Background: an optimization exercise with open tools, aiming at small area, a short achievable clock period and few clock cycles. Do not read the settings as production practice. RTL that was checked went through simulation tests only; none was proved equivalent to the original. Not every run is shown, and edits may drop behaviour that the tests do not exercise. The RTL of runs 4 to 7, 9 and 10 was laid out without a check of its function. No driver is modelled on the clock port, so clocking that relies on it looks cheaper here than on a real chip.

==> flow/design.v, too long to show whole: its modules and the start of the top module <==
// module conv_yt: 256 lines
// module mac21: 1497 lines
module conv_yt(
input             rst,
input             clk,
output            M0_R_req,
output     [31:0] M0_addr,
input      [31:0] M0_R_data,
output     [3:0]  M0_W_req,
output     [31:0] M0_W_data,
output            M1_R_req,
output     [31:0] M1_addr,
input      [31:0] M1_R_data,
output reg [3:0]  M1_W_req,
output     [31:0] M1_W_data,
input             start,
output reg        finish
);
  // ...
==> flow/run.sh <==
#!/bin/bash
# synth_recipe.tcl (not shown) runs the flow's synth.tcl, then flattens the netlist and writes it again
# the make line also repeats each setting of config.mk as NAME=value (left out here)
make -C /OpenROAD-flow-scripts/flow DESIGN_CONFIG=/design/flow/config.mk WORK_HOME=/design/flow/orfs CLKGATE_MAP_FILE= SYNTH_SCRIPT=/design/flow/synth_recipe.tcl finish
==> flow/config.mk <==
export PLATFORM = sky130hd
export DESIGN_NAME = conv_yt
export DESIGN_NICKNAME = conv_yt
export VERILOG_FILES = /design/flow/design.v
export SDC_FILE = /design/flow/constraint.sdc
export NUM_CORES = 4
export LEC_CHECK = 0
export ABC_AREA = 1
export CAP_MARGIN = 20
export CORE_MARGIN = 2
export CORE_UTILIZATION = 40
export GPL_TIMING_DRIVEN = 0
export SLEW_MARGIN = 20
==> flow/constraint.sdc <==
create_clock -name core_clock -period 26.0 [get_ports {clk}]
set_input_delay 5.2000 -clock core_clock [delete_from_list [all_inputs] [get_ports {clk}]]
set_output_delay 5.2000 -clock core_clock [all_outputs]
set_load 0.01 [all_outputs]
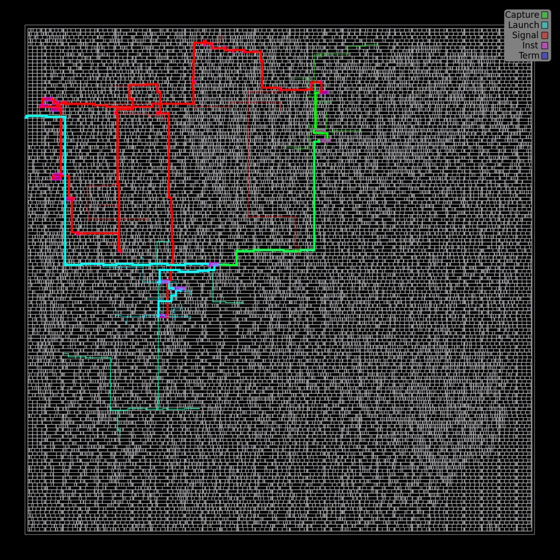
Fig. 1. Path with the least slack (run 1).
final worst slack: 18.04 ns
final non-filler cell total: 11000
final worst path period need: 7.96 ns

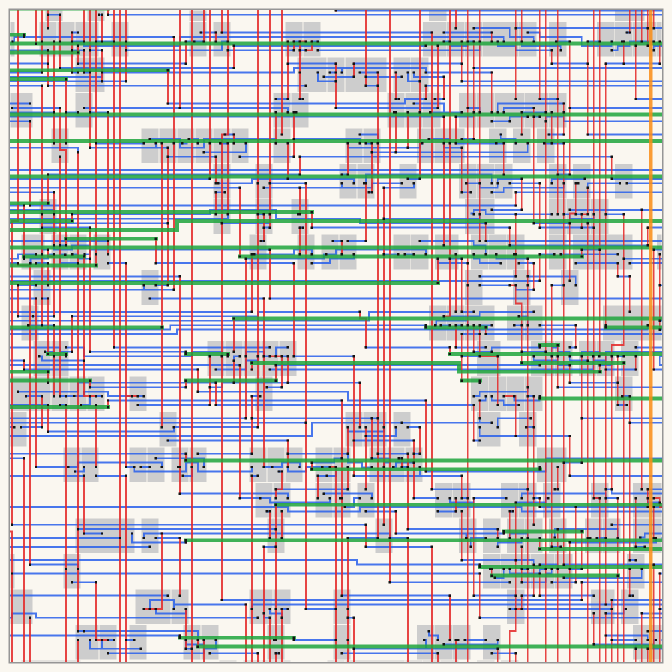
Fig. 2. A small window of the routed layout (run 1).
Region (277, 76) to (327, 126) um. Cells in grey, sequential cells in the stronger grey; small squares are vias.
| layer | colour |
|---|---|
| metal 2 | red |
| metal 1 | blue |
| metal 3 | green |
| metal 4 | orange |
most frequent: nand2_1 (96), inv_1 (55), nor2_1 (14)
sequential cells in the window: 0
cells with their middle in the window: 196

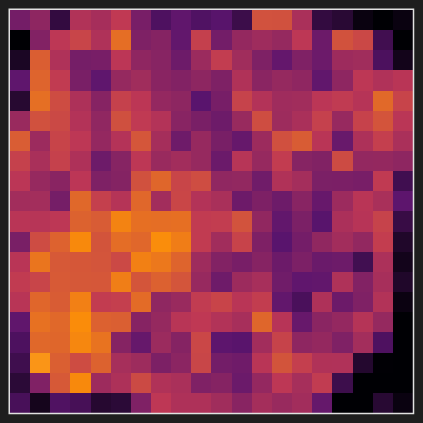
Fig. 3. Local utilization (run 1).
(1 px per um) 20 x 20 tiles, from black (low) to pale yellow (high), 0 to 100% covered.
mean over tiles: 41%
tiles over 75% full: 0.50%
nearly empty tiles: 3.0%
emptiest ninth of the die: bottom right
fin util: 44.1%
initial core utilization: 40.2%

==> run notes, run 1 <==
status=timing/DRC/antenna clean; dpl hpwl=around 240000 um; max_cap viols=0; well tap count=roughly 2100; Placer Congestion=between 1 and 1.5; # diodes=3; clock buf count=94; largest net degree at the start of global routing=29; CTS tree=done; number of post-CTS setup repair buffers=0; P&R area growth vs syn=9.73%; dominant cells by area after synthesis=dfxtp_1 (19%), fa_1 (18%), nand2_1 (12%), inv_1 (9.8%), xor2_1 (9.7%); Crit path depth=24; Synth top area share=18.9%; RSZ-0062 raised after global routing=false; Avg WL per Cell=approximately 26 um; Starting DRT DRC Count=6724; R2R setup slack=around 18 ns; Pins Over Slew Limit=0; # rows=around 150; CP dominant cell by count=fa_1; core area=between 0.15 and 0.2 sq mm; comb_multi_in=5831; synth cell count leaders=nand2_1 (2079), inv_1 (1656), xor2_1 (703); Longest Clk Path Bufs=3; Inverters=1700; ys flop type=dfxtp_1; sequential share of the synthesized area=between 20% and 30%; ClkCell Share=under 10%; M2 GR Usage=54.0%; metal3 WL=around 30000 um; most frequent cells in the layout=nand2_1 (2079), inv_1 (1656), xor2_1 (703), o22ai_1 (653), dfxtp_1 (598); #FFs+latches synth=approximately 660; DR pass1 iterations=6; mux contribution to synthesized area=less than 1%; io pins=approximately 200; Setup Crit Path Kind=reg -> reg; cell family contributing the most delay on the critical path=adder cells; number of synthesized flops with an enable pin=between 60 and 70; Syn Inst Count=approximately 8600; Non-clock buffers=between 500 and 600; YS warnings=4; gr usage total=roughly a third; final non-filler cell area=roughly 0.070 sq mm; hold slack=0.310 ns; clk_skew=0.0506 ns; met1 global-route usage=between 40% and 50%; DP Cell Count=~11000; CP Capture Type=flip-flop; share of cells above drive strength 1=under 10%; DR vias/cell=between 5 and 6; crit path cell chain=clkbuf_1 -> inv_1 -> o21ai_0 -> xor2_1 -> fa_1 -> fa_1 -> fa_1 -> inv_1 -> fa_1 -> fa_1 -> fa_1 -> inv_1 -> ha_1 -> a21oi_1 -> o21bai_1 -> a21oi_1 -> nor2_1 -> nor2_1 -> nand2_1 -> nand2_1 -> nand3_1 -> nand2_1 -> nand2_1 -> nand2_1; Non-Clock Buffer Area Fraction=under 10%; via count=59600; Synth Area in Adders=between 20% and 30%; CP required=around 27 ns; count leader, synth=nand2_1; DRT Wirelength=291000 um; slowest stage delay, CP=a little under 0.7 ns; crit-path max FO=10; Multi-input gate area=~0.041 sq mm; Final Setup Violations=0; Sequential cell area=approximately 0.014 sq mm; FFs w/ async S/R, synth=0%
Testbench counts for the RTL of run 1, summed over its fixed seeds: cycles 52,728.
## Run 2: what changed since run 1
--- a/flow/config.mk
+++ b/flow/config.mk
@@ -10,4 +10,3 @@
 export CORE_MARGIN = 2
 export CORE_UTILIZATION = 40
-export GPL_TIMING_DRIVEN = 0
 export SLEW_MARGIN = 20
==> run 2 against run 1 <==
Compared with the run above: sequential share of layout area up 0.45 points; register-to-register slack better by 0.21 ns; clock-buffer cell count up 1; area after synthesis unchanged; routed wire length down 15%; worst hold slack worse by 0.017 ns; cell area down 2.2%; die area unchanged; core utilization down 0.98 points; flip-flop and latch count unchanged; final cell count down 3.8%; critical path type unchanged; critical endpoint is now acc2[25]; highest routed layer is now met4.
==> run notes, run 2 <==
status=timing/DRC/antenna clean; io pins=206 (unchanged); final non-filler cell area=0.0682 sq mm (-2.2%); vias in the first global route=around 55000; clk_skew=0.0603 ns (+0.00971 ns); #FFs+latches synth=663 (unchanged); crit-path max FO=11 (+1); CTS tree=done; Starting DRT DRC Count=6670 (-0.80%); Non-clock buffers=167 (-72%); metal3 WL=27500 um (-8.5%); hold slack=0.292 ns (-0.0174 ns); Crit path depth=22 (-8.3%); Synth top area share=18.9% (unchanged); grt total ovfl=0; final worst path period need=7.75 ns (-0.210 ns); cell family contributing the most delay on the critical path=adder cells; most frequent cells in the layout=nand2_1 (2078), inv_1 (1653), xor2_1 (703), o22ai_1 (653), dfxtp_1 (597); Setup Crit Path Kind=reg -> reg; Multi-input gate area=0.0414 sq mm (about the same); crit path cell chain=inv_1 -> o21ai_0 -> xor2_1 -> ha_1 -> fa_1 -> fa_1 -> fa_1 -> fa_1 -> inv_1 -> fa_1 -> inv_1 -> ha_1 -> nand2_1 -> nor2_1 -> nand2_1 -> nor3_1 -> nand3_1 -> nand4_1 -> nand3_1 -> nand2_1 -> nand2_1 -> nand2_1; syn avg cell area=roughly 7.4 sq um; max_cap viols=0 (unchanged); RSZ-0062 raised after global routing=false; # diodes=3 (unchanged); CP Capture Type=flip-flop; R2R setup slack=18.25 ns (+0.21 ns); P&R area growth vs syn=7.30%; CP required=26.58 ns (about the same); YS warnings=4 (unchanged); largest net degree at the start of global routing=67 (+130%); initial core utilization=40.2% (unchanged); ClkCell Share=3.61% (+0.33 points); Final Setup Violations=0 (unchanged); Pins Over Slew Limit=0 (unchanged); Sequential cell area=0.0139 sq mm (about the same); DR pass1 iterations=7 (+1); M2 GR Usage=44.7% (-9.3 points); DR vias/cell=5.42 (about the same); mux contribution to synthesized area=0.348% (unchanged); synth cell count leaders=nand2_1 (2079), inv_1 (1656), xor2_1 (703); # rows=146 (unchanged); Synth Area in Adders=24.4% (unchanged); Longest Clk Path Bufs=3 (unchanged); sequential cell count=663; DP Cell Count=10400 (-3.9%); comb_multi_in=5831 (unchanged); ys flop type=dfxtp_1; count leader, synth=nand2_1; FFs w/ async S/R, synth=0% (unchanged); well tap count=2072 (unchanged); Non-Clock Buffer Area Fraction=2.19% (-2.5 points); number of synthesized flops with an enable pin=64 (unchanged); slowest stage delay, CP=0.95 ns (+0.26 ns); sequential share of the synthesized area=21.9% (unchanged); number of post-CTS setup repair buffers=0 (unchanged); Leading cell kind=multi-input gates; Inverters=1700 (unchanged); share of cells above drive strength 1=3.82% (-0.54 points)
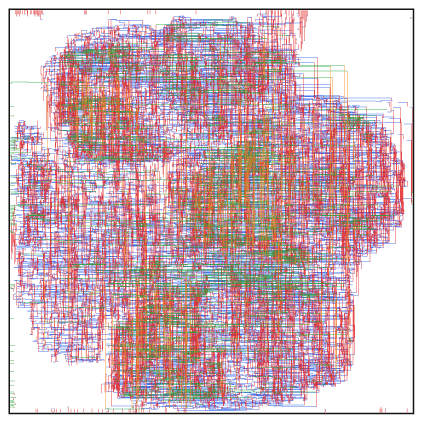
Fig. 4. Routed metal, one colour a layer (run 2).
(1 px per um)
| layer | colour | wire length |
|---|---|---|
| metal 4 | orange | 10900 um |
| metal 3 | green | 27.5 mm |
| metal 2 | red | 104 mm |
| metal 1 | blue | 104 mm |
DRT Wirelength: 246000 um
Avg WL per Cell: 23.3 um
via count: 57300
gr usage total: 29.8%

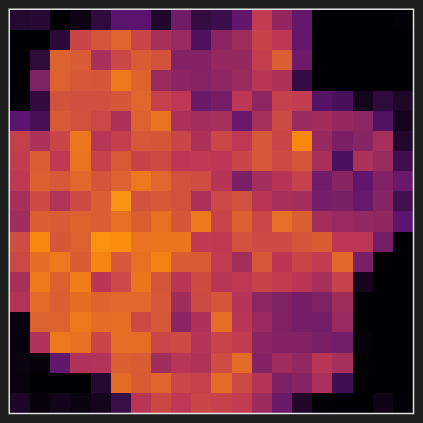
Fig. 5. Local utilization (run 2).
(1 px per um) 20 x 20 tiles, from black (low) to pale yellow (high), 0 to 100% covered.
fullest tile: 77%
tiles over 75% full: 0.70%
nearly empty tiles: 14%
densest ninth of the die: left middle
mean over tiles: 41%
core area: 0.158 sq mm
fin util: 43.1%

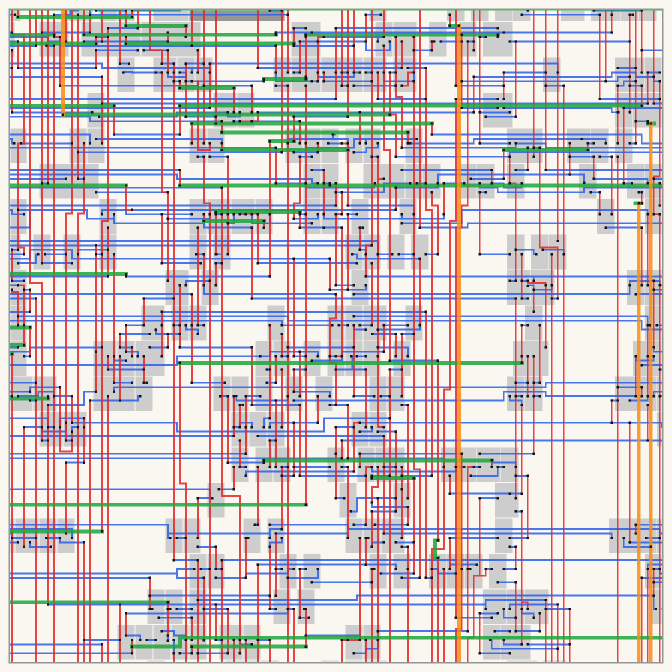
Fig. 6. A small window of the routed layout (run 2).
Region (277, 76) to (327, 126) um. Cells in grey, sequential cells in the stronger grey; small squares are vias.
| layer | colour |
|---|---|
| metal 1 | blue |
| metal 3 | green |
| metal 2 | red |
| metal 4 | orange |
cells with their middle in the window: 189
most frequent: nand2_1 (79), inv_1 (42), nor2_1 (20)
sequential cells in the window: 0

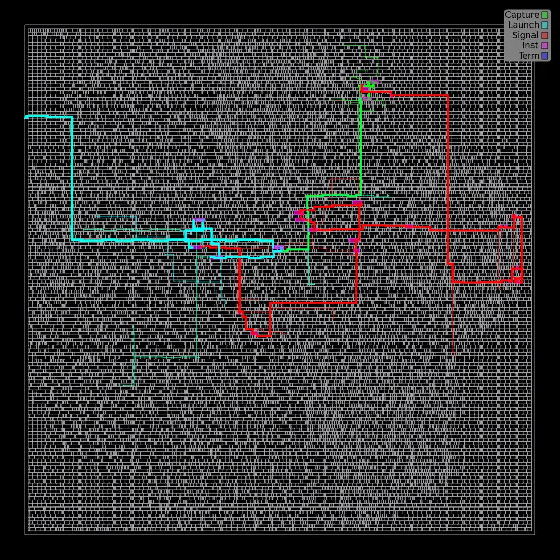
Fig. 7. Path with the least slack (run 2).
final non-filler cell total: 10600
Setup TNS: 0 ns
final worst slack: 18.25 ns

## Run 3: what changed since run 2
==> flow/flow/run.sh (new file) <==
#!/bin/bash
# The standard layout (standard.sh), with one change: the buffers that
# buffer_ports puts on the ports become buf_4 instead of the default delay
# buffer (flow/ports.tcl, run before the placement's resizing step).
set -euo pipefail
here=$(pwd)
export PRE_RESIZE_TCL="$here/flow/ports.tcl"
bash standard.sh > "$here/standard_make.log" 2>&1
==> flow/flow/ports.tcl (new file) <==
# Port buffers: the buffers buffer_ports put on every input and output, as a
# stronger, faster buffer than the default delay cell.
set n 0
foreach inst [[ord::get_db_block] getInsts] {
  set name [$inst getName]
  if {[regexp {^(input|output)[0-9]+$} $name] && [[$inst getMaster] getName] eq "sky130_fd_sc_hd__clkdlybuf4s50_1"} {
    replace_cell $name sky130_fd_sc_hd__buf_4
    incr n
  }
}
puts "ports.tcl: replaced $n port buffers"
==> flow/standard.sh (new file) <==
#!/bin/bash
# synth_recipe.tcl (not shown) runs the flow's synth.tcl, then flattens the netlist and writes it again
# the make line also repeats each setting of config.mk as NAME=value (left out here)
make -C /OpenROAD-flow-scripts/flow DESIGN_CONFIG=/design/flow/config.mk WORK_HOME=/design/flow/orfs CLKGATE_MAP_FILE= SYNTH_SCRIPT=/design/flow/synth_recipe.tcl "${@:-finish}"
--- a/flow/config.mk
+++ b/flow/config.mk
@@ -10,3 +10,4 @@
 export CORE_MARGIN = 2
 export CORE_UTILIZATION = 40
+export GPL_TIMING_DRIVEN = 0
 export SLEW_MARGIN = 20
removed: flow/run.sh
==> run 3 against run 2 <==
Compared with the run above: via count up 3.8%; worst hold slack gained 0.0092 ns; highest routed layer is now met5; global-route usage increased by 5.4 points; critical path type unchanged; non-clock buffer count up 425; clock skew shrank 0.013 ns; critical endpoint is now acc2[24]; synthesized cell count is the same.
==> run notes, run 3 <==
DP Area=slightly below 0.07 sq mm; status=timing/DRC/antenna clean; Multi-input gate area=0.0413 sq mm (about the same); comb_multi_in=5831 (unchanged); TritonCTS Buffers=69; number of synthesized flops with an enable pin=64 (unchanged); Inverters=1700 (unchanged); metal3 WL=29300 um (+6.6%); mux contribution to synthesized area=0.348% (unchanged); sequential share of the synthesized area=21.9% (unchanged); Setup TNS=0 ns (unchanged); P&R area growth vs syn=9.62%; synth cell count leaders=nand2_1 (2079), inv_1 (1656), xor2_1 (703); largest net degree at the start of global routing=29 (-57%); DP Cell Count=10900 (+4.1%); hold slack=0.301 ns (+0.00924 ns); M2 GR Usage=53.7% (+9.0 points); post-CTS sizing=0; Sequential cell area=0.0139 sq mm (about the same); CP Capture Type=flip-flop; core area=0.158 sq mm (unchanged); RSZ-0062 raised after global routing=false; cell family contributing the most delay on the critical path=adder cells; crit-path max FO=10 (-1); Non-Clock Buffer Area Fraction=4.32% (+2.1 points); number of post-CTS setup repair buffers=0 (unchanged); clk_skew=0.0469 ns (-0.0134 ns); largest area contributor in the netlist=dfxtp_1; slowest stage delay, CP=0.68 ns (-0.27 ns); share of cells above drive strength 1=5.51% (+1.7 points); Leading cell kind=multi-input gates; grt total ovfl=0 (unchanged); CTS tree=done; Final Setup Violations=0 (unchanged); final worst path period need=7.89 ns (+0.141 ns); initial core utilization=40.2% (unchanged); io pins=206 (unchanged); ys flop type=dfxtp_1; R2R setup slack=18.11 ns (-0.14 ns); count leader, synth=nand2_1; DR vias/cell=5.41 (-0.19%); #FFs+latches synth=663 (unchanged); # rows=146 (unchanged); number of fill cells=roughly 17000; YS warnings=4 (unchanged); CP required=26.60 ns (+0.02 ns); Starting DRT DRC Count=6835 (+2.5%); met2 WL=about 120000 um; Non-clock buffers=592 (+250%); Synth top area share=18.9% (unchanged); vias in the first global route=58400 (+5.7%); Setup Crit Path Kind=reg -> reg; Crit path depth=25 (+14%); final non-filler cell total=11000 (+4.0%); DR pass1 iterations=6 (-1); via count=59400 (+3.8%); well tap count=2072 (unchanged); # diodes=2 (-1); most frequent cells in the layout=nand2_1 (2079), inv_1 (1656), xor2_1 (703), o22ai_1 (653), dfxtp_1 (599); ClkCell Share=3.53% (-0.080 points); Longest Clk Path Bufs=3 (unchanged); final non-filler cell area=0.0697 sq mm (+2.2%); Pins Over Slew Limit=0 (unchanged)
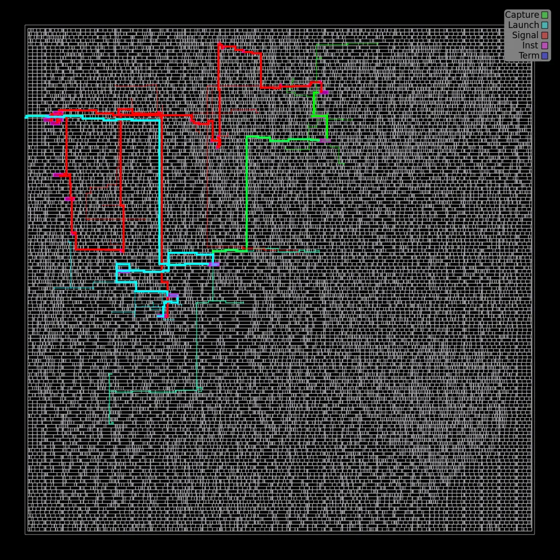
Fig. 8. Path with the least slack (run 3).
fin util: 44.1%
final worst slack: 18.11 ns

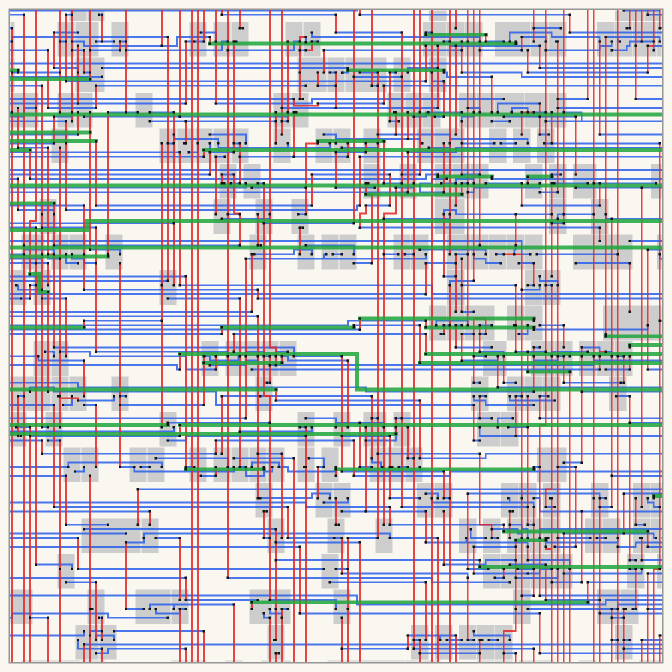
Fig. 9. A small window of the routed layout (run 3).
Region (277, 76) to (327, 126) um. Cells in grey, sequential cells in the stronger grey; small squares are vias.
| layer | colour |
|---|---|
| metal 2 | red |
| metal 1 | blue |
| metal 3 | green |
most frequent: nand2_1 (95), inv_1 (55), nor2_1 (14)
cells with their middle in the window: 195
sequential cells in the window: 0

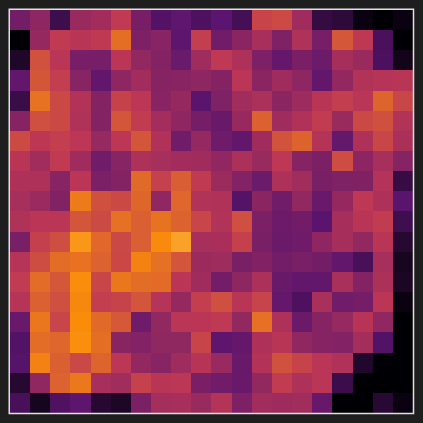
Fig. 10. Local utilization (run 3).
(1 px per um) 20 x 20 tiles, from black (low) to pale yellow (high), 0 to 100% covered.
tiles over 75% full: 1.3%
nearly empty tiles: 3.0%
mean over tiles: 41%
emptiest ninth of the die: bottom right
fullest tile: 80%

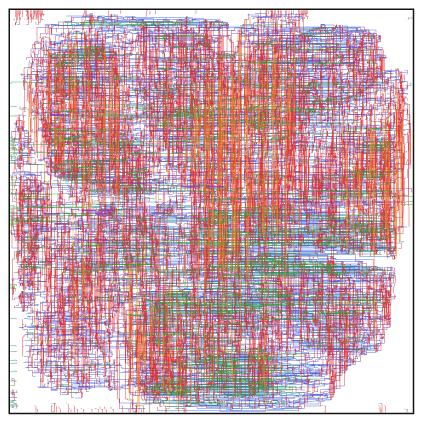
Fig. 11. Routed metal, one colour a layer (run 3).
(1 px per um)
| layer | colour | wire length |
|---|---|---|
| metal 5 | purple | 138 um |
| metal 2 | red | 124 mm |
| metal 1 | blue | 120 mm |
| metal 4 | orange | 17500 um |
| metal 3 | green | 29.3 mm |
gr usage total: 35.2%
Avg WL per Cell: 26.4 um
DRT Wirelength: 291000 um

## Run 4: what changed since run 3
--- a/flow/design.v
+++ b/flow/design.v
@@ -44,4 +44,5 @@
 reg         dlw;         
 reg         hit;         
+reg         start_r;     
 reg         d_v, d_xh, d_yh, d_col, d_wr, d_last;
 reg  [1:0]  d_al;
@@ -77,5 +78,7 @@
         hit   <= 1'b0;
         wx    <= 1'b0;
+        start_r <= 1'b0;
     end else begin
+        start_r <= start;
         dld_v <= 1'b0;
         d_v   <= 1'b0;
@@ -88,5 +91,5 @@
             case (st)
             S_IDLE: begin
-                if (start) begin
+                if (start_r) begin
                     st    <= S_LOAD;
                     k     <= 4'd1;
@@ -154,5 +157,5 @@
     if (dld_v && dld_k == 4'd9) bias <= M0_R_data;
     dlw <= dld_v && dld_k != 4'd9;
-    if (st == S_IDLE && start) nar <= 1'b1;
+    if (st == S_IDLE && start_r) nar <= 1'b1;
     else if (dlw) nar <= nar & narrow_new;
 end
@@ -240,5 +243,5 @@
     end
     outd <= r2;
-    if ((st == S_IDLE && start) || hit) widx <= 10'd0;
+    if ((st == S_IDLE && start_r) || hit) widx <= 10'd0;
     else if (wr_r) widx <= widx + 10'd1;
 end
@@ -1750,4 +1753,185 @@
   wire [47:0] ra = {hs263, hs262, hs261, hs260, hs259, hs258, hs257, hs256, hs255, hs254, hs253, hs252, fs251, fs250, fs249, fs248, fs247, fs246, fs245, fs244, fs243, fs242, fs241, fs240, fs239, fs238, fs237, fs236, fs235, fs234, fs233, fs232, fs231, fs230, fs229, fs228, fs227, fs226, fs225, fs224, hs223, hs222, fs179, fs178, fs177, fs176, hs175, hs174};
   wire [47:0] rb = {hc262, hc261, hc260, hc259, hc258, hc257, hc256, hc255, hc254, hc253, hc252, fc251, fc250, fc249, fc248, fc247, fc246, fc245, fc244, fc243, fc242, fc241, fc240, fc239, fc238, fc237, fc236, fc235, fc234, fc233, fc232, fc231, fc230, fc229, fc228, fc227, fc226, fc225, fc224, hc223, hc222, fc179, fc178, fc177, fc176, hc175, hc174, a[0]};
-  assign s = ra + rb;
+  mac21_cpa cpa(.a(ra), .b(rb), .s(s));
+endmodule
+module mac21_cpa(input [47:0] a, input [47:0] b, output [47:0] s);
+  wire [47:0] p = a ^ b;
+  wire [47:0] g = a & b;
+  wire G1 = g[1] | (p[1] & g[0]);
+  wire G2 = g[3] | (p[3] & g[2]);
+  wire P2 = p[3] & p[2];
+  wire G3 = g[5] | (p[5] & g[4]);
+  wire P3 = p[5] & p[4];
+  wire G4 = g[7] | (p[7] & g[6]);
+  wire P4 = p[7] & p[6];
+  wire G5 = g[9] | (p[9] & g[8]);
+  wire P5 = p[9] & p[8];
+  wire G6 = g[11] | (p[11] & g[10]);
+  wire P6 = p[11] & p[10];
+  wire G7 = g[13] | (p[13] & g[12]);
+  wire P7 = p[13] & p[12];
+  wire G8 = g[15] | (p[15] & g[14]);
+  wire P8 = p[15] & p[14];
+  wire G9 = g[17] | (p[17] & g[16]);
+  wire P9 = p[17] & p[16];
+  wire G10 = g[19] | (p[19] & g[18]);
+  wire P10 = p[19] & p[18];
+  wire G11 = g[21] | (p[21] & g[20]);
+  wire P11 = p[21] & p[20];
+  wire G12 = g[23] | (p[23] & g[22]);
+  wire P12 = p[23] & p[22];
+  wire G13 = g[25] | (p[25] & g[24]);
+  wire P13 = p[25] & p[24];
+  wire G14 = g[27] | (p[27] & g[26]);
+  wire P14 = p[27] & p[26];
+  wire G15 = g[29] | (p[29] & g[28]);
+  wire P15 = p[29] & p[28];
+  wire G16 = g[31] | (p[31] & g[30]);
+  wire P16 = p[31] & p[30];
+  wire G17 = g[33] | (p[33] & g[32]);
+  wire P17 = p[33] & p[32];
+  wire G18 = g[35] | (p[35] & g[34]);
+  wire P18 = p[35] & p[34];
+  wire G19 = g[37] | (p[37] & g[36]);
+  wire P19 = p[37] & p[36];
+  wire G20 = g[39] | (p[39] & g[38]);
+  wire P20 = p[39] & p[38];
+  wire G21 = g[41] | (p[41] & g[40]);
+  wire P21 = p[41] & p[40];
+  wire G22 = g[43] | (p[43] & g[42]);
+  wire P22 = p[43] & p[42];
+  wire G23 = g[45] | (p[45] & g[44]);
+  wire P23 = p[45] & p[44];
+  wire G24 = g[47] | (p[47] & g[46]);
+  wire P24 = p[47] & p[46];
+  wire G25 = G2 | (P2 & G1);
+  wire G26 = G4 | (P4 & G3);
+  wire P26 = P4 & P3;
+  wire G27 = G6 | (P6 & G5);
+  wire P27 = P6 & P5;
+  wire G28 = G8 | (P8 & G7);
+  wire P28 = P8 & P7;
+  wire G29 = G10 | (P10 & G9);
+  wire P29 = P10 & P9;
+  wire G30 = G12 | (P12 & G11);
+  wire P30 = P12 & P11;
+  wire G31 = G14 | (P14 & G13);
+  wire P31 = P14 & P13;
+  wire G32 = G16 | (P16 & G15);
+  wire P32 = P16 & P15;
+  wire G33 = G18 | (P18 & G17);
+  wire P33 = P18 & P17;
+  wire G34 = G20 | (P20 & G19);
+  wire P34 = P20 & P19;
+  wire G35 = G22 | (P22 & G21);
+  wire P35 = P22 & P21;
+  wire G36 = G24 | (P24 & G23);
+  wire P36 = P24 & P23;
+  wire G37 = G26 | (P26 & G25);
+  wire G38 = G28 | (P28 & G27);
+  wire P38 = P28 & P27;
+  wire G39 = G30 | (P30 & G29);
+  wire P39 = P30 & P29;
+  wire G40 = G32 | (P32 & G31);
+  wire P40 = P32 & P31;
+  wire G41 = G34 | (P34 & G33);
+  wire P41 = P34 & P33;
+  wire G42 = G36 | (P36 & G35);
+  wire P42 = P36 & P35;
+  wire G43 = G38 | (P38 & G37);
+  wire G44 = G40 | (P40 & G39);
+  wire P44 = P40 & P39;
+  wire G45 = G42 | (P42 & G41);
+  wire P45 = P42 & P41;
+  wire G46 = G44 | (P44 & G43);
+  wire G47 = G45 | (P45 & G46);
+  wire G48 = G39 | (P39 & G43);
+  wire G49 = G41 | (P41 & G46);
+  wire G50 = G27 | (P27 & G37);
+  wire G51 = G29 | (P29 & G43);
+  wire G52 = G31 | (P31 & G48);
+  wire G53 = G33 | (P33 & G46);
+  wire G54 = G35 | (P35 & G49);
+  wire G55 = G3 | (P3 & G25);
+  wire G56 = G5 | (P5 & G37);
+  wire G57 = G7 | (P7 & G50);
+  wire G58 = G9 | (P9 & G43);
+  wire G59 = G11 | (P11 & G51);
+  wire G60 = G13 | (P13 & G48);
+  wire G61 = G15 | (P15 & G52);
+  wire G62 = G17 | (P17 & G46);
+  wire G63 = G19 | (P19 & G53);
+  wire G64 = G21 | (P21 & G49);
+  wire G65 = G23 | (P23 & G54);
+  wire G66 = g[2] | (p[2] & G1);
+  wire G67 = g[4] | (p[4] & G25);
+  wire G68 = g[6] | (p[6] & G55);
+  wire G69 = g[8] | (p[8] & G37);
+  wire G70 = g[10] | (p[10] & G56);
+  wire G71 = g[12] | (p[12] & G50);
+  wire G72 = g[14] | (p[14] & G57);
+  wire G73 = g[16] | (p[16] & G43);
+  wire G74 = g[18] | (p[18] & G58);
+  wire G75 = g[20] | (p[20] & G51);
+  wire G76 = g[22] | (p[22] & G59);
+  wire G77 = g[24] | (p[24] & G48);
+  wire G78 = g[26] | (p[26] & G60);
+  wire G79 = g[28] | (p[28] & G52);
+  wire G80 = g[30] | (p[30] & G61);
+  wire G81 = g[32] | (p[32] & G46);
+  wire G82 = g[34] | (p[34] & G62);
+  wire G83 = g[36] | (p[36] & G53);
+  wire G84 = g[38] | (p[38] & G63);
+  wire G85 = g[40] | (p[40] & G49);
+  wire G86 = g[42] | (p[42] & G64);
+  wire G87 = g[44] | (p[44] & G54);
+  wire G88 = g[46] | (p[46] & G65);
+  assign s[0] = p[0];
+  assign s[1] = p[1] ^ g[0];
+  assign s[2] = p[2] ^ G1;
+  assign s[3] = p[3] ^ G66;
+  assign s[4] = p[4] ^ G25;
+  assign s[5] = p[5] ^ G67;
+  assign s[6] = p[6] ^ G55;
+  assign s[7] = p[7] ^ G68;
+  assign s[8] = p[8] ^ G37;
+  assign s[9] = p[9] ^ G69;
+  assign s[10] = p[10] ^ G56;
+  assign s[11] = p[11] ^ G70;
+  assign s[12] = p[12] ^ G50;
+  assign s[13] = p[13] ^ G71;
+  assign s[14] = p[14] ^ G57;
+  assign s[15] = p[15] ^ G72;
+  assign s[16] = p[16] ^ G43;
+  assign s[17] = p[17] ^ G73;
+  assign s[18] = p[18] ^ G58;
+  assign s[19] = p[19] ^ G74;
+  assign s[20] = p[20] ^ G51;
+  assign s[21] = p[21] ^ G75;
+  assign s[22] = p[22] ^ G59;
+  assign s[23] = p[23] ^ G76;
+  assign s[24] = p[24] ^ G48;
+  assign s[25] = p[25] ^ G77;
+  assign s[26] = p[26] ^ G60;
+  assign s[27] = p[27] ^ G78;
+  assign s[28] = p[28] ^ G52;
+  assign s[29] = p[29] ^ G79;
+  assign s[30] = p[30] ^ G61;
+  assign s[31] = p[31] ^ G80;
+  assign s[32] = p[32] ^ G46;
+  assign s[33] = p[33] ^ G81;
+  assign s[34] = p[34] ^ G62;
+  assign s[35] = p[35] ^ G82;
+  assign s[36] = p[36] ^ G53;
+  assign s[37] = p[37] ^ G83;
+  assign s[38] = p[38] ^ G63;
+  assign s[39] = p[39] ^ G84;
+  assign s[40] = p[40] ^ G49;
+  assign s[41] = p[41] ^ G85;
+  assign s[42] = p[42] ^ G64;
+  assign s[43] = p[43] ^ G86;
+  assign s[44] = p[44] ^ G54;
+  assign s[45] = p[45] ^ G87;
+  assign s[46] = p[46] ^ G65;
+  assign s[47] = p[47] ^ G88;
 endmodule
==> flow/run.sh (new file) <==
#!/bin/bash
# synth_recipe.tcl (not shown) runs the flow's synth.tcl, then flattens the netlist and writes it again
# the make line also repeats each setting of config.mk as NAME=value (left out here)
make -C /OpenROAD-flow-scripts/flow DESIGN_CONFIG=/design/flow/config.mk WORK_HOME=/design/flow/orfs CLKGATE_MAP_FILE= SYNTH_SCRIPT=/design/flow/synth_recipe.tcl finish
removed: flow/flow/run.sh
removed: flow/flow/ports.tcl
removed: flow/standard.sh
==> run 4 against run 3 <==
Compared with the run above: still clean on timing, DRC and antenna; clock-buffer cell count shrank 1; clock skew down 0.0072 ns; critical path depth is 3 higher; final cell count decreased by 20%.
==> run notes, run 4 <==
dpl hpwl=around 190000 um; number of synthesized flops with an enable pin=64 (unchanged); YS warnings=4 (unchanged); largest net degree at the start of global routing=27 (-6.9%); # rows=138 (-5.5%); DR vias/cell=5.41 (about the same); synth cell count leaders=inv_1 (1184), nand2_1 (896), xor2_1 (720); RSZ-0062 raised after global routing=false; Critical Path Start Type=flip-flop; Leading cell kind=multi-input gates; CTS tree=done; final non-filler cell total=8776 (-20%); share of cells above drive strength 1=5.15% (-0.36 points); hold slack=0.318 ns (+0.0171 ns); post-synthesis compound-gate area fraction=12.4%; DP Area=0.0605 sq mm (-10%); ys flop type=dfxtp_1; crit-path max FO=10 (unchanged); Synth cell types=60; clk_skew=0.0398 ns (-0.00716 ns); R2R setup slack=16.96 ns (-1.14 ns); #FFs+latches synth=664 (+0.15%); met2 WL=100000 um (-19%); xor/xnor share of the synthesized area=approximately an eighth; Setup Crit Path Kind=reg -> reg; slowest stage delay, CP=0.76 ns (+0.08 ns); hold path cells=0; Hold-fix buffers, CTS=0; class of the worst hold path=reg -> reg; DP Cell Count=8638 (-20%); final non-filler cell area=0.0630 sq mm (-9.7%); CP dominant cell by count=nand2_1; Inverters=1230 (-28%); largest family of logic cells by synthesized area=adder cells; CTS Sinks=664; Starting DRT DRC Count=5187 (-24%); root buf cell=clkbuf_16; Die Wd=approximately 380 um; DR pass1 iterations=14 (+8); TritonCTS Buffers=70 (+1.4%); number of fill cells=14200 (-14%); Final period util=between 30% and 40%; vias in the first global route=48000 (-18%); post-CTS sizing=0 (unchanged); WL met1=89700 um; Non-Clock Buffer Area Fraction=5.22% (+0.90 points); Longest Clk Path Bufs=3 (unchanged); io pins=206 (unchanged); largest area contributor in the netlist=fa_1; H-tree Lvls=3; CP Capture Type=flip-flop; P&R area growth vs syn=10.8%; sequential share of the synthesized area=24.5% (+2.6 points); chip height=381 um; CP required=26.46 ns (-0.14 ns); Setup TNS=0 ns (unchanged); Multi-input gate area=0.0363 sq mm (-12%); Pins Over Slew Limit=0 (unchanged); cell family contributing the most delay on the critical path=adder cells; Rel. slew slack=16.8%; Sequential cell area=0.0139 sq mm (+0.15%); mux contribution to synthesized area=0.722% (+0.37 points); Placer Congestion=approximately 1.0; Crit path depth=28 (+12%); sequential share of cell area=between 20 and 25%; Synth top area share=22.4% (+3.5 points); count leader, synth=inv_1; Non-clock buffers=597 (+0.84%); # diodes=8 (+6); well tap count=1890 (-8.8%); antenna violations before repair=7; grt total ovfl=0 (unchanged); most frequent cells in the layout=inv_1 (1184), nand2_1 (896), xor2_1 (720), o22ai_1 (674), fa_1 (636); Final Setup Violations=0 (unchanged); fmax=111 MHz; number of post-CTS setup repair buffers=0 (unchanged); status=timing/DRC/antenna clean; metal3 WL=20100 um (-32%); comb_multi_in=4258 (-27%); M2 GR Usage=48.7% (-5.0 points); ClkCell Share=3.83% (+0.30 points)
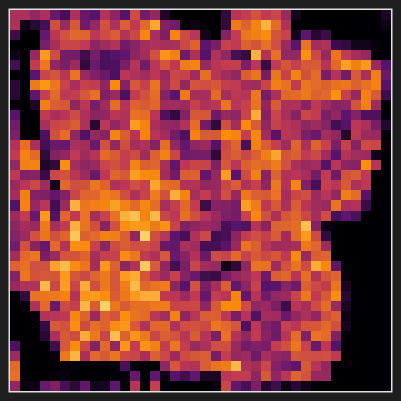
Fig. 12. Local utilization (run 4).
(1 px per um) 38 x 38 tiles, from black (low) to pale yellow (high), 0 to 100% covered.
emptiest ninth of the die: bottom right
tiles over 75% full: 4.8%
nearly empty tiles: 14%
fullest tile: 90%
mean over tiles: 42%
fin util: 44.6%
initial core utilization: 40.2%
core area: 0.141 sq mm

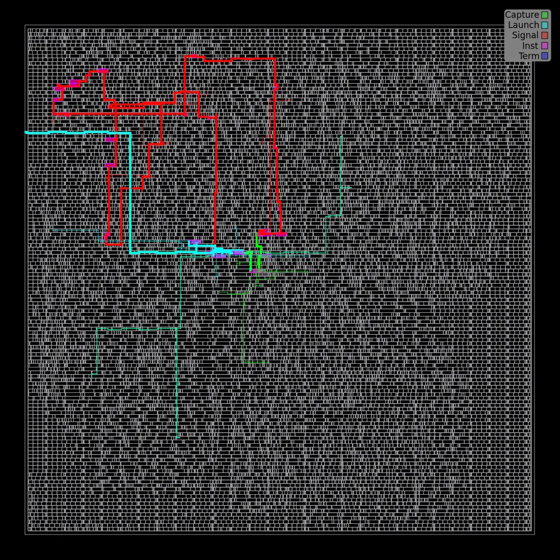
Fig. 13. Path with the least slack (run 4).
final worst slack: 16.96 ns
final worst path period need: 9.04 ns

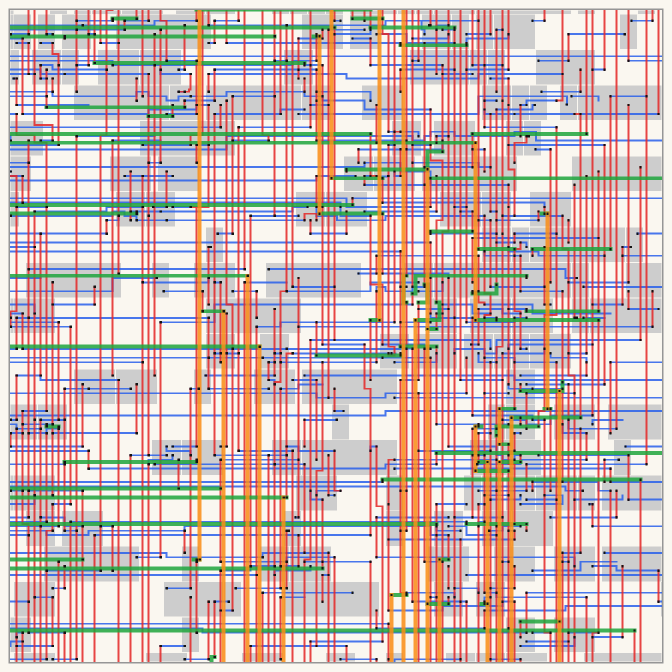
Fig. 14. A small window of the routed layout (run 4).
Region (261, 70) to (311, 120) um. Cells in grey, sequential cells in the stronger grey; small squares are vias.
| layer | colour |
|---|---|
| metal 4 | orange |
| metal 1 | blue |
| metal 3 | green |
| metal 2 | red |
sequential cells in the window: 0
cells with their middle in the window: 134
most frequent: o22ai_1 (37), xor2_1 (37), fa_1 (20)

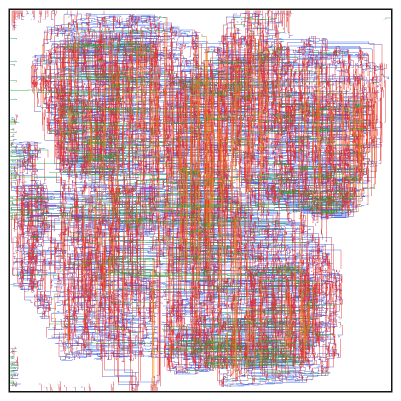
Fig. 15. Routed metal, one colour a layer (run 4).
(1 px per um)
| layer | colour | wire length |
|---|---|---|
| metal 5 | purple | 57.0 um |
| metal 4 | orange | 15900 um |
| metal 3 | green | 20.1 mm |
| metal 2 | red | 100 mm |
| metal 1 | blue | 89.7 mm |
via count: 47500
DRT Wirelength: 226000 um
Avg WL per Cell: 25.7 um
gr usage total: 30.8%

## Run 5: what changed since run 4
==> flow/flow/run.sh (new file) <==
#!/bin/bash
# The standard layout (standard.sh), with one change: the buffers that
# buffer_ports puts on the ports become buf_4 instead of the default delay
# buffer (flow/ports.tcl, run before the placement's resizing step).
set -euo pipefail
here=$(pwd)
export PRE_RESIZE_TCL="$here/flow/ports.tcl"
bash standard.sh > "$here/standard_make.log" 2>&1
==> flow/flow/ports.tcl (new file) <==
# Port buffers: the buffers buffer_ports put on every input and output, as a
# stronger, faster buffer than the default delay cell.
set n 0
foreach inst [[ord::get_db_block] getInsts] {
  set name [$inst getName]
  if {[regexp {^(input|output)[0-9]+$} $name] && [[$inst getMaster] getName] eq "sky130_fd_sc_hd__clkdlybuf4s50_1"} {
    replace_cell $name sky130_fd_sc_hd__buf_4
    incr n
  }
}
puts "ports.tcl: replaced $n port buffers"
==> flow/standard.sh (new file) <==
#!/bin/bash
# synth_recipe.tcl (not shown) runs the flow's synth.tcl, then flattens the netlist and writes it again
# the make line also repeats each setting of config.mk as NAME=value (left out here)
make -C /OpenROAD-flow-scripts/flow DESIGN_CONFIG=/design/flow/config.mk WORK_HOME=/design/flow/orfs CLKGATE_MAP_FILE= SYNTH_SCRIPT=/design/flow/synth_recipe.tcl "${@:-finish}"
--- a/flow/config.mk
+++ b/flow/config.mk
@@ -10,4 +10,3 @@
 export CORE_MARGIN = 2
 export CORE_UTILIZATION = 40
-export GPL_TIMING_DRIVEN = 0
-export SLEW_MARGIN = 20
+export SLEW_MARGIN = 70
removed: flow/run.sh
==> run 5 against run 4 <==
Compared with the run above: highest routed layer unchanged; worst hold slack got worse by 0.0081 ns; global-route usage is 4.2 points lower.
==> run notes, run 5 <==
DP Cell Count=8264 (-4.3%); CTS tree=done; largest net degree at the start of global routing=65 (+140%); io pins=206 (unchanged); Leading cell kind=multi-input gates; number of post-CTS setup repair buffers=0 (unchanged); final non-filler cell area=0.0626 sq mm (-0.59%); Critical Path Start Type=flip-flop; DP Area=0.0600 sq mm (-0.94%); largest area contributor in the netlist=fa_1; number of synthesized flops with an enable pin=64 (unchanged); status=timing/DRC/antenna clean; class of the worst hold path=reg -> reg; Final Setup Violations=0 (unchanged); cell family contributing the most delay on the critical path=adder cells; clk_skew=0.0483 ns (+0.00859 ns); root buf cell=clkbuf_16; initial core utilization=40.2% (unchanged); CP required=26.53 ns (+0.07 ns); vias in the first global route=45600 (-5.0%); well tap count=1890 (unchanged); via count=45900 (-3.4%); Crit path depth=29 (+3.6%); grt total ovfl=0 (unchanged); CP dominant cell by count=nand2_1; Synth cell types=60 (unchanged); YS warnings=4 (unchanged); M2 GR Usage=41.1% (-7.6 points); antenna violations before repair=7 (unchanged); hold slack=0.310 ns (-0.00813 ns); Synth top area share=22.4% (unchanged); most frequent cells in the layout=inv_1 (1106), nand2_1 (894), xor2_1 (702), o22ai_1 (660), fa_1 (636); DRT Wirelength=194000 um (-14%); WL met1=75800 um (-15%); ClkCell Share=3.94% (+0.11 points); Setup TNS=0 ns (unchanged); # rows=138 (unchanged); dpl hpwl=145000 um (-22%); H-tree Lvls=3 (unchanged); Longest Clk Path Bufs=3 (unchanged); DR vias/cell=5.46 (+0.97%); RSZ-0062 raised after global routing=false; P&R area growth vs syn=10.1%; metal3 WL=19600 um (-2.1%); DR pass1 iterations=8 (-6); Non-clock buffers=226 (-62%); mux contribution to synthesized area=0.722% (unchanged); CP Capture Type=flip-flop; hold path cells=0 (unchanged); slowest stage delay, CP=0.60 ns (-0.16 ns); Pins Over Slew Limit=0 (unchanged); post-synthesis compound-gate area fraction=12.4% (unchanged); Final period util=31.6% (-3.1 points); Inverters=1230 (unchanged); post-CTS sizing=0 (unchanged); largest family of logic cells by synthesized area=adder cells; chip height=381 um (unchanged); # diodes=1 (-7); Setup Crit Path Kind=reg -> reg; TritonCTS Buffers=68 (-2.9%); Hold-fix buffers, CTS=0 (unchanged); crit-path max FO=13 (+3); sequential share of the synthesized area=24.5% (unchanged); number of fill cells=13900 (-2.4%); Die Wd=381 um (unchanged); Placer Congestion=0.949 (-8.9%); synth cell count leaders=inv_1 (1184), nand2_1 (896), xor2_1 (720)
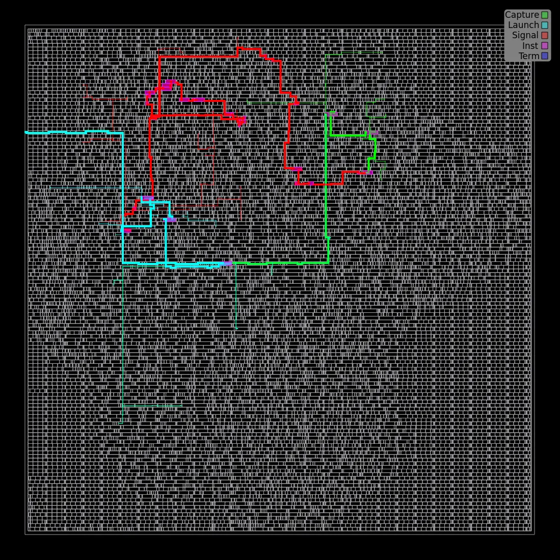
Fig. 16. Path with the least slack (run 5).
final worst slack: 17.78 ns
final non-filler cell total: 8394
fin util: 44.3%
final worst path period need: 8.22 ns

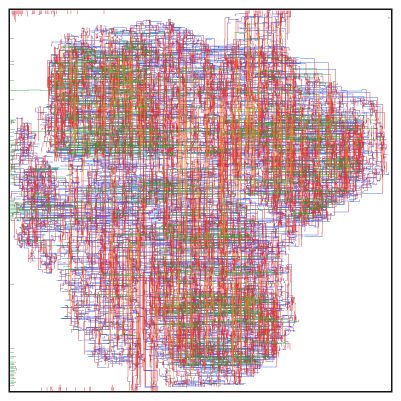
Fig. 17. Routed metal, one colour a layer (run 5).
(1 px per um)
| layer | colour | wire length |
|---|---|---|
| metal 4 | orange | 13900 um |
| metal 2 | red | 85.1 mm |
| metal 5 | purple | 64.4 um |
| metal 3 | green | 19600 um |
| metal 1 | blue | 75.8 mm |
gr usage total: 26.6%
Avg WL per Cell: 23.2 um

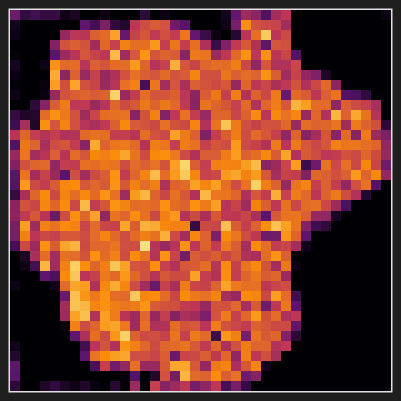
Fig. 18. Local utilization (run 5).
(1 px per um) 38 x 38 tiles, from black (low) to pale yellow (high), 0 to 100% covered.
nearly empty tiles: 25%
emptiest ninth of the die: bottom right
tiles over 75% full: 8.4%
fullest tile: 93%
densest ninth of the die: middle

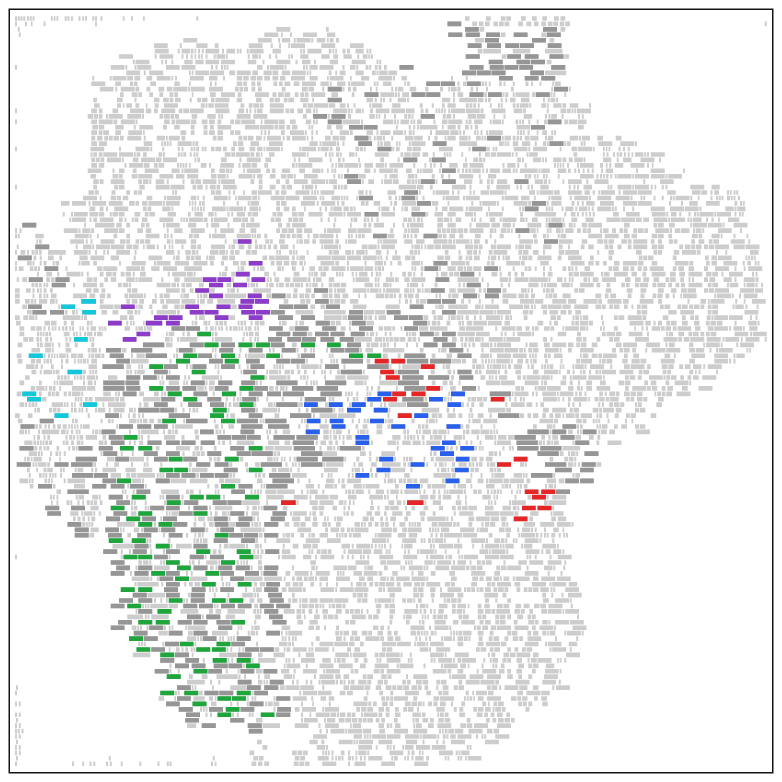
Fig. 19. Sequential cells grouped by signal name (run 5).
(2 px per um)
| netlist name | colour | flops |
|---|---|---|
| acc0 | blue | 32 |
| dg1 | purple | 30 |
| px0 | red | 21 |
| s0 | green | 96 |
| raddr | cyan | 10 |
not coloured: 475
Sequential cell area: 0.0140 sq mm
sequential share of cell area: 22.3%

## Run 6: what changed since run 5
==> flow/flow/run.sh (replaced) <==
#!/bin/bash
# The standard layout (standard.sh) with two additions, both hooks of the
# ORFS scripts:
#  - flow/ports.tcl, before the placement's resizing step: the buffers that
#    buffer_ports puts on the ports become buf_4 instead of the default delay
#    buffer;
#  - flow/post_cts.tcl, after clock tree synthesis: setup repair aimed at a
#    shorter clock period than the design's (the constraints are unchanged).
set -euo pipefail
here=$(pwd)
export PRE_RESIZE_TCL="$here/flow/ports.tcl"
export POST_CTS_TCL="$here/flow/post_cts.tcl"
export FLOW_TARGET_NS=6.6
bash standard.sh > "$here/standard_make.log" 2>&1
==> flow/flow/post_cts.tcl (new file) <==
set target $::env(FLOW_TARGET_NS)
set margin [expr {$::env(FLOW_PERIOD_NS) - $target}]
puts "post_cts.tcl: repair_timing -setup_margin $margin (target $target ns)"
estimate_parasitics -placement
repair_timing -setup -setup_margin $margin -verbose
detailed_placement
check_placement -verbose
estimate_parasitics -placement
report_worst_slack -max
==> run 6 against run 5 <==
Compared with the run above: critical path type unchanged; non-clock buffer count increased by 85; critical endpoint is now acc2[31].
==> run notes, run 6 <==
hold slack=0.309 ns (-0.000938 ns); slowest stage delay, CP=0.61 ns (about the same); DP Area=0.0600 sq mm (unchanged); cell family contributing the most delay on the critical path=adder cells; # rows=138 (unchanged); dpl hpwl=145000 um (unchanged); P&R area growth vs syn=14.3%; well tap count=1890 (unchanged); mux contribution to synthesized area=0.722% (unchanged); CP required=26.53 ns (about the same); ClkCell Share=3.80% (-0.14 points); YS warnings=4 (unchanged); clk_skew=0.0491 ns (+0.000765 ns); DR vias/cell=5.48 (+0.33%); vias in the first global route=46600 (+2.4%); Inverters=1236 (+0.49%); WL met1=77000 um (+1.6%); final non-filler cell area=0.0649 sq mm (+3.8%); synth cell count leaders=inv_1 (1184), nand2_1 (896), xor2_1 (720); number of fill cells=13600 (-1.7%); most frequent cells in the layout=inv_1 (1087), nand2_1 (859), xor2_1 (692), o22ai_1 (637), fa_1 (612); Final period util=26.5% (-5.1 points); CP Capture Type=flip-flop; largest area contributor in the netlist=fa_1; crit-path max FO=20 (+7); Die Wd=381 um (unchanged); CP dominant cell by count=inv_1; metal3 WL=21100 um (+7.6%); hold path cells=0 (unchanged); status=timing/DRC/antenna clean; Setup TNS=0 ns (unchanged); Pins Over Slew Limit=0 (unchanged); Placer Congestion=0.949 (unchanged); Setup Crit Path Kind=reg -> reg; DR pass1 iterations=6 (-2); io pins=206 (unchanged); sequential share of the synthesized area=24.5% (unchanged)
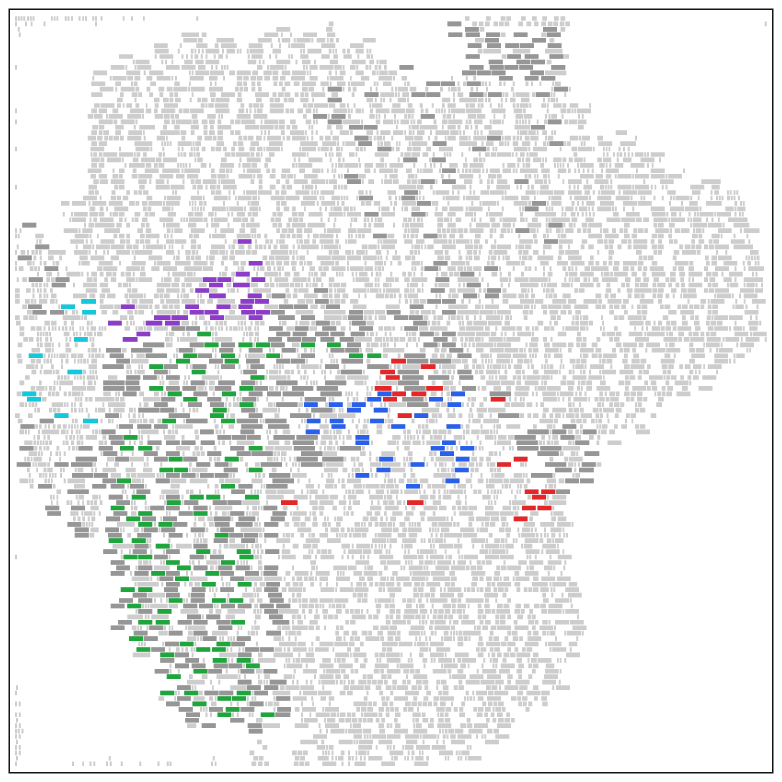
Fig. 20. Sequential cells grouped by signal name (run 6).
(2 px per um)
| netlist name | colour | flops |
|---|---|---|
| px0 | red | 21 |
| raddr | cyan | 10 |
| dg1 | purple | 30 |
| acc0 | blue | 32 |
| s0 | green | 96 |
not coloured: 475
Sequential cell area: 0.0140 sq mm
sequential share of cell area: 21.6%
fin util: 46.0%

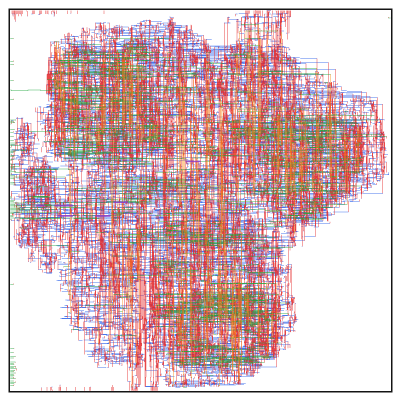
Fig. 21. Routed metal, one colour a layer (run 6).
(1 px per um)
| layer | colour | wire length |
|---|---|---|
| metal 5 | purple | 78.2 um |
| metal 4 | orange | 15300 um |
| metal 1 | blue | 77.0 mm |
| metal 3 | green | 21.1 mm |
| metal 2 | red | 86.5 mm |
gr usage total: 27.3%
via count: 46500
DRT Wirelength: 200000 um

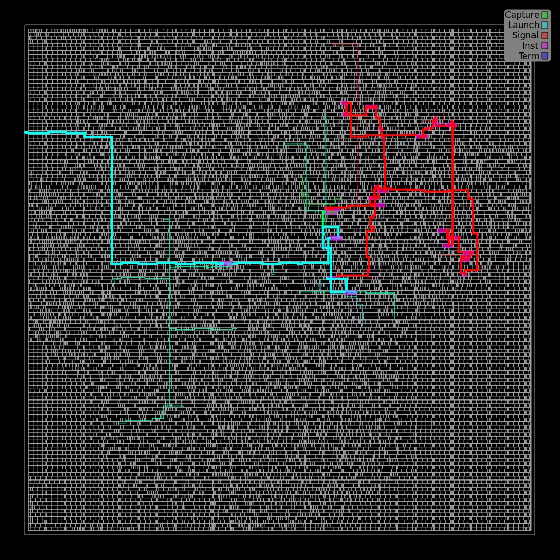
Fig. 22. Path with the least slack (run 6).
final worst path period need: 6.90 ns
final non-filler cell total: 8485
final worst slack: 19.10 ns

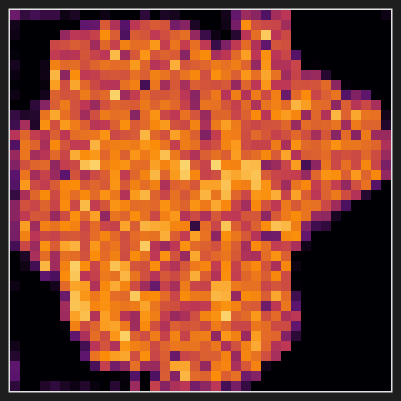
Fig. 23. Local utilization (run 6).
(1 px per um) 38 x 38 tiles, from black (low) to pale yellow (high), 0 to 100% covered.
mean over tiles: 43%
fullest tile: 91%
tiles over 75% full: 12%
densest ninth of the die: middle
nearly empty tiles: 25%

## Run 7: what changed since run 6
--- a/flow/design.v
+++ b/flow/design.v
@@ -54,5 +54,4 @@
 reg  [31:0] bias;
 reg  [31:0] acc0, acc1, acc2;
-reg  [31:0] outd;
 reg         wr_r;
 reg         fin_r;
@@ -213,11 +212,15 @@
     endcase
 endfunction
+reg         sh;
+wire [31:0] ain0 = sh ? bias : acc0;
+wire [31:0] ain1 = sh ? acc0 : acc1;
+wire [31:0] ain2 = sh ? acc1 : acc2;
 wire [47:0] t0, t1, t2;
-mac21 u0(.x(px0),   .neg(dg0[9:0]), .one(dg0[19:10]), .two(dg0[29:20]), .a(arow(m_al, acc0)), .rnd(m_aln == 2'd3), .s(t0));
-mac21 u1(.x(~px1n), .neg(dg1[9:0]), .one(dg1[19:10]), .two(dg1[29:20]), .a(arow(m_al, acc1)), .rnd(m_aln == 2'd3), .s(t1));
-mac21 u2(.x(px2),   .neg(dg2[9:0]), .one(dg2[19:10]), .two(dg2[29:20]), .a(arow(m_al, acc2)), .rnd(m_aln == 2'd3), .s(t2));
-wire [31:0] r0 = res(m_aln, t0, acc0);
-wire [31:0] r1 = res(m_aln, t1, acc1);
-wire [31:0] r2 = res(m_aln, t2, acc2);
+mac21 u0(.x(px0),   .neg(dg0[9:0]), .one(dg0[19:10]), .two(dg0[29:20]), .a(arow(m_al, ain0)), .rnd(m_aln == 2'd3), .s(t0));
+mac21 u1(.x(~px1n), .neg(dg1[9:0]), .one(dg1[19:10]), .two(dg1[29:20]), .a(arow(m_al, ain1)), .rnd(m_aln == 2'd3), .s(t1));
+mac21 u2(.x(px2),   .neg(dg2[9:0]), .one(dg2[19:10]), .two(dg2[29:20]), .a(arow(m_al, ain2)), .rnd(m_aln == 2'd3), .s(t2));
+wire [31:0] r0 = res(m_aln, t0, ain0);
+wire [31:0] r1 = res(m_aln, t1, ain1);
+wire [31:0] r2 = res(m_aln, t2, ain2);
 always @(posedge clk) begin
     if (~rst) begin
@@ -233,14 +236,8 @@
     m_wr   <= d_wr;
     m_last <= d_last;
-    if (m_col | ~m_v) begin
-        acc0 <= bias;
-        acc1 <= r0;
-        acc2 <= r1;
-    end else begin
-        acc0 <= r0;
-        acc1 <= r1;
-        acc2 <= r2;
-    end
-    outd <= r2;
+    sh     <= m_col | ~m_v;
+    acc0   <= r0;
+    acc1   <= r1;
+    acc2   <= r2;
     if ((st == S_IDLE && start_r) || hit) widx <= 10'd0;
     else if (wr_r) widx <= widx + 10'd1;
@@ -252,5 +249,5 @@
 assign M1_R_req  = 1'b1;
 assign M1_addr   = {20'b0, widx, 2'b0};
-assign M1_W_data = outd;
+assign M1_W_data = acc2;    
 always @(*) begin
     M1_W_req = {4{wr_r}};
--- a/flow/flow/run.sh
+++ b/flow/flow/run.sh
@@ -11,4 +11,4 @@
 export PRE_RESIZE_TCL="$here/flow/ports.tcl"
 export POST_CTS_TCL="$here/flow/post_cts.tcl"
-export FLOW_TARGET_NS=6.6
+export FLOW_TARGET_NS=6.4
 bash standard.sh > "$here/standard_make.log" 2>&1
==> run 7 against run 6 <==
Compared with the run above: register-to-register slack gained 0.12 ns; maximum frequency grew 1.8%; cell area shrank 2.2%; via count shrank 0.88%; core utilization shrank 0.41 points; critical path depth shrank 4; flip-flop and latch count shrank 31; setup slack gained 0.12 ns; sequential share of layout area shrank 0.32 points; largest cell class unchanged; synthesized cell count shrank 1.8%.
==> run notes, run 7 <==
number of fill cells=13300 (-2.2%); Die Wd=378 um (-0.69%); P&R area growth vs syn=13.3%; sequential share of the synthesized area=23.8% (-0.76 points); Inverters=1211 (-2.0%); status=timing/DRC/antenna clean; gr usage total=27.3% (about the same); synth cell count leaders=inv_1 (1150), nand2_1 (842), xor2_1 (711); most frequent cells in the layout=inv_1 (1057), nand2_1 (809), xor2_1 (698), o22ai_1 (633), fa_1 (622); CP required=26.47 ns (-0.06 ns); metal3 WL=24300 um (+15%); # rows=137 (-0.72%); WL met1=75800 um (-1.5%); slowest stage delay, CP=0.55 ns (-0.06 ns); final non-filler cell area=0.0635 sq mm (-2.2%); Placer Congestion=0.966 (+1.8%); Pins Over Slew Limit=0 (unchanged); io pins=206 (unchanged); hold path cells=0 (unchanged); CP Capture Type=flip-flop; crit-path max FO=7 (-65%); Final period util=26.1% (-0.46 points); DP Area=0.0589 sq mm (-1.8%); dpl hpwl=142000 um (-2.1%); largest area contributor in the netlist=fa_1; DR pass1 iterations=9 (+3); mux contribution to synthesized area=0.969% (+0.25 points); YS warnings=4 (unchanged); Setup Crit Path Kind=reg -> reg; Setup TNS=0 ns (unchanged); via count=46100 (-0.88%); vias in the first global route=46500 (-0.35%); clk_skew=0.0476 ns (-0.00154 ns)
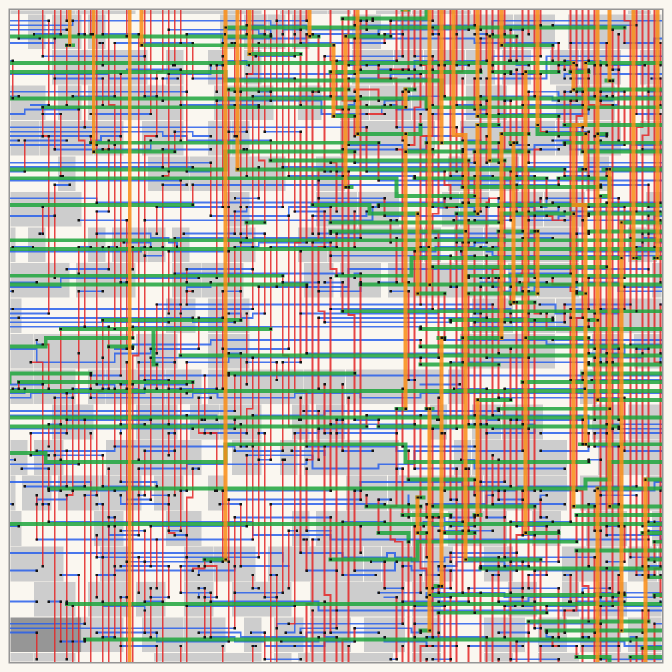
Fig. 24. A small window of the routed layout (run 7).
Region (259, 70) to (309, 120) um. Cells in grey, sequential cells in the stronger grey; small squares are vias.
| layer | colour |
|---|---|
| metal 2 | red |
| metal 4 | orange |
| metal 3 | green |
| metal 1 | blue |
sequential cells in the window: 1
most frequent: o22ai_1 (48), xor2_1 (44), inv_1 (26)
cells with their middle in the window: 175

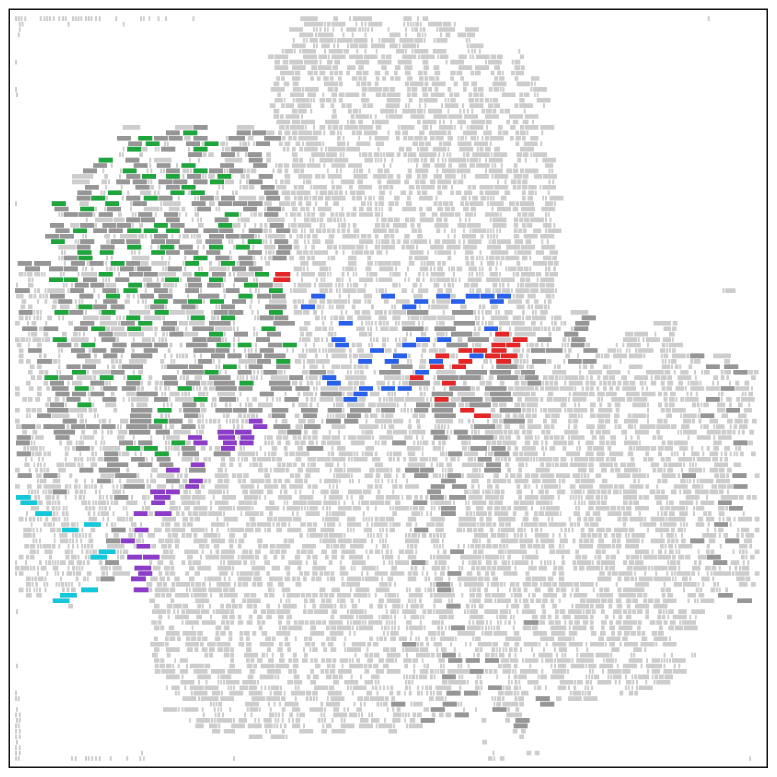
Fig. 25. Sequential cells grouped by signal name (run 7).
(2 px per um)
| netlist name | colour | flops |
|---|---|---|
| raddr | cyan | 10 |
| dg1 | purple | 30 |
| px0 | red | 21 |
| acc0 | blue | 32 |
| s0 | green | 96 |
not coloured: 444
sequential share of cell area: 21.3%
fin util: 45.6%
Sequential cell area: 0.0135 sq mm

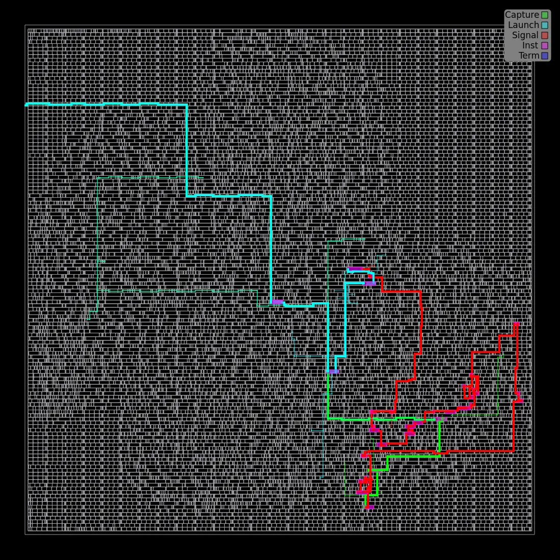
Fig. 26. Path with the least slack (run 7).
final worst slack: 19.22 ns
final non-filler cell total: 8336
final worst path period need: 6.78 ns

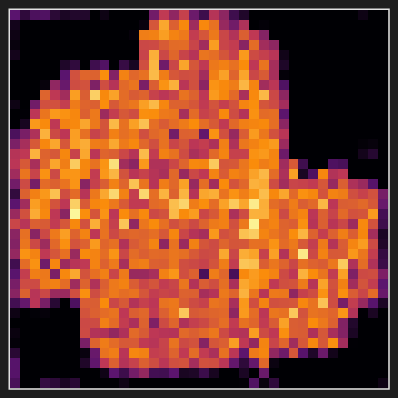
Fig. 27. Local utilization (run 7).
(1 px per um) 38 x 38 tiles, from black (low) to pale yellow (high), 0 to 100% covered.
fullest tile: 98%
tiles over 75% full: 11%
mean over tiles: 43%
core area: 0.139 sq mm
initial core utilization: 40.2%

## Run 8: what changed since run 7
--- a/flow/design.v
+++ b/flow/design.v
@@ -1803,132 +1803,228 @@
   wire P24 = p[47] & p[46];
   wire G25 = G2 | (P2 & G1);
-  wire G26 = G4 | (P4 & G3);
-  wire P26 = P4 & P3;
-  wire G27 = G6 | (P6 & G5);
-  wire P27 = P6 & P5;
-  wire G28 = G8 | (P8 & G7);
-  wire P28 = P8 & P7;
-  wire G29 = G10 | (P10 & G9);
-  wire P29 = P10 & P9;
-  wire G30 = G12 | (P12 & G11);
-  wire P30 = P12 & P11;
-  wire G31 = G14 | (P14 & G13);
-  wire P31 = P14 & P13;
-  wire G32 = G16 | (P16 & G15);
-  wire P32 = P16 & P15;
-  wire G33 = G18 | (P18 & G17);
-  wire P33 = P18 & P17;
-  wire G34 = G20 | (P20 & G19);
-  wire P34 = P20 & P19;
-  wire G35 = G22 | (P22 & G21);
-  wire P35 = P22 & P21;
-  wire G36 = G24 | (P24 & G23);
-  wire P36 = P24 & P23;
-  wire G37 = G26 | (P26 & G25);
-  wire G38 = G28 | (P28 & G27);
-  wire P38 = P28 & P27;
-  wire G39 = G30 | (P30 & G29);
-  wire P39 = P30 & P29;
-  wire G40 = G32 | (P32 & G31);
-  wire P40 = P32 & P31;
-  wire G41 = G34 | (P34 & G33);
-  wire P41 = P34 & P33;
-  wire G42 = G36 | (P36 & G35);
-  wire P42 = P36 & P35;
-  wire G43 = G38 | (P38 & G37);
-  wire G44 = G40 | (P40 & G39);
-  wire P44 = P40 & P39;
-  wire G45 = G42 | (P42 & G41);
-  wire P45 = P42 & P41;
-  wire G46 = G44 | (P44 & G43);
-  wire G47 = G45 | (P45 & G46);
-  wire G48 = G39 | (P39 & G43);
-  wire G49 = G41 | (P41 & G46);
-  wire G50 = G27 | (P27 & G37);
-  wire G51 = G29 | (P29 & G43);
-  wire G52 = G31 | (P31 & G48);
-  wire G53 = G33 | (P33 & G46);
-  wire G54 = G35 | (P35 & G49);
-  wire G55 = G3 | (P3 & G25);
-  wire G56 = G5 | (P5 & G37);
-  wire G57 = G7 | (P7 & G50);
-  wire G58 = G9 | (P9 & G43);
-  wire G59 = G11 | (P11 & G51);
-  wire G60 = G13 | (P13 & G48);
-  wire G61 = G15 | (P15 & G52);
-  wire G62 = G17 | (P17 & G46);
-  wire G63 = G19 | (P19 & G53);
-  wire G64 = G21 | (P21 & G49);
-  wire G65 = G23 | (P23 & G54);
-  wire G66 = g[2] | (p[2] & G1);
-  wire G67 = g[4] | (p[4] & G25);
-  wire G68 = g[6] | (p[6] & G55);
-  wire G69 = g[8] | (p[8] & G37);
-  wire G70 = g[10] | (p[10] & G56);
-  wire G71 = g[12] | (p[12] & G50);
-  wire G72 = g[14] | (p[14] & G57);
-  wire G73 = g[16] | (p[16] & G43);
-  wire G74 = g[18] | (p[18] & G58);
-  wire G75 = g[20] | (p[20] & G51);
-  wire G76 = g[22] | (p[22] & G59);
-  wire G77 = g[24] | (p[24] & G48);
-  wire G78 = g[26] | (p[26] & G60);
-  wire G79 = g[28] | (p[28] & G52);
-  wire G80 = g[30] | (p[30] & G61);
-  wire G81 = g[32] | (p[32] & G46);
-  wire G82 = g[34] | (p[34] & G62);
-  wire G83 = g[36] | (p[36] & G53);
-  wire G84 = g[38] | (p[38] & G63);
-  wire G85 = g[40] | (p[40] & G49);
-  wire G86 = g[42] | (p[42] & G64);
-  wire G87 = g[44] | (p[44] & G54);
-  wire G88 = g[46] | (p[46] & G65);
+  wire G26 = G3 | (P3 & G2);
+  wire P26 = P3 & P2;
+  wire G27 = G4 | (P4 & G3);
+  wire P27 = P4 & P3;
+  wire G28 = G5 | (P5 & G4);
+  wire P28 = P5 & P4;
+  wire G29 = G6 | (P6 & G5);
+  wire P29 = P6 & P5;
+  wire G30 = G7 | (P7 & G6);
+  wire P30 = P7 & P6;
+  wire G31 = G8 | (P8 & G7);
+  wire P31 = P8 & P7;
+  wire G32 = G9 | (P9 & G8);
+  wire P32 = P9 & P8;
+  wire G33 = G10 | (P10 & G9);
+  wire P33 = P10 & P9;
+  wire G34 = G11 | (P11 & G10);
+  wire P34 = P11 & P10;
+  wire G35 = G12 | (P12 & G11);
+  wire P35 = P12 & P11;
+  wire G36 = G13 | (P13 & G12);
+  wire P36 = P13 & P12;
+  wire G37 = G14 | (P14 & G13);
+  wire P37 = P14 & P13;
+  wire G38 = G15 | (P15 & G14);
+  wire P38 = P15 & P14;
+  wire G39 = G16 | (P16 & G15);
+  wire P39 = P16 & P15;
+  wire G40 = G17 | (P17 & G16);
+  wire P40 = P17 & P16;
+  wire G41 = G18 | (P18 & G17);
+  wire P41 = P18 & P17;
+  wire G42 = G19 | (P19 & G18);
+  wire P42 = P19 & P18;
+  wire G43 = G20 | (P20 & G19);
+  wire P43 = P20 & P19;
+  wire G44 = G21 | (P21 & G20);
+  wire P44 = P21 & P20;
+  wire G45 = G22 | (P22 & G21);
+  wire P45 = P22 & P21;
+  wire G46 = G23 | (P23 & G22);
+  wire P46 = P23 & P22;
+  wire G47 = G24 | (P24 & G23);
+  wire P47 = P24 & P23;
+  wire G48 = G26 | (P26 & G1);
+  wire G49 = G27 | (P27 & G25);
+  wire G50 = G28 | (P28 & G26);
+  wire P50 = P28 & P26;
+  wire G51 = G29 | (P29 & G27);
+  wire P51 = P29 & P27;
+  wire G52 = G30 | (P30 & G28);
+  wire P52 = P30 & P28;
+  wire G53 = G31 | (P31 & G29);
+  wire P53 = P31 & P29;
+  wire G54 = G32 | (P32 & G30);
+  wire P54 = P32 & P30;
+  wire G55 = G33 | (P33 & G31);
+  wire P55 = P33 & P31;
+  wire G56 = G34 | (P34 & G32);
+  wire P56 = P34 & P32;
+  wire G57 = G35 | (P35 & G33);
+  wire P57 = P35 & P33;
+  wire G58 = G36 | (P36 & G34);
+  wire P58 = P36 & P34;
+  wire G59 = G37 | (P37 & G35);
+  wire P59 = P37 & P35;
+  wire G60 = G38 | (P38 & G36);
+  wire P60 = P38 & P36;
+  wire G61 = G39 | (P39 & G37);
+  wire P61 = P39 & P37;
+  wire G62 = G40 | (P40 & G38);
+  wire P62 = P40 & P38;
+  wire G63 = G41 | (P41 & G39);
+  wire P63 = P41 & P39;
+  wire G64 = G42 | (P42 & G40);
+  wire P64 = P42 & P40;
+  wire G65 = G43 | (P43 & G41);
+  wire P65 = P43 & P41;
+  wire G66 = G44 | (P44 & G42);
+  wire P66 = P44 & P42;
+  wire G67 = G45 | (P45 & G43);
+  wire P67 = P45 & P43;
+  wire G68 = G46 | (P46 & G44);
+  wire P68 = P46 & P44;
+  wire G69 = G47 | (P47 & G45);
+  wire P69 = P47 & P45;
+  wire G70 = G50 | (P50 & G1);
+  wire G71 = G51 | (P51 & G25);
+  wire G72 = G52 | (P52 & G48);
+  wire G73 = G53 | (P53 & G49);
+  wire G74 = G54 | (P54 & G50);
+  wire P74 = P54 & P50;
+  wire G75 = G55 | (P55 & G51);
+  wire P75 = P55 & P51;
+  wire G76 = G56 | (P56 & G52);
+  wire P76 = P56 & P52;
+  wire G77 = G57 | (P57 & G53);
+  wire P77 = P57 & P53;
+  wire G78 = G58 | (P58 & G54);
+  wire P78 = P58 & P54;
+  wire G79 = G59 | (P59 & G55);
+  wire P79 = P59 & P55;
+  wire G80 = G60 | (P60 & G56);
+  wire P80 = P60 & P56;
+  wire G81 = G61 | (P61 & G57);
+  wire P81 = P61 & P57;
+  wire G82 = G62 | (P62 & G58);
+  wire P82 = P62 & P58;
+  wire G83 = G63 | (P63 & G59);
+  wire P83 = P63 & P59;
+  wire G84 = G64 | (P64 & G60);
+  wire P84 = P64 & P60;
+  wire G85 = G65 | (P65 & G61);
+  wire P85 = P65 & P61;
+  wire G86 = G66 | (P66 & G62);
+  wire P86 = P66 & P62;
+  wire G87 = G67 | (P67 & G63);
+  wire P87 = P67 & P63;
+  wire G88 = G68 | (P68 & G64);
+  wire P88 = P68 & P64;
+  wire G89 = G69 | (P69 & G65);
+  wire P89 = P69 & P65;
+  wire G90 = G74 | (P74 & G1);
+  wire G91 = G75 | (P75 & G25);
+  wire G92 = G76 | (P76 & G48);
+  wire G93 = G77 | (P77 & G49);
+  wire G94 = G78 | (P78 & G70);
+  wire G95 = G79 | (P79 & G71);
+  wire G96 = G80 | (P80 & G72);
+  wire G97 = G81 | (P81 & G73);
+  wire G98 = G82 | (P82 & G74);
+  wire P98 = P82 & P74;
+  wire G99 = G83 | (P83 & G75);
+  wire P99 = P83 & P75;
+  wire G100 = G84 | (P84 & G76);
+  wire P100 = P84 & P76;
+  wire G101 = G85 | (P85 & G77);
+  wire P101 = P85 & P77;
+  wire G102 = G86 | (P86 & G78);
+  wire P102 = P86 & P78;
+  wire G103 = G87 | (P87 & G79);
+  wire P103 = P87 & P79;
+  wire G104 = G88 | (P88 & G80);
+  wire P104 = P88 & P80;
+  wire G105 = G89 | (P89 & G81);
+  wire P105 = P89 & P81;
+  wire G106 = G98 | (P98 & G1);
+  wire G107 = G99 | (P99 & G25);
+  wire G108 = G100 | (P100 & G48);
+  wire G109 = G101 | (P101 & G49);
+  wire G110 = G102 | (P102 & G70);
+  wire G111 = G103 | (P103 & G71);
+  wire G112 = G104 | (P104 & G72);
+  wire G113 = G105 | (P105 & G73);
+  wire G114 = g[2] | (p[2] & G1);
+  wire G115 = g[4] | (p[4] & G25);
+  wire G116 = g[6] | (p[6] & G48);
+  wire G117 = g[8] | (p[8] & G49);
+  wire G118 = g[10] | (p[10] & G70);
+  wire G119 = g[12] | (p[12] & G71);
+  wire G120 = g[14] | (p[14] & G72);
+  wire G121 = g[16] | (p[16] & G73);
+  wire G122 = g[18] | (p[18] & G90);
+  wire G123 = g[20] | (p[20] & G91);
+  wire G124 = g[22] | (p[22] & G92);
+  wire G125 = g[24] | (p[24] & G93);
+  wire G126 = g[26] | (p[26] & G94);
+  wire G127 = g[28] | (p[28] & G95);
+  wire G128 = g[30] | (p[30] & G96);
+  wire G129 = g[32] | (p[32] & G97);
+  wire G130 = g[34] | (p[34] & G106);
+  wire G131 = g[36] | (p[36] & G107);
+  wire G132 = g[38] | (p[38] & G108);
+  wire G133 = g[40] | (p[40] & G109);
+  wire G134 = g[42] | (p[42] & G110);
+  wire G135 = g[44] | (p[44] & G111);
+  wire G136 = g[46] | (p[46] & G112);
   assign s[0] = p[0];
   assign s[1] = p[1] ^ g[0];
   assign s[2] = p[2] ^ G1;
-  assign s[3] = p[3] ^ G66;
+  assign s[3] = p[3] ^ G114;
   assign s[4] = p[4] ^ G25;
-  assign s[5] = p[5] ^ G67;
-  assign s[6] = p[6] ^ G55;
-  assign s[7] = p[7] ^ G68;
-  assign s[8] = p[8] ^ G37;
-  assign s[9] = p[9] ^ G69;
-  assign s[10] = p[10] ^ G56;
-  assign s[11] = p[11] ^ G70;
-  assign s[12] = p[12] ^ G50;
-  assign s[13] = p[13] ^ G71;
-  assign s[14] = p[14] ^ G57;
-  assign s[15] = p[15] ^ G72;
-  assign s[16] = p[16] ^ G43;
-  assign s[17] = p[17] ^ G73;
-  assign s[18] = p[18] ^ G58;
-  assign s[19] = p[19] ^ G74;
-  assign s[20] = p[20] ^ G51;
-  assign s[21] = p[21] ^ G75;
-  assign s[22] = p[22] ^ G59;
-  assign s[23] = p[23] ^ G76;
-  assign s[24] = p[24] ^ G48;
-  assign s[25] = p[25] ^ G77;
-  assign s[26] = p[26] ^ G60;
-  assign s[27] = p[27] ^ G78;
-  assign s[28] = p[28] ^ G52;
-  assign s[29] = p[29] ^ G79;
-  assign s[30] = p[30] ^ G61;
-  assign s[31] = p[31] ^ G80;
-  assign s[32] = p[32] ^ G46;
-  assign s[33] = p[33] ^ G81;
-  assign s[34] = p[34] ^ G62;
-  assign s[35] = p[35] ^ G82;
-  assign s[36] = p[36] ^ G53;
-  assign s[37] = p[37] ^ G83;
-  assign s[38] = p[38] ^ G63;
-  assign s[39] = p[39] ^ G84;
-  assign s[40] = p[40] ^ G49;
-  assign s[41] = p[41] ^ G85;
-  assign s[42] = p[42] ^ G64;
-  assign s[43] = p[43] ^ G86;
-  assign s[44] = p[44] ^ G54;
-  assign s[45] = p[45] ^ G87;
-  assign s[46] = p[46] ^ G65;
-  assign s[47] = p[47] ^ G88;
+  assign s[5] = p[5] ^ G115;
+  assign s[6] = p[6] ^ G48;
+  assign s[7] = p[7] ^ G116;
+  assign s[8] = p[8] ^ G49;
+  assign s[9] = p[9] ^ G117;
+  assign s[10] = p[10] ^ G70;
+  assign s[11] = p[11] ^ G118;
+  assign s[12] = p[12] ^ G71;
+  assign s[13] = p[13] ^ G119;
+  assign s[14] = p[14] ^ G72;
+  assign s[15] = p[15] ^ G120;
+  assign s[16] = p[16] ^ G73;
+  assign s[17] = p[17] ^ G121;
+  assign s[18] = p[18] ^ G90;
+  assign s[19] = p[19] ^ G122;
+  assign s[20] = p[20] ^ G91;
+  assign s[21] = p[21] ^ G123;
+  assign s[22] = p[22] ^ G92;
+  assign s[23] = p[23] ^ G124;
+  assign s[24] = p[24] ^ G93;
+  assign s[25] = p[25] ^ G125;
+  assign s[26] = p[26] ^ G94;
+  assign s[27] = p[27] ^ G126;
+  assign s[28] = p[28] ^ G95;
+  assign s[29] = p[29] ^ G127;
+  assign s[30] = p[30] ^ G96;
+  assign s[31] = p[31] ^ G128;
+  assign s[32] = p[32] ^ G97;
+  assign s[33] = p[33] ^ G129;
+  assign s[34] = p[34] ^ G106;
+  assign s[35] = p[35] ^ G130;
+  assign s[36] = p[36] ^ G107;
+  assign s[37] = p[37] ^ G131;
+  assign s[38] = p[38] ^ G108;
+  assign s[39] = p[39] ^ G132;
+  assign s[40] = p[40] ^ G109;
+  assign s[41] = p[41] ^ G133;
+  assign s[42] = p[42] ^ G110;
+  assign s[43] = p[43] ^ G134;
+  assign s[44] = p[44] ^ G111;
+  assign s[45] = p[45] ^ G135;
+  assign s[46] = p[46] ^ G112;
+  assign s[47] = p[47] ^ G136;
 endmodule
==> run 8 against run 7 <==
Compared with the run above: via count is 4.9% higher; first-iteration DRC count is 30% higher; cell area is 1.4% higher; largest cell class unchanged; non-clock buffer count is 48 lower; clock skew is 0.020 ns lower; maximum frequency is 2.9% higher; setup slack better by 0.19 ns.
==> run notes, run 8 <==
Setup TNS=0 ns (unchanged); dominant cells by area after synthesis=fa_1 (22%), dfxtp_1 (20%), xor2_1 (11%), inv_1 (7.8%), o22ai_1 (7.3%); antenna violations before repair=8; Leading cell kind=multi-input gates; grt total ovfl=0; crit path buf inv count=6; Syn Inst Count=~6700; most frequent cells in the layout=inv_1 (1109), nand2_1 (798), xor2_1 (695), o22ai_1 (640), fa_1 (613); comb_multi_in=roughly 4500; metal3 WL=24200 um (-0.31%); CTS Sinks=633; DR pass1 iterations=7 (-2); first-pass GRT wire length=between 300000 and 400000 um; DP Cell Count=8429; Post-Synth Simple-Gate Area=under 10%; most common cell after layout, fill and taps aside=inv_1; Routed Antenna Nets=0; Non-clock buffers=240; Inverters=1250 (+3.2%); pre-CTS setup slack=roughly 19 ns; syn avg cell area=approximately 8.5 sq um; sequential cell count=between 600 and 700; number of synthesized flops with an enable pin=between 60 and 70; Synth Cell Area=approximately 0.057 sq mm; ys flop type=dfxtp_1; FFs w/ async S/R, synth=0%; CTS tree=done; # DRC=0; Synth Area in Adders=just under 30%; final non-filler cell area=0.0644 sq mm (+1.4%); dpl hpwl=161000 um (+13%); Critical Path Start Type=flip-flop; crit-path max FO=20 (+13); Starting DRT DRC Count=about 6100; xor/xnor share of the synthesized area=a little under an eighth; Synth top area share=roughly 22%; # diodes=4; met2 WL=approximately 91000 um; CP Capture Type=flip-flop; met3 Track Usage GR=roughly 7.6%; Crit path depth=24; RSZ-0062 raised after global routing=false; post-synthesis compound-gate area fraction=a little over an eighth; Die Wd=383 um (+1.2%); die area=around 0.15 sq mm; DR vias/cell=5.62; busiest grt layer=met2; Final Setup Violations=0; CP dominant cell by count=fa_1; Final period util=25.3% (-0.74 points); clock buf count=97; Slowest-stage cell, CP=fa_2; CP required=26.48 ns (about the same); R2R setup slack=around 19 ns; WL met1=86800 um (+15%); Data arrival, critical path=7.07 ns; slowest stage delay, CP=0.62 ns (+0.07 ns); DP Area=0.0603 sq mm (+2.5%); Placer Congestion=0.996 (+3.1%); hold path cells=0 (unchanged); sequential share of the synthesized area=23.2% (-0.59 points); number of fill cells=13900 (+4.4%); max_cap viols=0; clk_skew=0.0272 ns (-0.0204 ns); ClkCell Share=between 3 and 4%; vias in the first global route=47900 (+3.0%); YS warnings=4 (unchanged); class of the worst hold path=reg -> reg; status=timing/DRC/antenna clean; well tap count=between 1500 and 2000; #FFs+latches synth=633; Final Hold Vio Count=0; DR top layer=met5; Setup Crit Path Kind=reg -> reg; # rows=139 (+1.5%); mux contribution to synthesized area=0.877% (-0.091 points); synth cell count leaders=inv_1 (1198), nand2_1 (809), xor2_1 (713); largest family of logic cells by synthesized area=adder cells; fmax=152 MHz; Pins Over Slew Limit=0 (unchanged); largest net degree at the start of global routing=75; largest area contributor in the netlist=fa_1; fraction of area in multi-input gates=between 60% and 70%; final layout net count=7683; Synth cell types=a little under 60; Clock transition at path regs=around 0.06 ns; io pins=206 (unchanged); core area=0.143 sq mm (+2.7%); hold slack=roughly 0.32 ns; initial core utilization=40.1% (-0.068 points); P&R area growth vs syn=12.1%; Non-Clock Buffer Area Fraction=about 3.4%; met1 global-route usage=38.9%
Testbench counts for the RTL of run 8, summed over its fixed seeds: cycles 52,752.
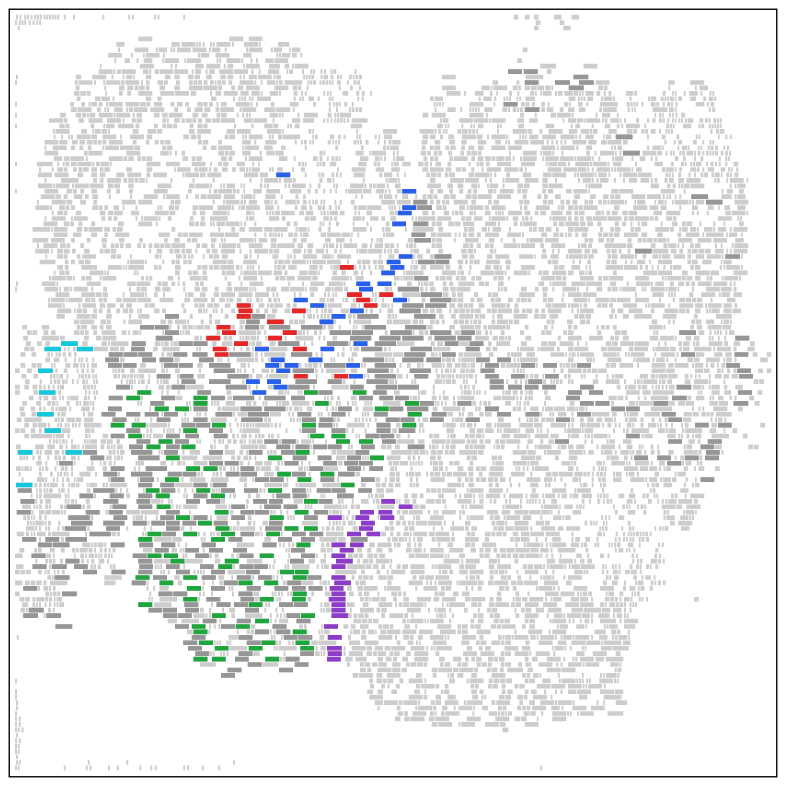
Fig. 28. Sequential cells grouped by signal name (run 8).
(2 px per um)
| netlist name | colour | flops |
|---|---|---|
| acc0 | blue | 32 |
| dg1 | purple | 30 |
| s0 | green | 96 |
| raddr | cyan | 10 |
| px0 | red | 21 |
not coloured: 444
sequential share of cell area: 20.9%
Sequential cell area: 0.0135 sq mm

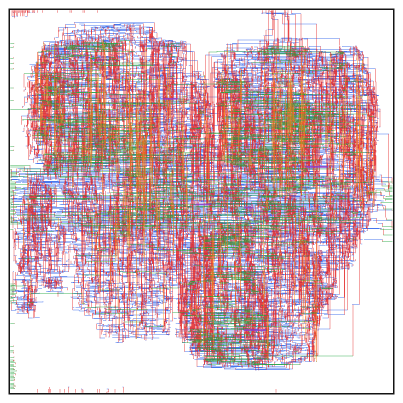
Fig. 29. Routed metal, one colour a layer (run 8).
(1 px per um)
| layer | colour | wire length |
|---|---|---|
| metal 1 | blue | 86.8 mm |
| metal 2 | red | 91.1 mm |
| metal 3 | green | 24.2 mm |
| metal 5 | purple | 74.5 um |
| metal 4 | orange | 11600 um |
via count: 48400
DRT Wirelength: 214000 um
Avg WL per Cell: 24.8 um
gr usage total: 28.8%

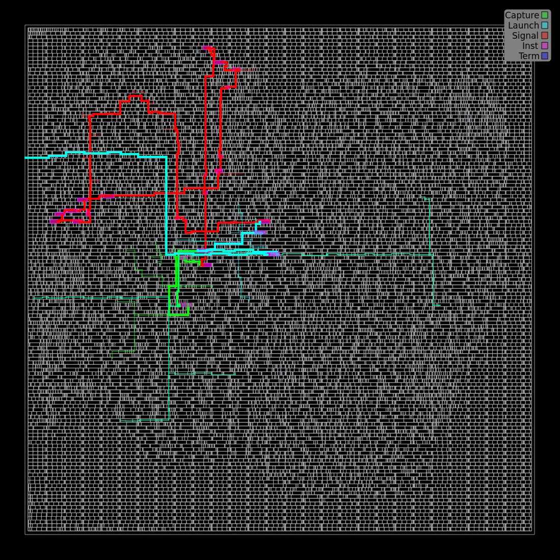
Fig. 30. Path with the least slack (run 8).
final non-filler cell total: 8615
fin util: 45.0%
final worst slack: 19.41 ns
final worst path period need: 6.59 ns

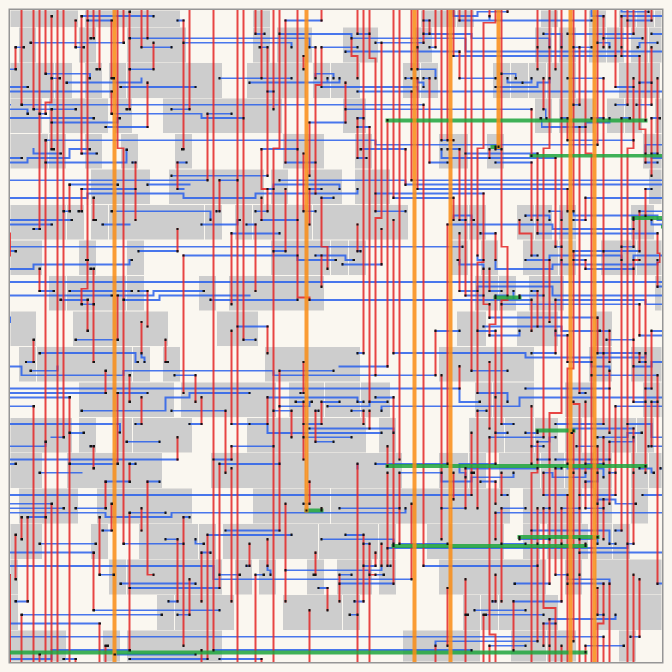
Fig. 31. A small window of the routed layout (run 8).
Region (262, 71) to (312, 121) um. Cells in grey, sequential cells in the stronger grey; small squares are vias.
| layer | colour |
|---|---|
| metal 2 | red |
| metal 3 | green |
| metal 1 | blue |
| metal 4 | orange |
cells with their middle in the window: 175
most frequent: inv_1 (56), fa_1 (21), ha_1 (19)
sequential cells in the window: 0

## Run 9: what changed since run 8
--- a/flow/design.v
+++ b/flow/design.v
@@ -15,5 +15,5 @@
 output reg        finish
 );
-localparam [1:0] S_IDLE = 2'd0, S_LOAD = 2'd1, S_PIX = 2'd2, S_WAIT = 2'd3;
+localparam [2:0] S_IDLE = 3'd0, S_LOAD = 3'd1, S_PIX = 3'd2, S_WAIT = 3'd3, S_RLD = 3'd4;
 function [9:0] waddr;
     input [3:0] k;
@@ -32,56 +32,68 @@
     endcase
 endfunction
-reg  [1:0]  st;
+function [9:0] raddr_rl;
+    input [3:0] n;
+    case (n)
+        4'd0: raddr_rl = 10'd790;
+        4'd1: raddr_rl = 10'd784;
+        4'd2: raddr_rl = 10'd787;
+        4'd3: raddr_rl = 10'd791;
+        4'd4: raddr_rl = 10'd785;
+        4'd5: raddr_rl = 10'd788;
+        4'd6: raddr_rl = 10'd792;
+        4'd7: raddr_rl = 10'd786;
+        default: raddr_rl = 10'd789;
+    endcase
+endfunction
+reg  [2:0]  st;
 reg  [3:0]  k;           
 reg  [9:0]  raddr;       
+reg  [9:0]  cbase;       
 reg  [1:0]  ri;          
-reg  [1:0]  pc;          
+reg         pc;          
+reg         rph;         
+reg         rhi;         
 reg  [4:0]  x;           
 reg         nar;         
 reg         wx;          
 reg         dld_v;       
-reg  [3:0]  dld_k;
-reg         dlw;         
+reg         dld_b;       
+reg         dld_hi;      
+reg         dld_i;       
 reg         hit;         
 reg         start_r;     
-reg         d_v, d_xh, d_yh, d_col, d_wr, d_last;
+reg         d_v, d_col, d_wr, d_last, d_xh;
 reg  [1:0]  d_al;
 reg         m_v, m_col, m_wr, m_last;
 reg  [1:0]  m_al, m_aln;         
-reg  [31:0] s0 [0:2];            
-reg  [31:0] s1 [0:2];
-reg  [31:0] s2 [0:2];
-reg  [31:0] bias;
-reg  [31:0] acc0, acc1, acc2;
-reg         wr_r;
-reg         fin_r;
-reg  [9:0]  widx;
 wire        wy       = ~nar;
-wire [1:0]  last_pc  = (wx & wy) ? 2'd3 : ((wx | wy) ? 2'd1 : 2'd0);
-wire        last_col = (ri == 2'd2) && (pc == last_pc);
-wire        r_last   = (raddr == 10'd783) && last_col;
-wire        r_xh     = wx & pc[0];
-wire        r_yh     = wy & (wx ? pc[1] : pc[0]);
-wire        narrow_new = (s2[2][31:19] == {13{s2[2][31]}});
+wire        last_pc  = (pc == wx);
+wire        col_end  = last_pc && (rph == wy);
+wire        last_col = (cbase == 10'd727);
+wire        r_xh     = pc;
+wire        r_yh     = rph;
 wire        px_wide  = (M0_R_data[31:20] != {12{M0_R_data[31]}});
+wire        w_narrow = (M0_R_data[31:19] == {13{M0_R_data[31]}});
 always @(posedge clk) begin
     if (~rst) begin
-        st    <= S_IDLE;
-        k     <= 4'd0;
-        raddr <= waddr(4'd0);
-        ri    <= 2'd0;
-        pc    <= 2'd0;
-        x     <= 5'd0;
-        dld_v <= 1'b0;
-        d_v   <= 1'b0;
-        hit   <= 1'b0;
-        wx    <= 1'b0;
+        st      <= S_IDLE;
+        k       <= 4'd0;
+        raddr   <= waddr(4'd0);
+        ri      <= 2'd0;
+        pc      <= 1'b0;
+        rph     <= 1'b0;
+        x       <= 5'd0;
+        dld_v   <= 1'b0;
+        d_v     <= 1'b0;
+        hit     <= 1'b0;
+        wx      <= 1'b0;
         start_r <= 1'b0;
     end else begin
         start_r <= start;
-        dld_v <= 1'b0;
-        d_v   <= 1'b0;
-        hit   <= d_v & ~wx & px_wide;
-        ri    <= (ri == 2'd2) ? 2'd0 : ri + 2'd1;
+        dld_v   <= 1'b0;
+        d_v     <= 1'b0;
+        d_al    <= 2'd0;
+        hit     <= d_v & ~wx & px_wide;
+        ri      <= (ri == 2'd2) ? 2'd0 : ri + 2'd1;
         if (hit) begin
             wx <= 1'b1;
@@ -91,30 +103,52 @@
             S_IDLE: begin
                 if (start_r) begin
-                    st    <= S_LOAD;
-                    k     <= 4'd1;
-                    raddr <= waddr(4'd1);
-                    dld_v <= 1'b1;
-                    dld_k <= 4'd0;
-                    wx    <= 1'b0;
+                    st     <= S_LOAD;
+                    k      <= 4'd1;
+                    raddr  <= waddr(4'd1);
+                    dld_v  <= 1'b1;
+                    dld_b  <= 1'b0;
+                    dld_hi <= 1'b0;
+                    dld_i  <= 1'b1;
+                    wx     <= 1'b0;
                 end
             end
             S_LOAD: begin
-                dld_v <= 1'b1;
-                dld_k <= k;
-                k     <= k + 4'd1;
-                raddr <= waddr(k + 4'd1);
+                dld_v  <= 1'b1;
+                dld_b  <= (k == 4'd9);
+                dld_hi <= 1'b0;
+                dld_i  <= 1'b1;
+                k      <= k + 4'd1;
+                raddr  <= waddr(k + 4'd1);
                 if (k == 4'd9) begin
-                    st <= S_PIX;
-                    ri <= 2'd0;
-                    pc <= 2'd0;
-                    x  <= 5'd0;
+                    st    <= S_PIX;
+                    ri    <= 2'd0;
+                    pc    <= 1'b0;
+                    rph   <= 1'b0;
+                    x     <= 5'd0;
+                    cbase <= 10'd0;
                 end
             end
             S_WAIT: begin
                 if (ri == 2'd2) begin
-                    st    <= S_PIX;
-                    raddr <= 10'd0;
-                    pc    <= 2'd0;
+                    st    <= S_RLD;
+                    k     <= 4'd0;
+                    rhi   <= 1'b0;
+                    raddr <= raddr_rl(4'd0);
+                    pc    <= 1'b0;
                     x     <= 5'd0;
+                    cbase <= 10'd0;
+                end
+            end
+            S_RLD: begin
+                dld_v  <= 1'b1;
+                dld_b  <= 1'b0;
+                dld_hi <= rhi;
+                dld_i  <= 1'b0;
+                k      <= k + 4'd1;
+                raddr  <= raddr_rl(k + 4'd1);
+                if (k == 4'd8) begin
+                    st    <= S_PIX;
+                    rph   <= rhi;
+                    raddr <= cbase;
                 end
             end
@@ -122,22 +156,34 @@
                 d_v    <= 1'b1;
                 d_xh   <= r_xh;
-                d_yh   <= r_yh;
                 d_al   <= {r_xh & r_yh, r_xh ^ r_yh};
-                d_col  <= last_col;
+                d_col  <= (ri == 2'd2) && col_end;
                 d_wr   <= (x >= 5'd2);
-                d_last <= r_last;
+                d_last <= (ri == 2'd2) && col_end && last_col;
                 if (ri != 2'd2) begin
                     raddr <= raddr + 10'd28;
-                end else if (pc == last_pc) begin
-                    pc    <= 2'd0;
-                    x     <= (x == 5'd27) ? 5'd0 : x + 5'd1;
-                    raddr <= raddr - 10'd55;
-                end else begin
-                    pc    <= pc + 2'd1;
-                    raddr <= raddr - 10'd56;
-                end
-                if (r_last) begin
+                end else if (!last_pc) begin
+                    pc    <= 1'b1;
+                    raddr <= cbase;
+                end else if (!col_end) begin
+                    pc    <= 1'b0;
+                    st    <= S_RLD;
+                    k     <= 4'd0;
+                    rhi   <= 1'b1;
+                    raddr <= raddr_rl(4'd0);
+                end else if (last_col) begin
+                    pc    <= 1'b0;
                     st    <= S_IDLE;
                     raddr <= waddr(4'd0);
+                end else begin
+                    pc    <= 1'b0;
+                    cbase <= cbase + 10'd1;
+                    x     <= (x == 5'd27) ? 5'd0 : x + 5'd1;
+                    raddr <= cbase + 10'd1;
+                    if (rph) begin
+                        st    <= S_RLD;
+                        k     <= 4'd0;
+                        rhi   <= 1'b0;
+                        raddr <= raddr_rl(4'd0);
+                    end
                 end
             end
@@ -146,21 +192,9 @@
     end
 end
-always @(posedge clk) begin
-    s0[0] <= s1[0]; s0[1] <= s1[1]; s0[2] <= s1[2];
-    s1[0] <= s2[0]; s1[1] <= s2[1]; s1[2] <= s2[2];
-    if (dld_v && dld_k != 4'd9) begin
-        s2[0] <= s0[1]; s2[1] <= s0[2]; s2[2] <= M0_R_data;
-    end else begin
-        s2[0] <= s0[0]; s2[1] <= s0[1]; s2[2] <= s0[2];
-    end
-    if (dld_v && dld_k == 4'd9) bias <= M0_R_data;
-    dlw <= dld_v && dld_k != 4'd9;
-    if (st == S_IDLE && start_r) nar <= 1'b1;
-    else if (dlw) nar <= nar & narrow_new;
-end
-function [29:0] benc;    
+function [30:0] benc;
     input [20:0] e;
     integer g;
     begin
+        benc[30] = e[0];
         for (g = 0; g < 10; g = g + 1) begin
             benc[g]      = e[2*g+2];
@@ -170,24 +204,45 @@
     end
 endfunction
-function [20:0] wsel;
-    input        hi;
-    input [31:0] w;
-    wsel = hi ? {{8{w[31]}}, w[31:19]} : {w[19:0], 1'b0};
+function [20:0] bdec;
+    input [30:0] d;
+    integer g;
+    begin
+        bdec[0] = d[30];
+        for (g = 0; g < 10; g = g + 1) begin
+            bdec[2*g+2] = d[g];
+            bdec[2*g+1] = d[10 + g] ^ ((g == 0) ? d[30] : d[g - 1]);
+        end
+    end
 endfunction
+reg  [30:0] s0 [0:2];
+reg  [20:0] s1 [0:2];
+reg  [20:0] s2 [0:2];
+reg  [31:0] bias;
+wire [20:0] e_new = dld_hi ? {{8{M0_R_data[31]}}, M0_R_data[31:19]} : {M0_R_data[19:0], 1'b0};
+always @(posedge clk) begin
+    s0[0] <= benc(s1[0]); s0[1] <= benc(s1[1]); s0[2] <= benc(s1[2]);
+    s1[0] <= s2[0]; s1[1] <= s2[1]; s1[2] <= s2[2];
+    if (dld_v && !dld_b) begin
+        s2[0] <= bdec(s0[1]); s2[1] <= bdec(s0[2]); s2[2] <= e_new;
+    end else begin
+        s2[0] <= bdec(s0[0]); s2[1] <= bdec(s0[1]); s2[2] <= bdec(s0[2]);
+    end
+    if (dld_v && dld_b) bias <= M0_R_data;
+    if (st == S_IDLE && start_r) nar <= 1'b1;
+    else if (dld_v && dld_i && !dld_b) nar <= nar & w_narrow;
+end
 function [20:0] xsel;
+    input        v;
     input        split;
     input        hi;
     input [31:0] p;
-    xsel = hi ? {{9{p[31]}}, p[31:20]} : {p[20] & ~split, p[19:0]};
+    xsel = ~v ? 21'd0 : (hi ? {{9{p[31]}}, p[31:20]} : {p[20] & ~split, p[19:0]});
 endfunction
-reg  [29:0] dg0, dg1, dg2;
 reg  [20:0] px0, px1n, px2;      
 always @(posedge clk) begin
-    dg0 <= benc(wsel(d_yh, s1[0]));
-    dg1 <= benc(wsel(d_yh, s1[1]));
-    dg2 <= benc(wsel(d_yh, s1[2]));
-    px0  <= xsel(wx, d_xh, M0_R_data);
-    px1n <= ~xsel(wx, d_xh, M0_R_data);
-    if (d_v) px2 <= xsel(wx, d_xh, M0_R_data);
+    px0  <= xsel(d_v, wx, d_xh, M0_R_data);
+    px1n <= ~xsel(d_v, wx, d_xh, M0_R_data);
+    if (~rst) px2 <= 21'd0;
+    else      px2 <= xsel(d_v, wx, d_xh, M0_R_data);
     m_al  <= d_al;
     m_aln <= ~d_al;
@@ -212,12 +267,18 @@
     endcase
 endfunction
-reg         sh;
+reg  [31:0] acc0, acc1, acc2;
+reg         pend;        
+reg         sh;          
+reg         wr_r;
+reg         fin_r;
+reg  [9:0]  widx;
+wire        pend_n = (m_v & m_col) | (pend & ~m_v) | (dld_v & dld_i) | hit;
 wire [31:0] ain0 = sh ? bias : acc0;
 wire [31:0] ain1 = sh ? acc0 : acc1;
 wire [31:0] ain2 = sh ? acc1 : acc2;
 wire [47:0] t0, t1, t2;
-mac21 u0(.x(px0),   .neg(dg0[9:0]), .one(dg0[19:10]), .two(dg0[29:20]), .a(arow(m_al, ain0)), .rnd(m_aln == 2'd3), .s(t0));
-mac21 u1(.x(~px1n), .neg(dg1[9:0]), .one(dg1[19:10]), .two(dg1[29:20]), .a(arow(m_al, ain1)), .rnd(m_aln == 2'd3), .s(t1));
-mac21 u2(.x(px2),   .neg(dg2[9:0]), .one(dg2[19:10]), .two(dg2[29:20]), .a(arow(m_al, ain2)), .rnd(m_aln == 2'd3), .s(t2));
+mac21 u0(.x(px0),   .neg(s0[0][9:0]), .one(s0[0][19:10]), .two(s0[0][29:20]), .a(arow(m_al, ain0)), .rnd(m_aln == 2'd3), .s(t0));
+mac21 u1(.x(~px1n), .neg(s0[1][9:0]), .one(s0[1][19:10]), .two(s0[1][29:20]), .a(arow(m_al, ain1)), .rnd(m_aln == 2'd3), .s(t1));
+mac21 u2(.x(px2),   .neg(s0[2][9:0]), .one(s0[2][19:10]), .two(s0[2][29:20]), .a(arow(m_al, ain2)), .rnd(m_aln == 2'd3), .s(t2));
 wire [31:0] r0 = res(m_aln, t0, ain0);
 wire [31:0] r1 = res(m_aln, t1, ain1);
@@ -236,5 +297,6 @@
     m_wr   <= d_wr;
     m_last <= d_last;
-    sh     <= m_col | ~m_v;
+    pend   <= pend_n;
+    sh     <= pend_n & d_v & ~hit;
     acc0   <= r0;
     acc1   <= r1;
==> run 9 against run 8 <==
Compared with the run above: clock skew rose by 0.041 ns; still clean on timing, DRC and antenna; final cell count fell by 4.6%; synthesized cell count fell by 3.9%; die area fell by 6.1%; flip-flop and latch count fell by 149; critical path depth rose by 1.
==> run notes, run 9 <==
post-synthesis compound-gate area fraction=14.4% (+0.91 points); CP Capture Type=flip-flop; # DRC=0 (unchanged); Final Setup Violations=0 (unchanged); Synth top area share=23.6% (+1.5 points); max_cap viols=0 (unchanged); CP required=26.51 ns (+0.03 ns); largest net degree at the start of global routing=71 (-5.3%); Sequential cell area=0.0104 sq mm (-23%); clk_skew=0.0679 ns (+0.0407 ns); Starting DRT DRC Count=5121 (-17%); sequential cell count=484 (-24%); pre-CTS setup slack=18.63 ns (-0.136 ns); hold slack=0.283 ns (-0.0381 ns); met1 global-route usage=38.4% (-0.52 points); ClkCell Share=2.83% (-0.91 points); largest area contributor in the netlist=fa_1; Synth Area in Adders=31.1% (+1.9 points); syn avg cell area=8.31 sq um (-2.4%); met3 Track Usage GR=8.61% (+1.0 points); met2 WL=88800 um (-2.5%); status=timing/DRC/antenna clean; Setup TNS=0 ns (unchanged); vias in the first global route=46900 (-2.0%); final layout net count=7433 (-3.3%); Avg WL per Cell=25.0 um (+0.58%); YS warnings=7 (+3); final non-filler cell area=0.0607 sq mm (-5.8%); number of fill cells=13100 (-5.6%); Post-Synth Simple-Gate Area=9.09% (-0.35 points); CP dominant cell by count=fa_1; Setup Crit Path Kind=reg -> reg; DP Area=0.0568 sq mm (-5.9%); # rows=134 (-3.6%); Inverters=1224 (-2.1%); WL met1=80300 um (-7.6%); io pins=206 (unchanged); Non-clock buffers=273 (+14%); RSZ-0062 raised after global routing=false; Leading cell kind=multi-input gates; DR pass1 iterations=8 (+1); slowest stage delay, CP=0.56 ns (-0.06 ns); hold path cells=0 (unchanged); Final Hold Vio Count=0 (unchanged); FFs w/ async S/R, synth=0% (unchanged); comb_multi_in=4374 (-2.0%); Pins Over Slew Limit=0 (unchanged); DP Cell Count=8068 (-4.3%); R2R setup slack=19.42 ns (about the same); crit path buf inv count=5 (-1); # diodes=1 (-3); Placer Congestion=1.02 (+2.8%); P&R area growth vs syn=12.6%; dpl hpwl=155000 um (-4.0%); CTS Sinks=484 (-24%); DR vias/cell=5.67 (+0.99%); Synth Cell Area=0.0539 sq mm (-6.2%); well tap count=1768 (-7.1%); fmax=152 MHz (+0.16%); #FFs+latches synth=484 (-24%); dominant cells by area after synthesis=fa_1 (24%), dfxtp_1 (16%), xor2_1 (11%), inv_1 (8.2%), o22ai_1 (7.9%); fraction of area in multi-input gates=64.1% (+3.7 points); busiest grt layer=met2; first-pass GRT wire length=304000 um (-3.7%); largest family of logic cells by synthesized area=adder cells; most common cell after layout, fill and taps aside=inv_1; Crit path depth=25 (+4.2%); Slowest-stage cell, CP=fa_1; number of synthesized flops with an enable pin=52 (-19%); grt total ovfl=0 (unchanged); Syn Inst Count=6485 (-3.9%); die area=0.138 sq mm (-6.1%); synth cell count leaders=inv_1 (1181), xor2_1 (698), o22ai_1 (679); Routed Antenna Nets=0 (unchanged); antenna violations before repair=12 (+4); Critical Path Start Type=flip-flop; Clock transition at path regs=0.06 ns (about the same); clock buf count=65 (-33%); Non-Clock Buffer Area Fraction=4.25% (+0.81 points); ys flop type=dfxtp_1; mux contribution to synthesized area=1.27% (+0.39 points); Final period util=25.3% (-0.041 points); xor/xnor share of the synthesized area=12.6% (+0.93 points)
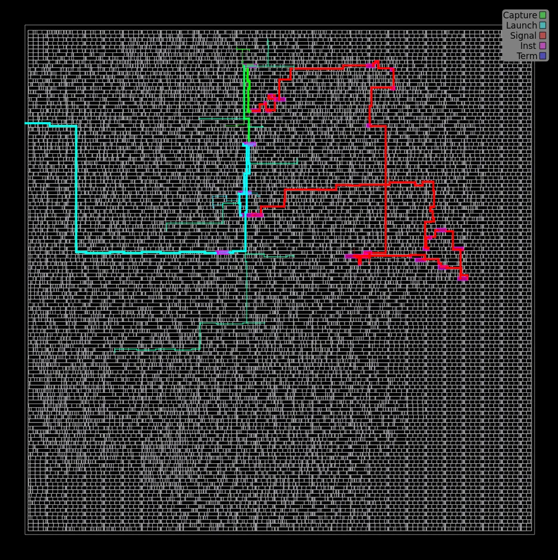
Fig. 32. Path with the least slack (run 9).
final worst path period need: 6.58 ns
final worst slack: 19.42 ns
final non-filler cell total: 8218
fin util: 45.4%

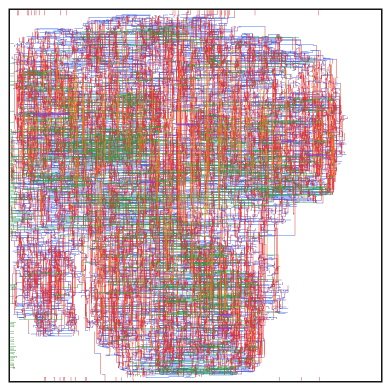
Fig. 33. Routed metal, one colour a layer (run 9).
(1 px per um)
| layer | colour | wire length |
|---|---|---|
| metal 1 | blue | 80.3 mm |
| metal 2 | red | 88.8 mm |
| metal 3 | green | 24.0 mm |
| metal 4 | orange | 11800 um |
| metal 5 | purple | 139 um |
gr usage total: 29.7%
DRT Wirelength: 205000 um
via count: 46600

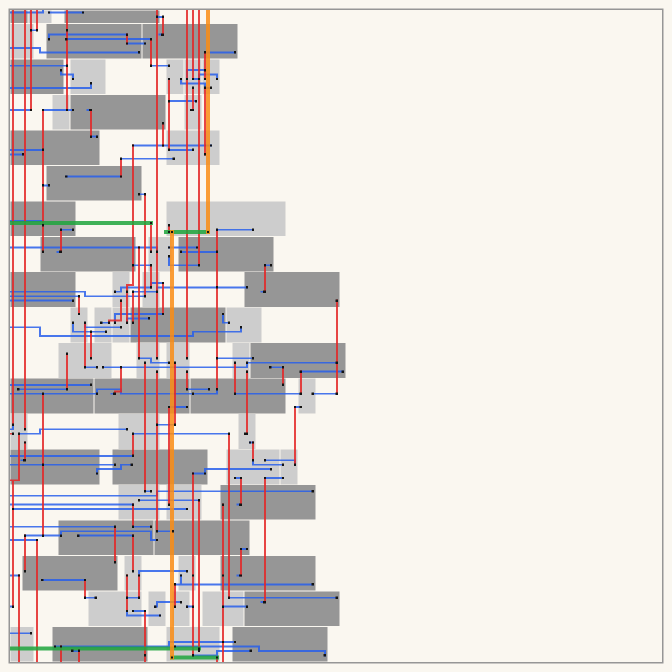
Fig. 34. A small window of the routed layout (run 9).
Region (253, 68) to (303, 118) um. Cells in grey, sequential cells in the stronger grey; small squares are vias.
| layer | colour |
|---|---|
| metal 3 | green |
| metal 4 | orange |
| metal 1 | blue |
| metal 2 | red |
cells with their middle in the window: 61
most frequent: dfxtp_1 (26), nor2_1 (8)
sequential cells in the window: 26

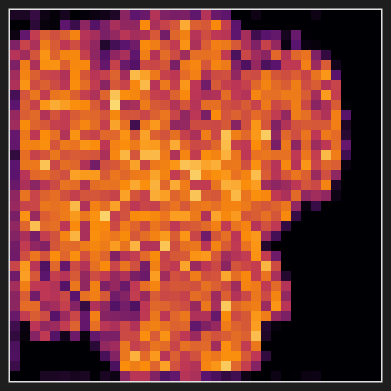
Fig. 35. Local utilization (run 9).
(1 px per um) 37 x 37 tiles, from black (low) to pale yellow (high), 0 to 100% covered.
densest ninth of the die: middle
emptiest ninth of the die: bottom right
mean over tiles: 43%
tiles over 75% full: 9.0%
core area: 0.134 sq mm
initial core utilization: 40.3%

## Run 10: what changed since run 9
--- a/flow/config.mk
+++ b/flow/config.mk
@@ -9,4 +9,4 @@
 export CAP_MARGIN = 20
 export CORE_MARGIN = 2
-export CORE_UTILIZATION = 40
+export CORE_UTILIZATION = 55
 export SLEW_MARGIN = 70
==> run 10 against run 9 <==
Compared with the run above: die area fell by 27%; non-clock buffer count fell by 3; first-iteration DRC count is 0.55% higher; synthesized cell count stayed put; final cell count decreased by 5.9%; worst hold slack lost 0.0014 ns; clock-buffer cell count increased by 10; register-to-register slack hardly changed; sequential share of layout area rose by 0.15 points; critical endpoint is now acc0[23]; largest cell class unchanged.
==> run notes, run 10 <==
status=timing/DRC/antenna clean; crit path buf inv count=5 (unchanged); DR pass1 iterations=6 (-2); Sequential cell area=0.0104 sq mm (about the same); Final Hold Vio Count=0 (unchanged); slowest stage delay, CP=0.54 ns (-0.02 ns); #FFs+latches synth=484 (unchanged); WL met1=79900 um (-0.42%); Synth Area in Adders=31.1% (unchanged); fraction of area in multi-input gates=64.0% (-0.13 points); first-pass GRT wire length=302000 um (-0.72%); mux contribution to synthesized area=1.27% (unchanged); Critical Path Start Type=flip-flop; # diodes=2 (+1); met1 global-route usage=54.1% (+16 points); ys flop type=dfxtp_1; Inverters=1224 (unchanged); busiest grt layer=met2; Leading cell kind=multi-input gates; sequential cell count=484 (unchanged); Starting DRT DRC Count=5149 (+0.55%); dominant cells by area after synthesis=fa_1 (24%), dfxtp_1 (16%), xor2_1 (11%), inv_1 (8.2%), o22ai_1 (7.9%); final layout net count=7437 (+0.054%); max_cap viols=0 (unchanged); Crit path depth=23 (-8.0%); Slowest-stage cell, CP=fa_1; CP Capture Type=flip-flop; Syn Inst Count=6485 (unchanged); antenna violations before repair=5 (-7); comb_multi_in=4374 (unchanged); Post-Synth Simple-Gate Area=9.09% (unchanged); RSZ-0062 raised after global routing=false; most frequent cells in the layout=inv_1 (1099), xor2_1 (675), o22ai_1 (646), fa_1 (618), nand2_1 (572); DP Area=0.0560 sq mm (-1.4%); # DRC=0 (unchanged); die area=0.101 sq mm (-27%); Setup TNS=0 ns (unchanged); well tap count=1276 (-28%); DP Cell Count=7569 (-6.2%); Synth Cell Area=0.0539 sq mm (unchanged); # rows=114 (-15%); Final Setup Violations=0 (unchanged); syn avg cell area=8.31 sq um (unchanged); R2R setup slack=19.43 ns (about the same); largest net degree at the start of global routing=67 (-5.6%); Non-clock buffers=270 (-1.1%); CTS Sinks=484 (unchanged); FFs w/ async S/R, synth=0% (unchanged); hold path cells=0 (unchanged); met2 WL=87100 um (-1.9%); DRT Wirelength=203000 um (-0.85%); Non-Clock Buffer Area Fraction=4.63% (+0.38 points); Final period util=25.3% (-0.037 points); clk_skew=0.104 ns (+0.0359 ns); vias in the first global route=46500 (-0.95%); Setup Crit Path Kind=reg -> reg; hold slack=0.282 ns (-0.00142 ns); final non-filler cell area=0.0602 sq mm (-0.79%); pre-CTS setup slack=18.63 ns (-0.00170 ns); Pins Over Slew Limit=0 (unchanged); Clock transition at path regs=0.07 ns (about the same); grt total ovfl=0 (unchanged); most common cell after layout, fill and taps aside=inv_1; clock buf count=75 (+15%); CP dominant cell by count=fa_1; post-synthesis compound-gate area fraction=14.4% (unchanged); YS warnings=7 (unchanged); xor/xnor share of the synthesized area=12.6% (unchanged); synth cell count leaders=inv_1 (1181), xor2_1 (698), o22ai_1 (679); met3 Track Usage GR=9.42% (+0.82 points); largest area contributor in the netlist=fa_1; P&R area growth vs syn=11.7%; number of synthesized flops with an enable pin=52 (unchanged); Routed Antenna Nets=0 (unchanged)
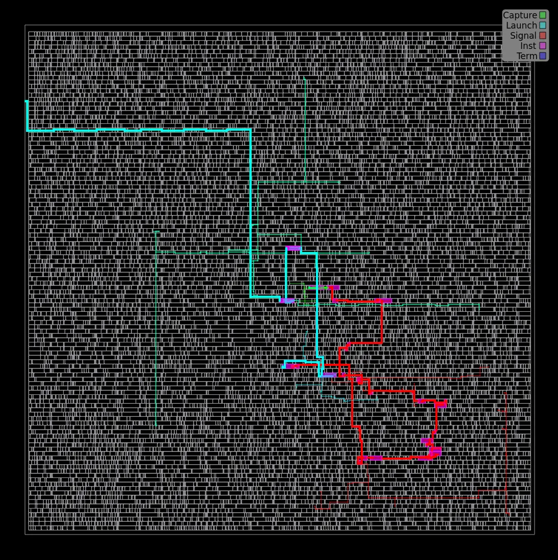
Fig. 36. Path with the least slack (run 10).
final worst slack: 19.43 ns
final non-filler cell total: 7737
final worst path period need: 6.57 ns
fin util: 62.2%

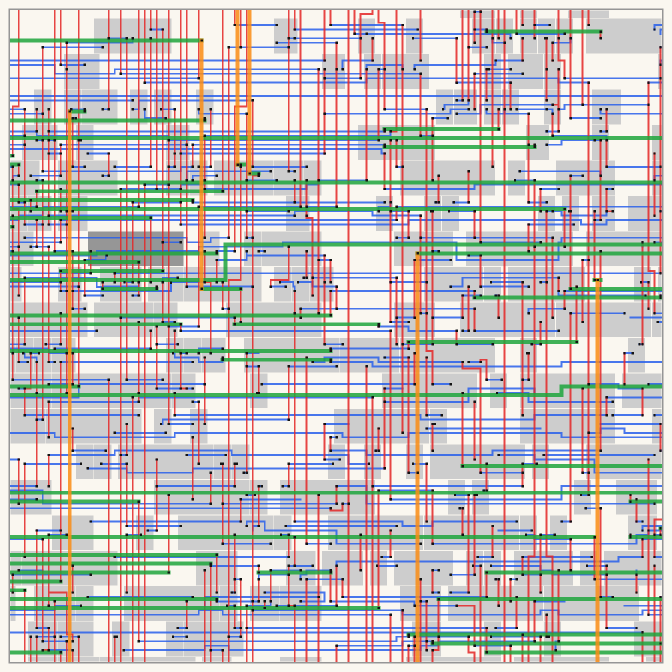
Fig. 37. A small window of the routed layout (run 10).
Region (213, 54) to (263, 104) um. Cells in grey, sequential cells in the stronger grey; small squares are vias.
| layer | colour |
|---|---|
| metal 3 | green |
| metal 4 | orange |
| metal 1 | blue |
| metal 2 | red |
cells with their middle in the window: 164
most frequent: inv_1 (52), fa_1 (27), ha_1 (14)
sequential cells in the window: 1

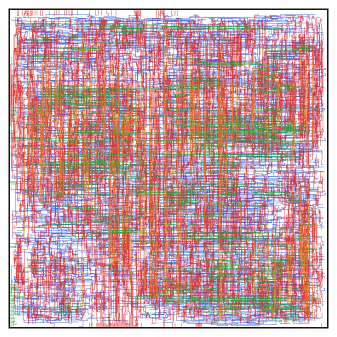
Fig. 38. Routed metal, one colour a layer (run 10).
(1 px per um)
| layer | colour | wire length |
|---|---|---|
| metal 5 | purple | 39.6 um |
| metal 1 | blue | 79.9 mm |
| metal 3 | green | 22.3 mm |
| metal 4 | orange | 13900 um |
| metal 2 | red | 87.1 mm |
via count: 46700
gr usage total: 40.8%
Avg WL per Cell: 26.3 um

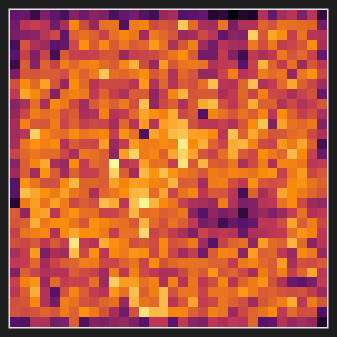
Fig. 39. Local utilization (run 10).
(1 px per um) 32 x 32 tiles, from black (low) to pale yellow (high), 0 to 100% covered.
tiles over 75% full: 14%
nearly empty tiles: 0.10%
mean over tiles: 58%
fullest tile: 99%
initial core utilization: 55.6%
core area: 0.0969 sq mm


==> layout pictures side by side <==
Sequential cells grouped by signal name.
(2 px per um)
picture 1
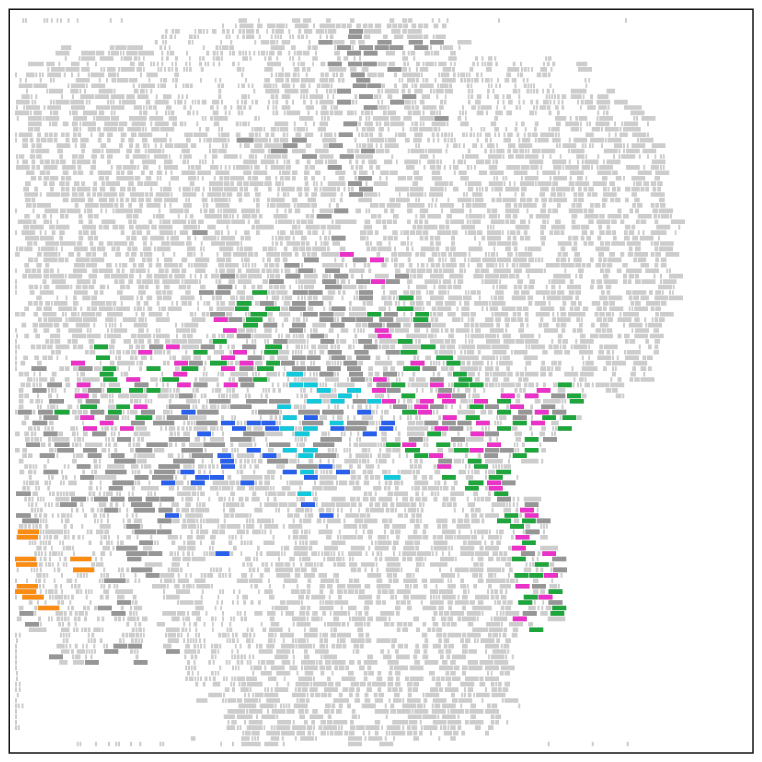
picture 2
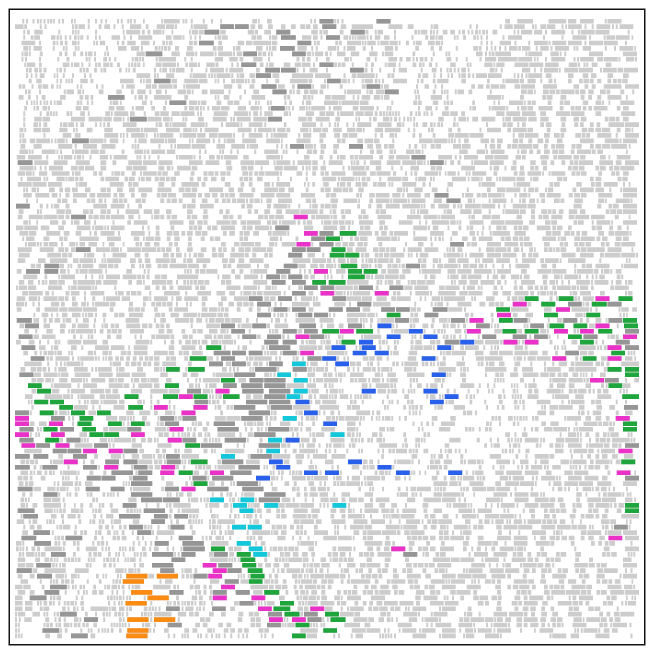
picture 3
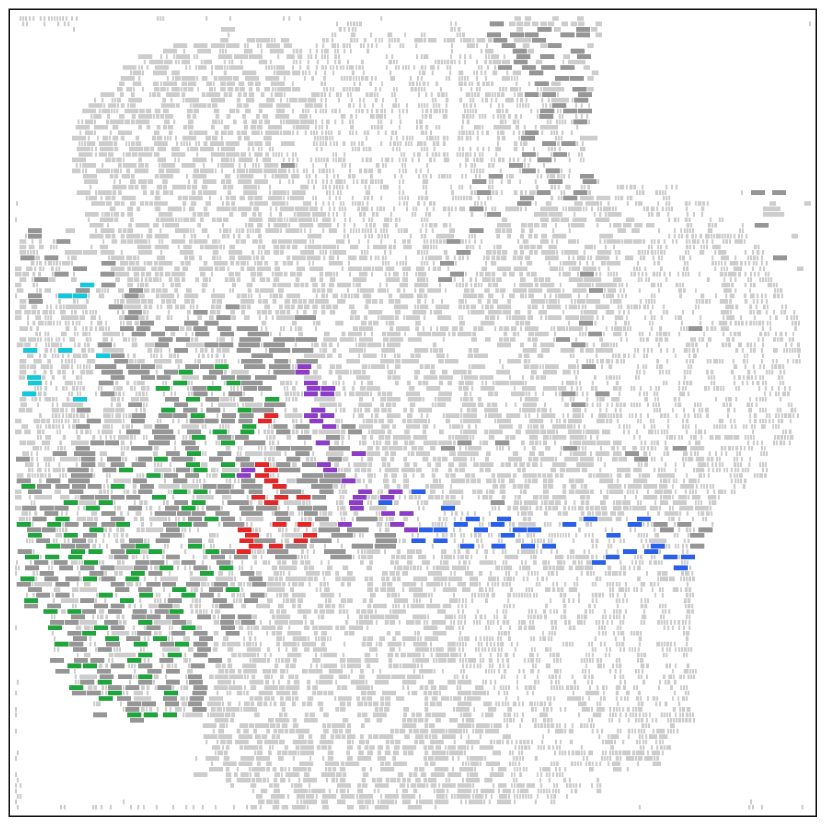
picture 4
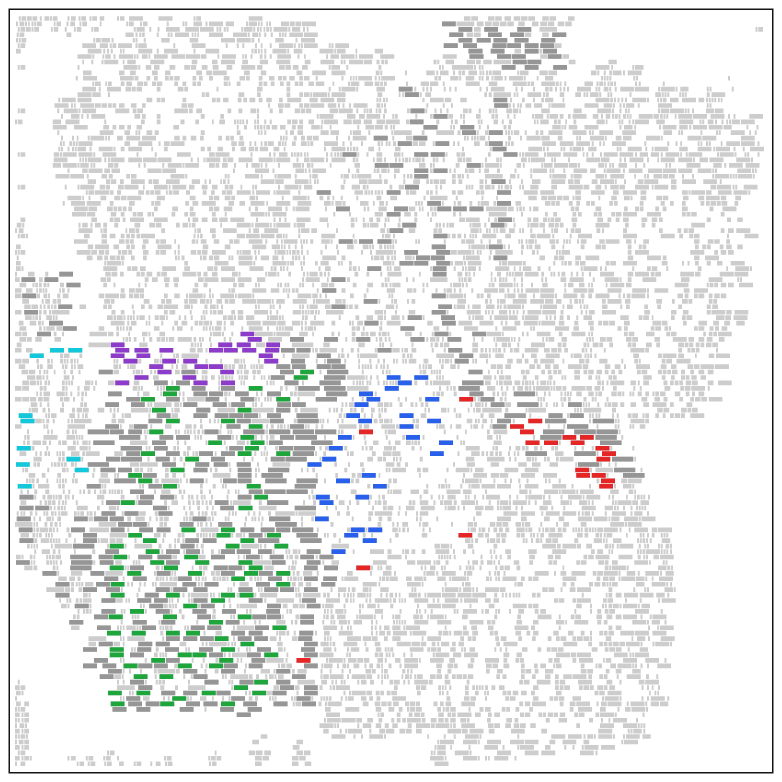
run 9: picture 1
run 4: picture 4
run 2: picture 3
run 10: picture 2
Of these, smallest die: picture 2

Key to picture 1:
| netlist name | colour | flops |
|---|---|---|
| s2 | magenta | 63 |
| cbase | orange | 10 |
| s0 | green | 93 |
| px0 | cyan | 21 |
| acc0 | blue | 32 |
not coloured: 265

[port drivers added, routing unchanged]
In the flow no input, the clock included, has a driving cell. The finished layouts below were timed again as built, in two steps.
Step 1, drivers: a clkbuf_16 drives clk and a buf_2 each remaining input, both assumed.
Step 2, shift: input delay + t, output delay - t, t = (earliest + latest rising clock arrival at the registers) / 2. This alone moves slack from input paths to output paths.
Slacks: ideal ports / drivers / drivers and shift; pairs: ideal ports / drivers.
run	shift t [ns]	setup slack, ns	hold slack, ns	worst register clock-pin slew, ns	pins driven straight from the clock port
run 1	0.722	18.036 / 18.036 / 18.036	0.310 / 0.310 / 0.310	0.07 / 0.07	1
run 2	0.738	18.247 / 18.247 / 18.247	0.292 / 0.292 / 0.292	0.07 / 0.07	1
run 3	0.734	18.106 / 18.106 / 18.106	0.301 / 0.301 / 0.301	0.07 / 0.07	1
run 4	0.698	16.964 / 16.964 / 16.964	0.318 / 0.318 / 0.318	0.07 / 0.07	1
run 5	0.701	17.778 / 17.778 / 17.778	0.310 / 0.310 / 0.310	0.07 / 0.07	1
run 6	0.701	19.100 / 19.100 / 19.100	0.309 / 0.309 / 0.309	0.07 / 0.07	1
run 7	0.720	19.220 / 19.220 / 19.220	0.299 / 0.299 / 0.299	0.07 / 0.07	1
run 8	0.728	19.412 / 19.412 / 19.222	0.321 / 0.321 / 0.321	0.07 / 0.07	1
run 9	0.685	19.423 / 19.423 / 19.124	0.283 / 0.283 / 0.283	0.07 / 0.07	1
run 10	0.727	19.432 / 19.432 / 19.200	0.282 / 0.282 / 0.282	0.09 / 0.09	1
After both steps every run listed still meets setup and hold. For run 9, which loses most, drivers alone change the setup slack by 0.000 ns; drivers and shift together by -0.299 ns.
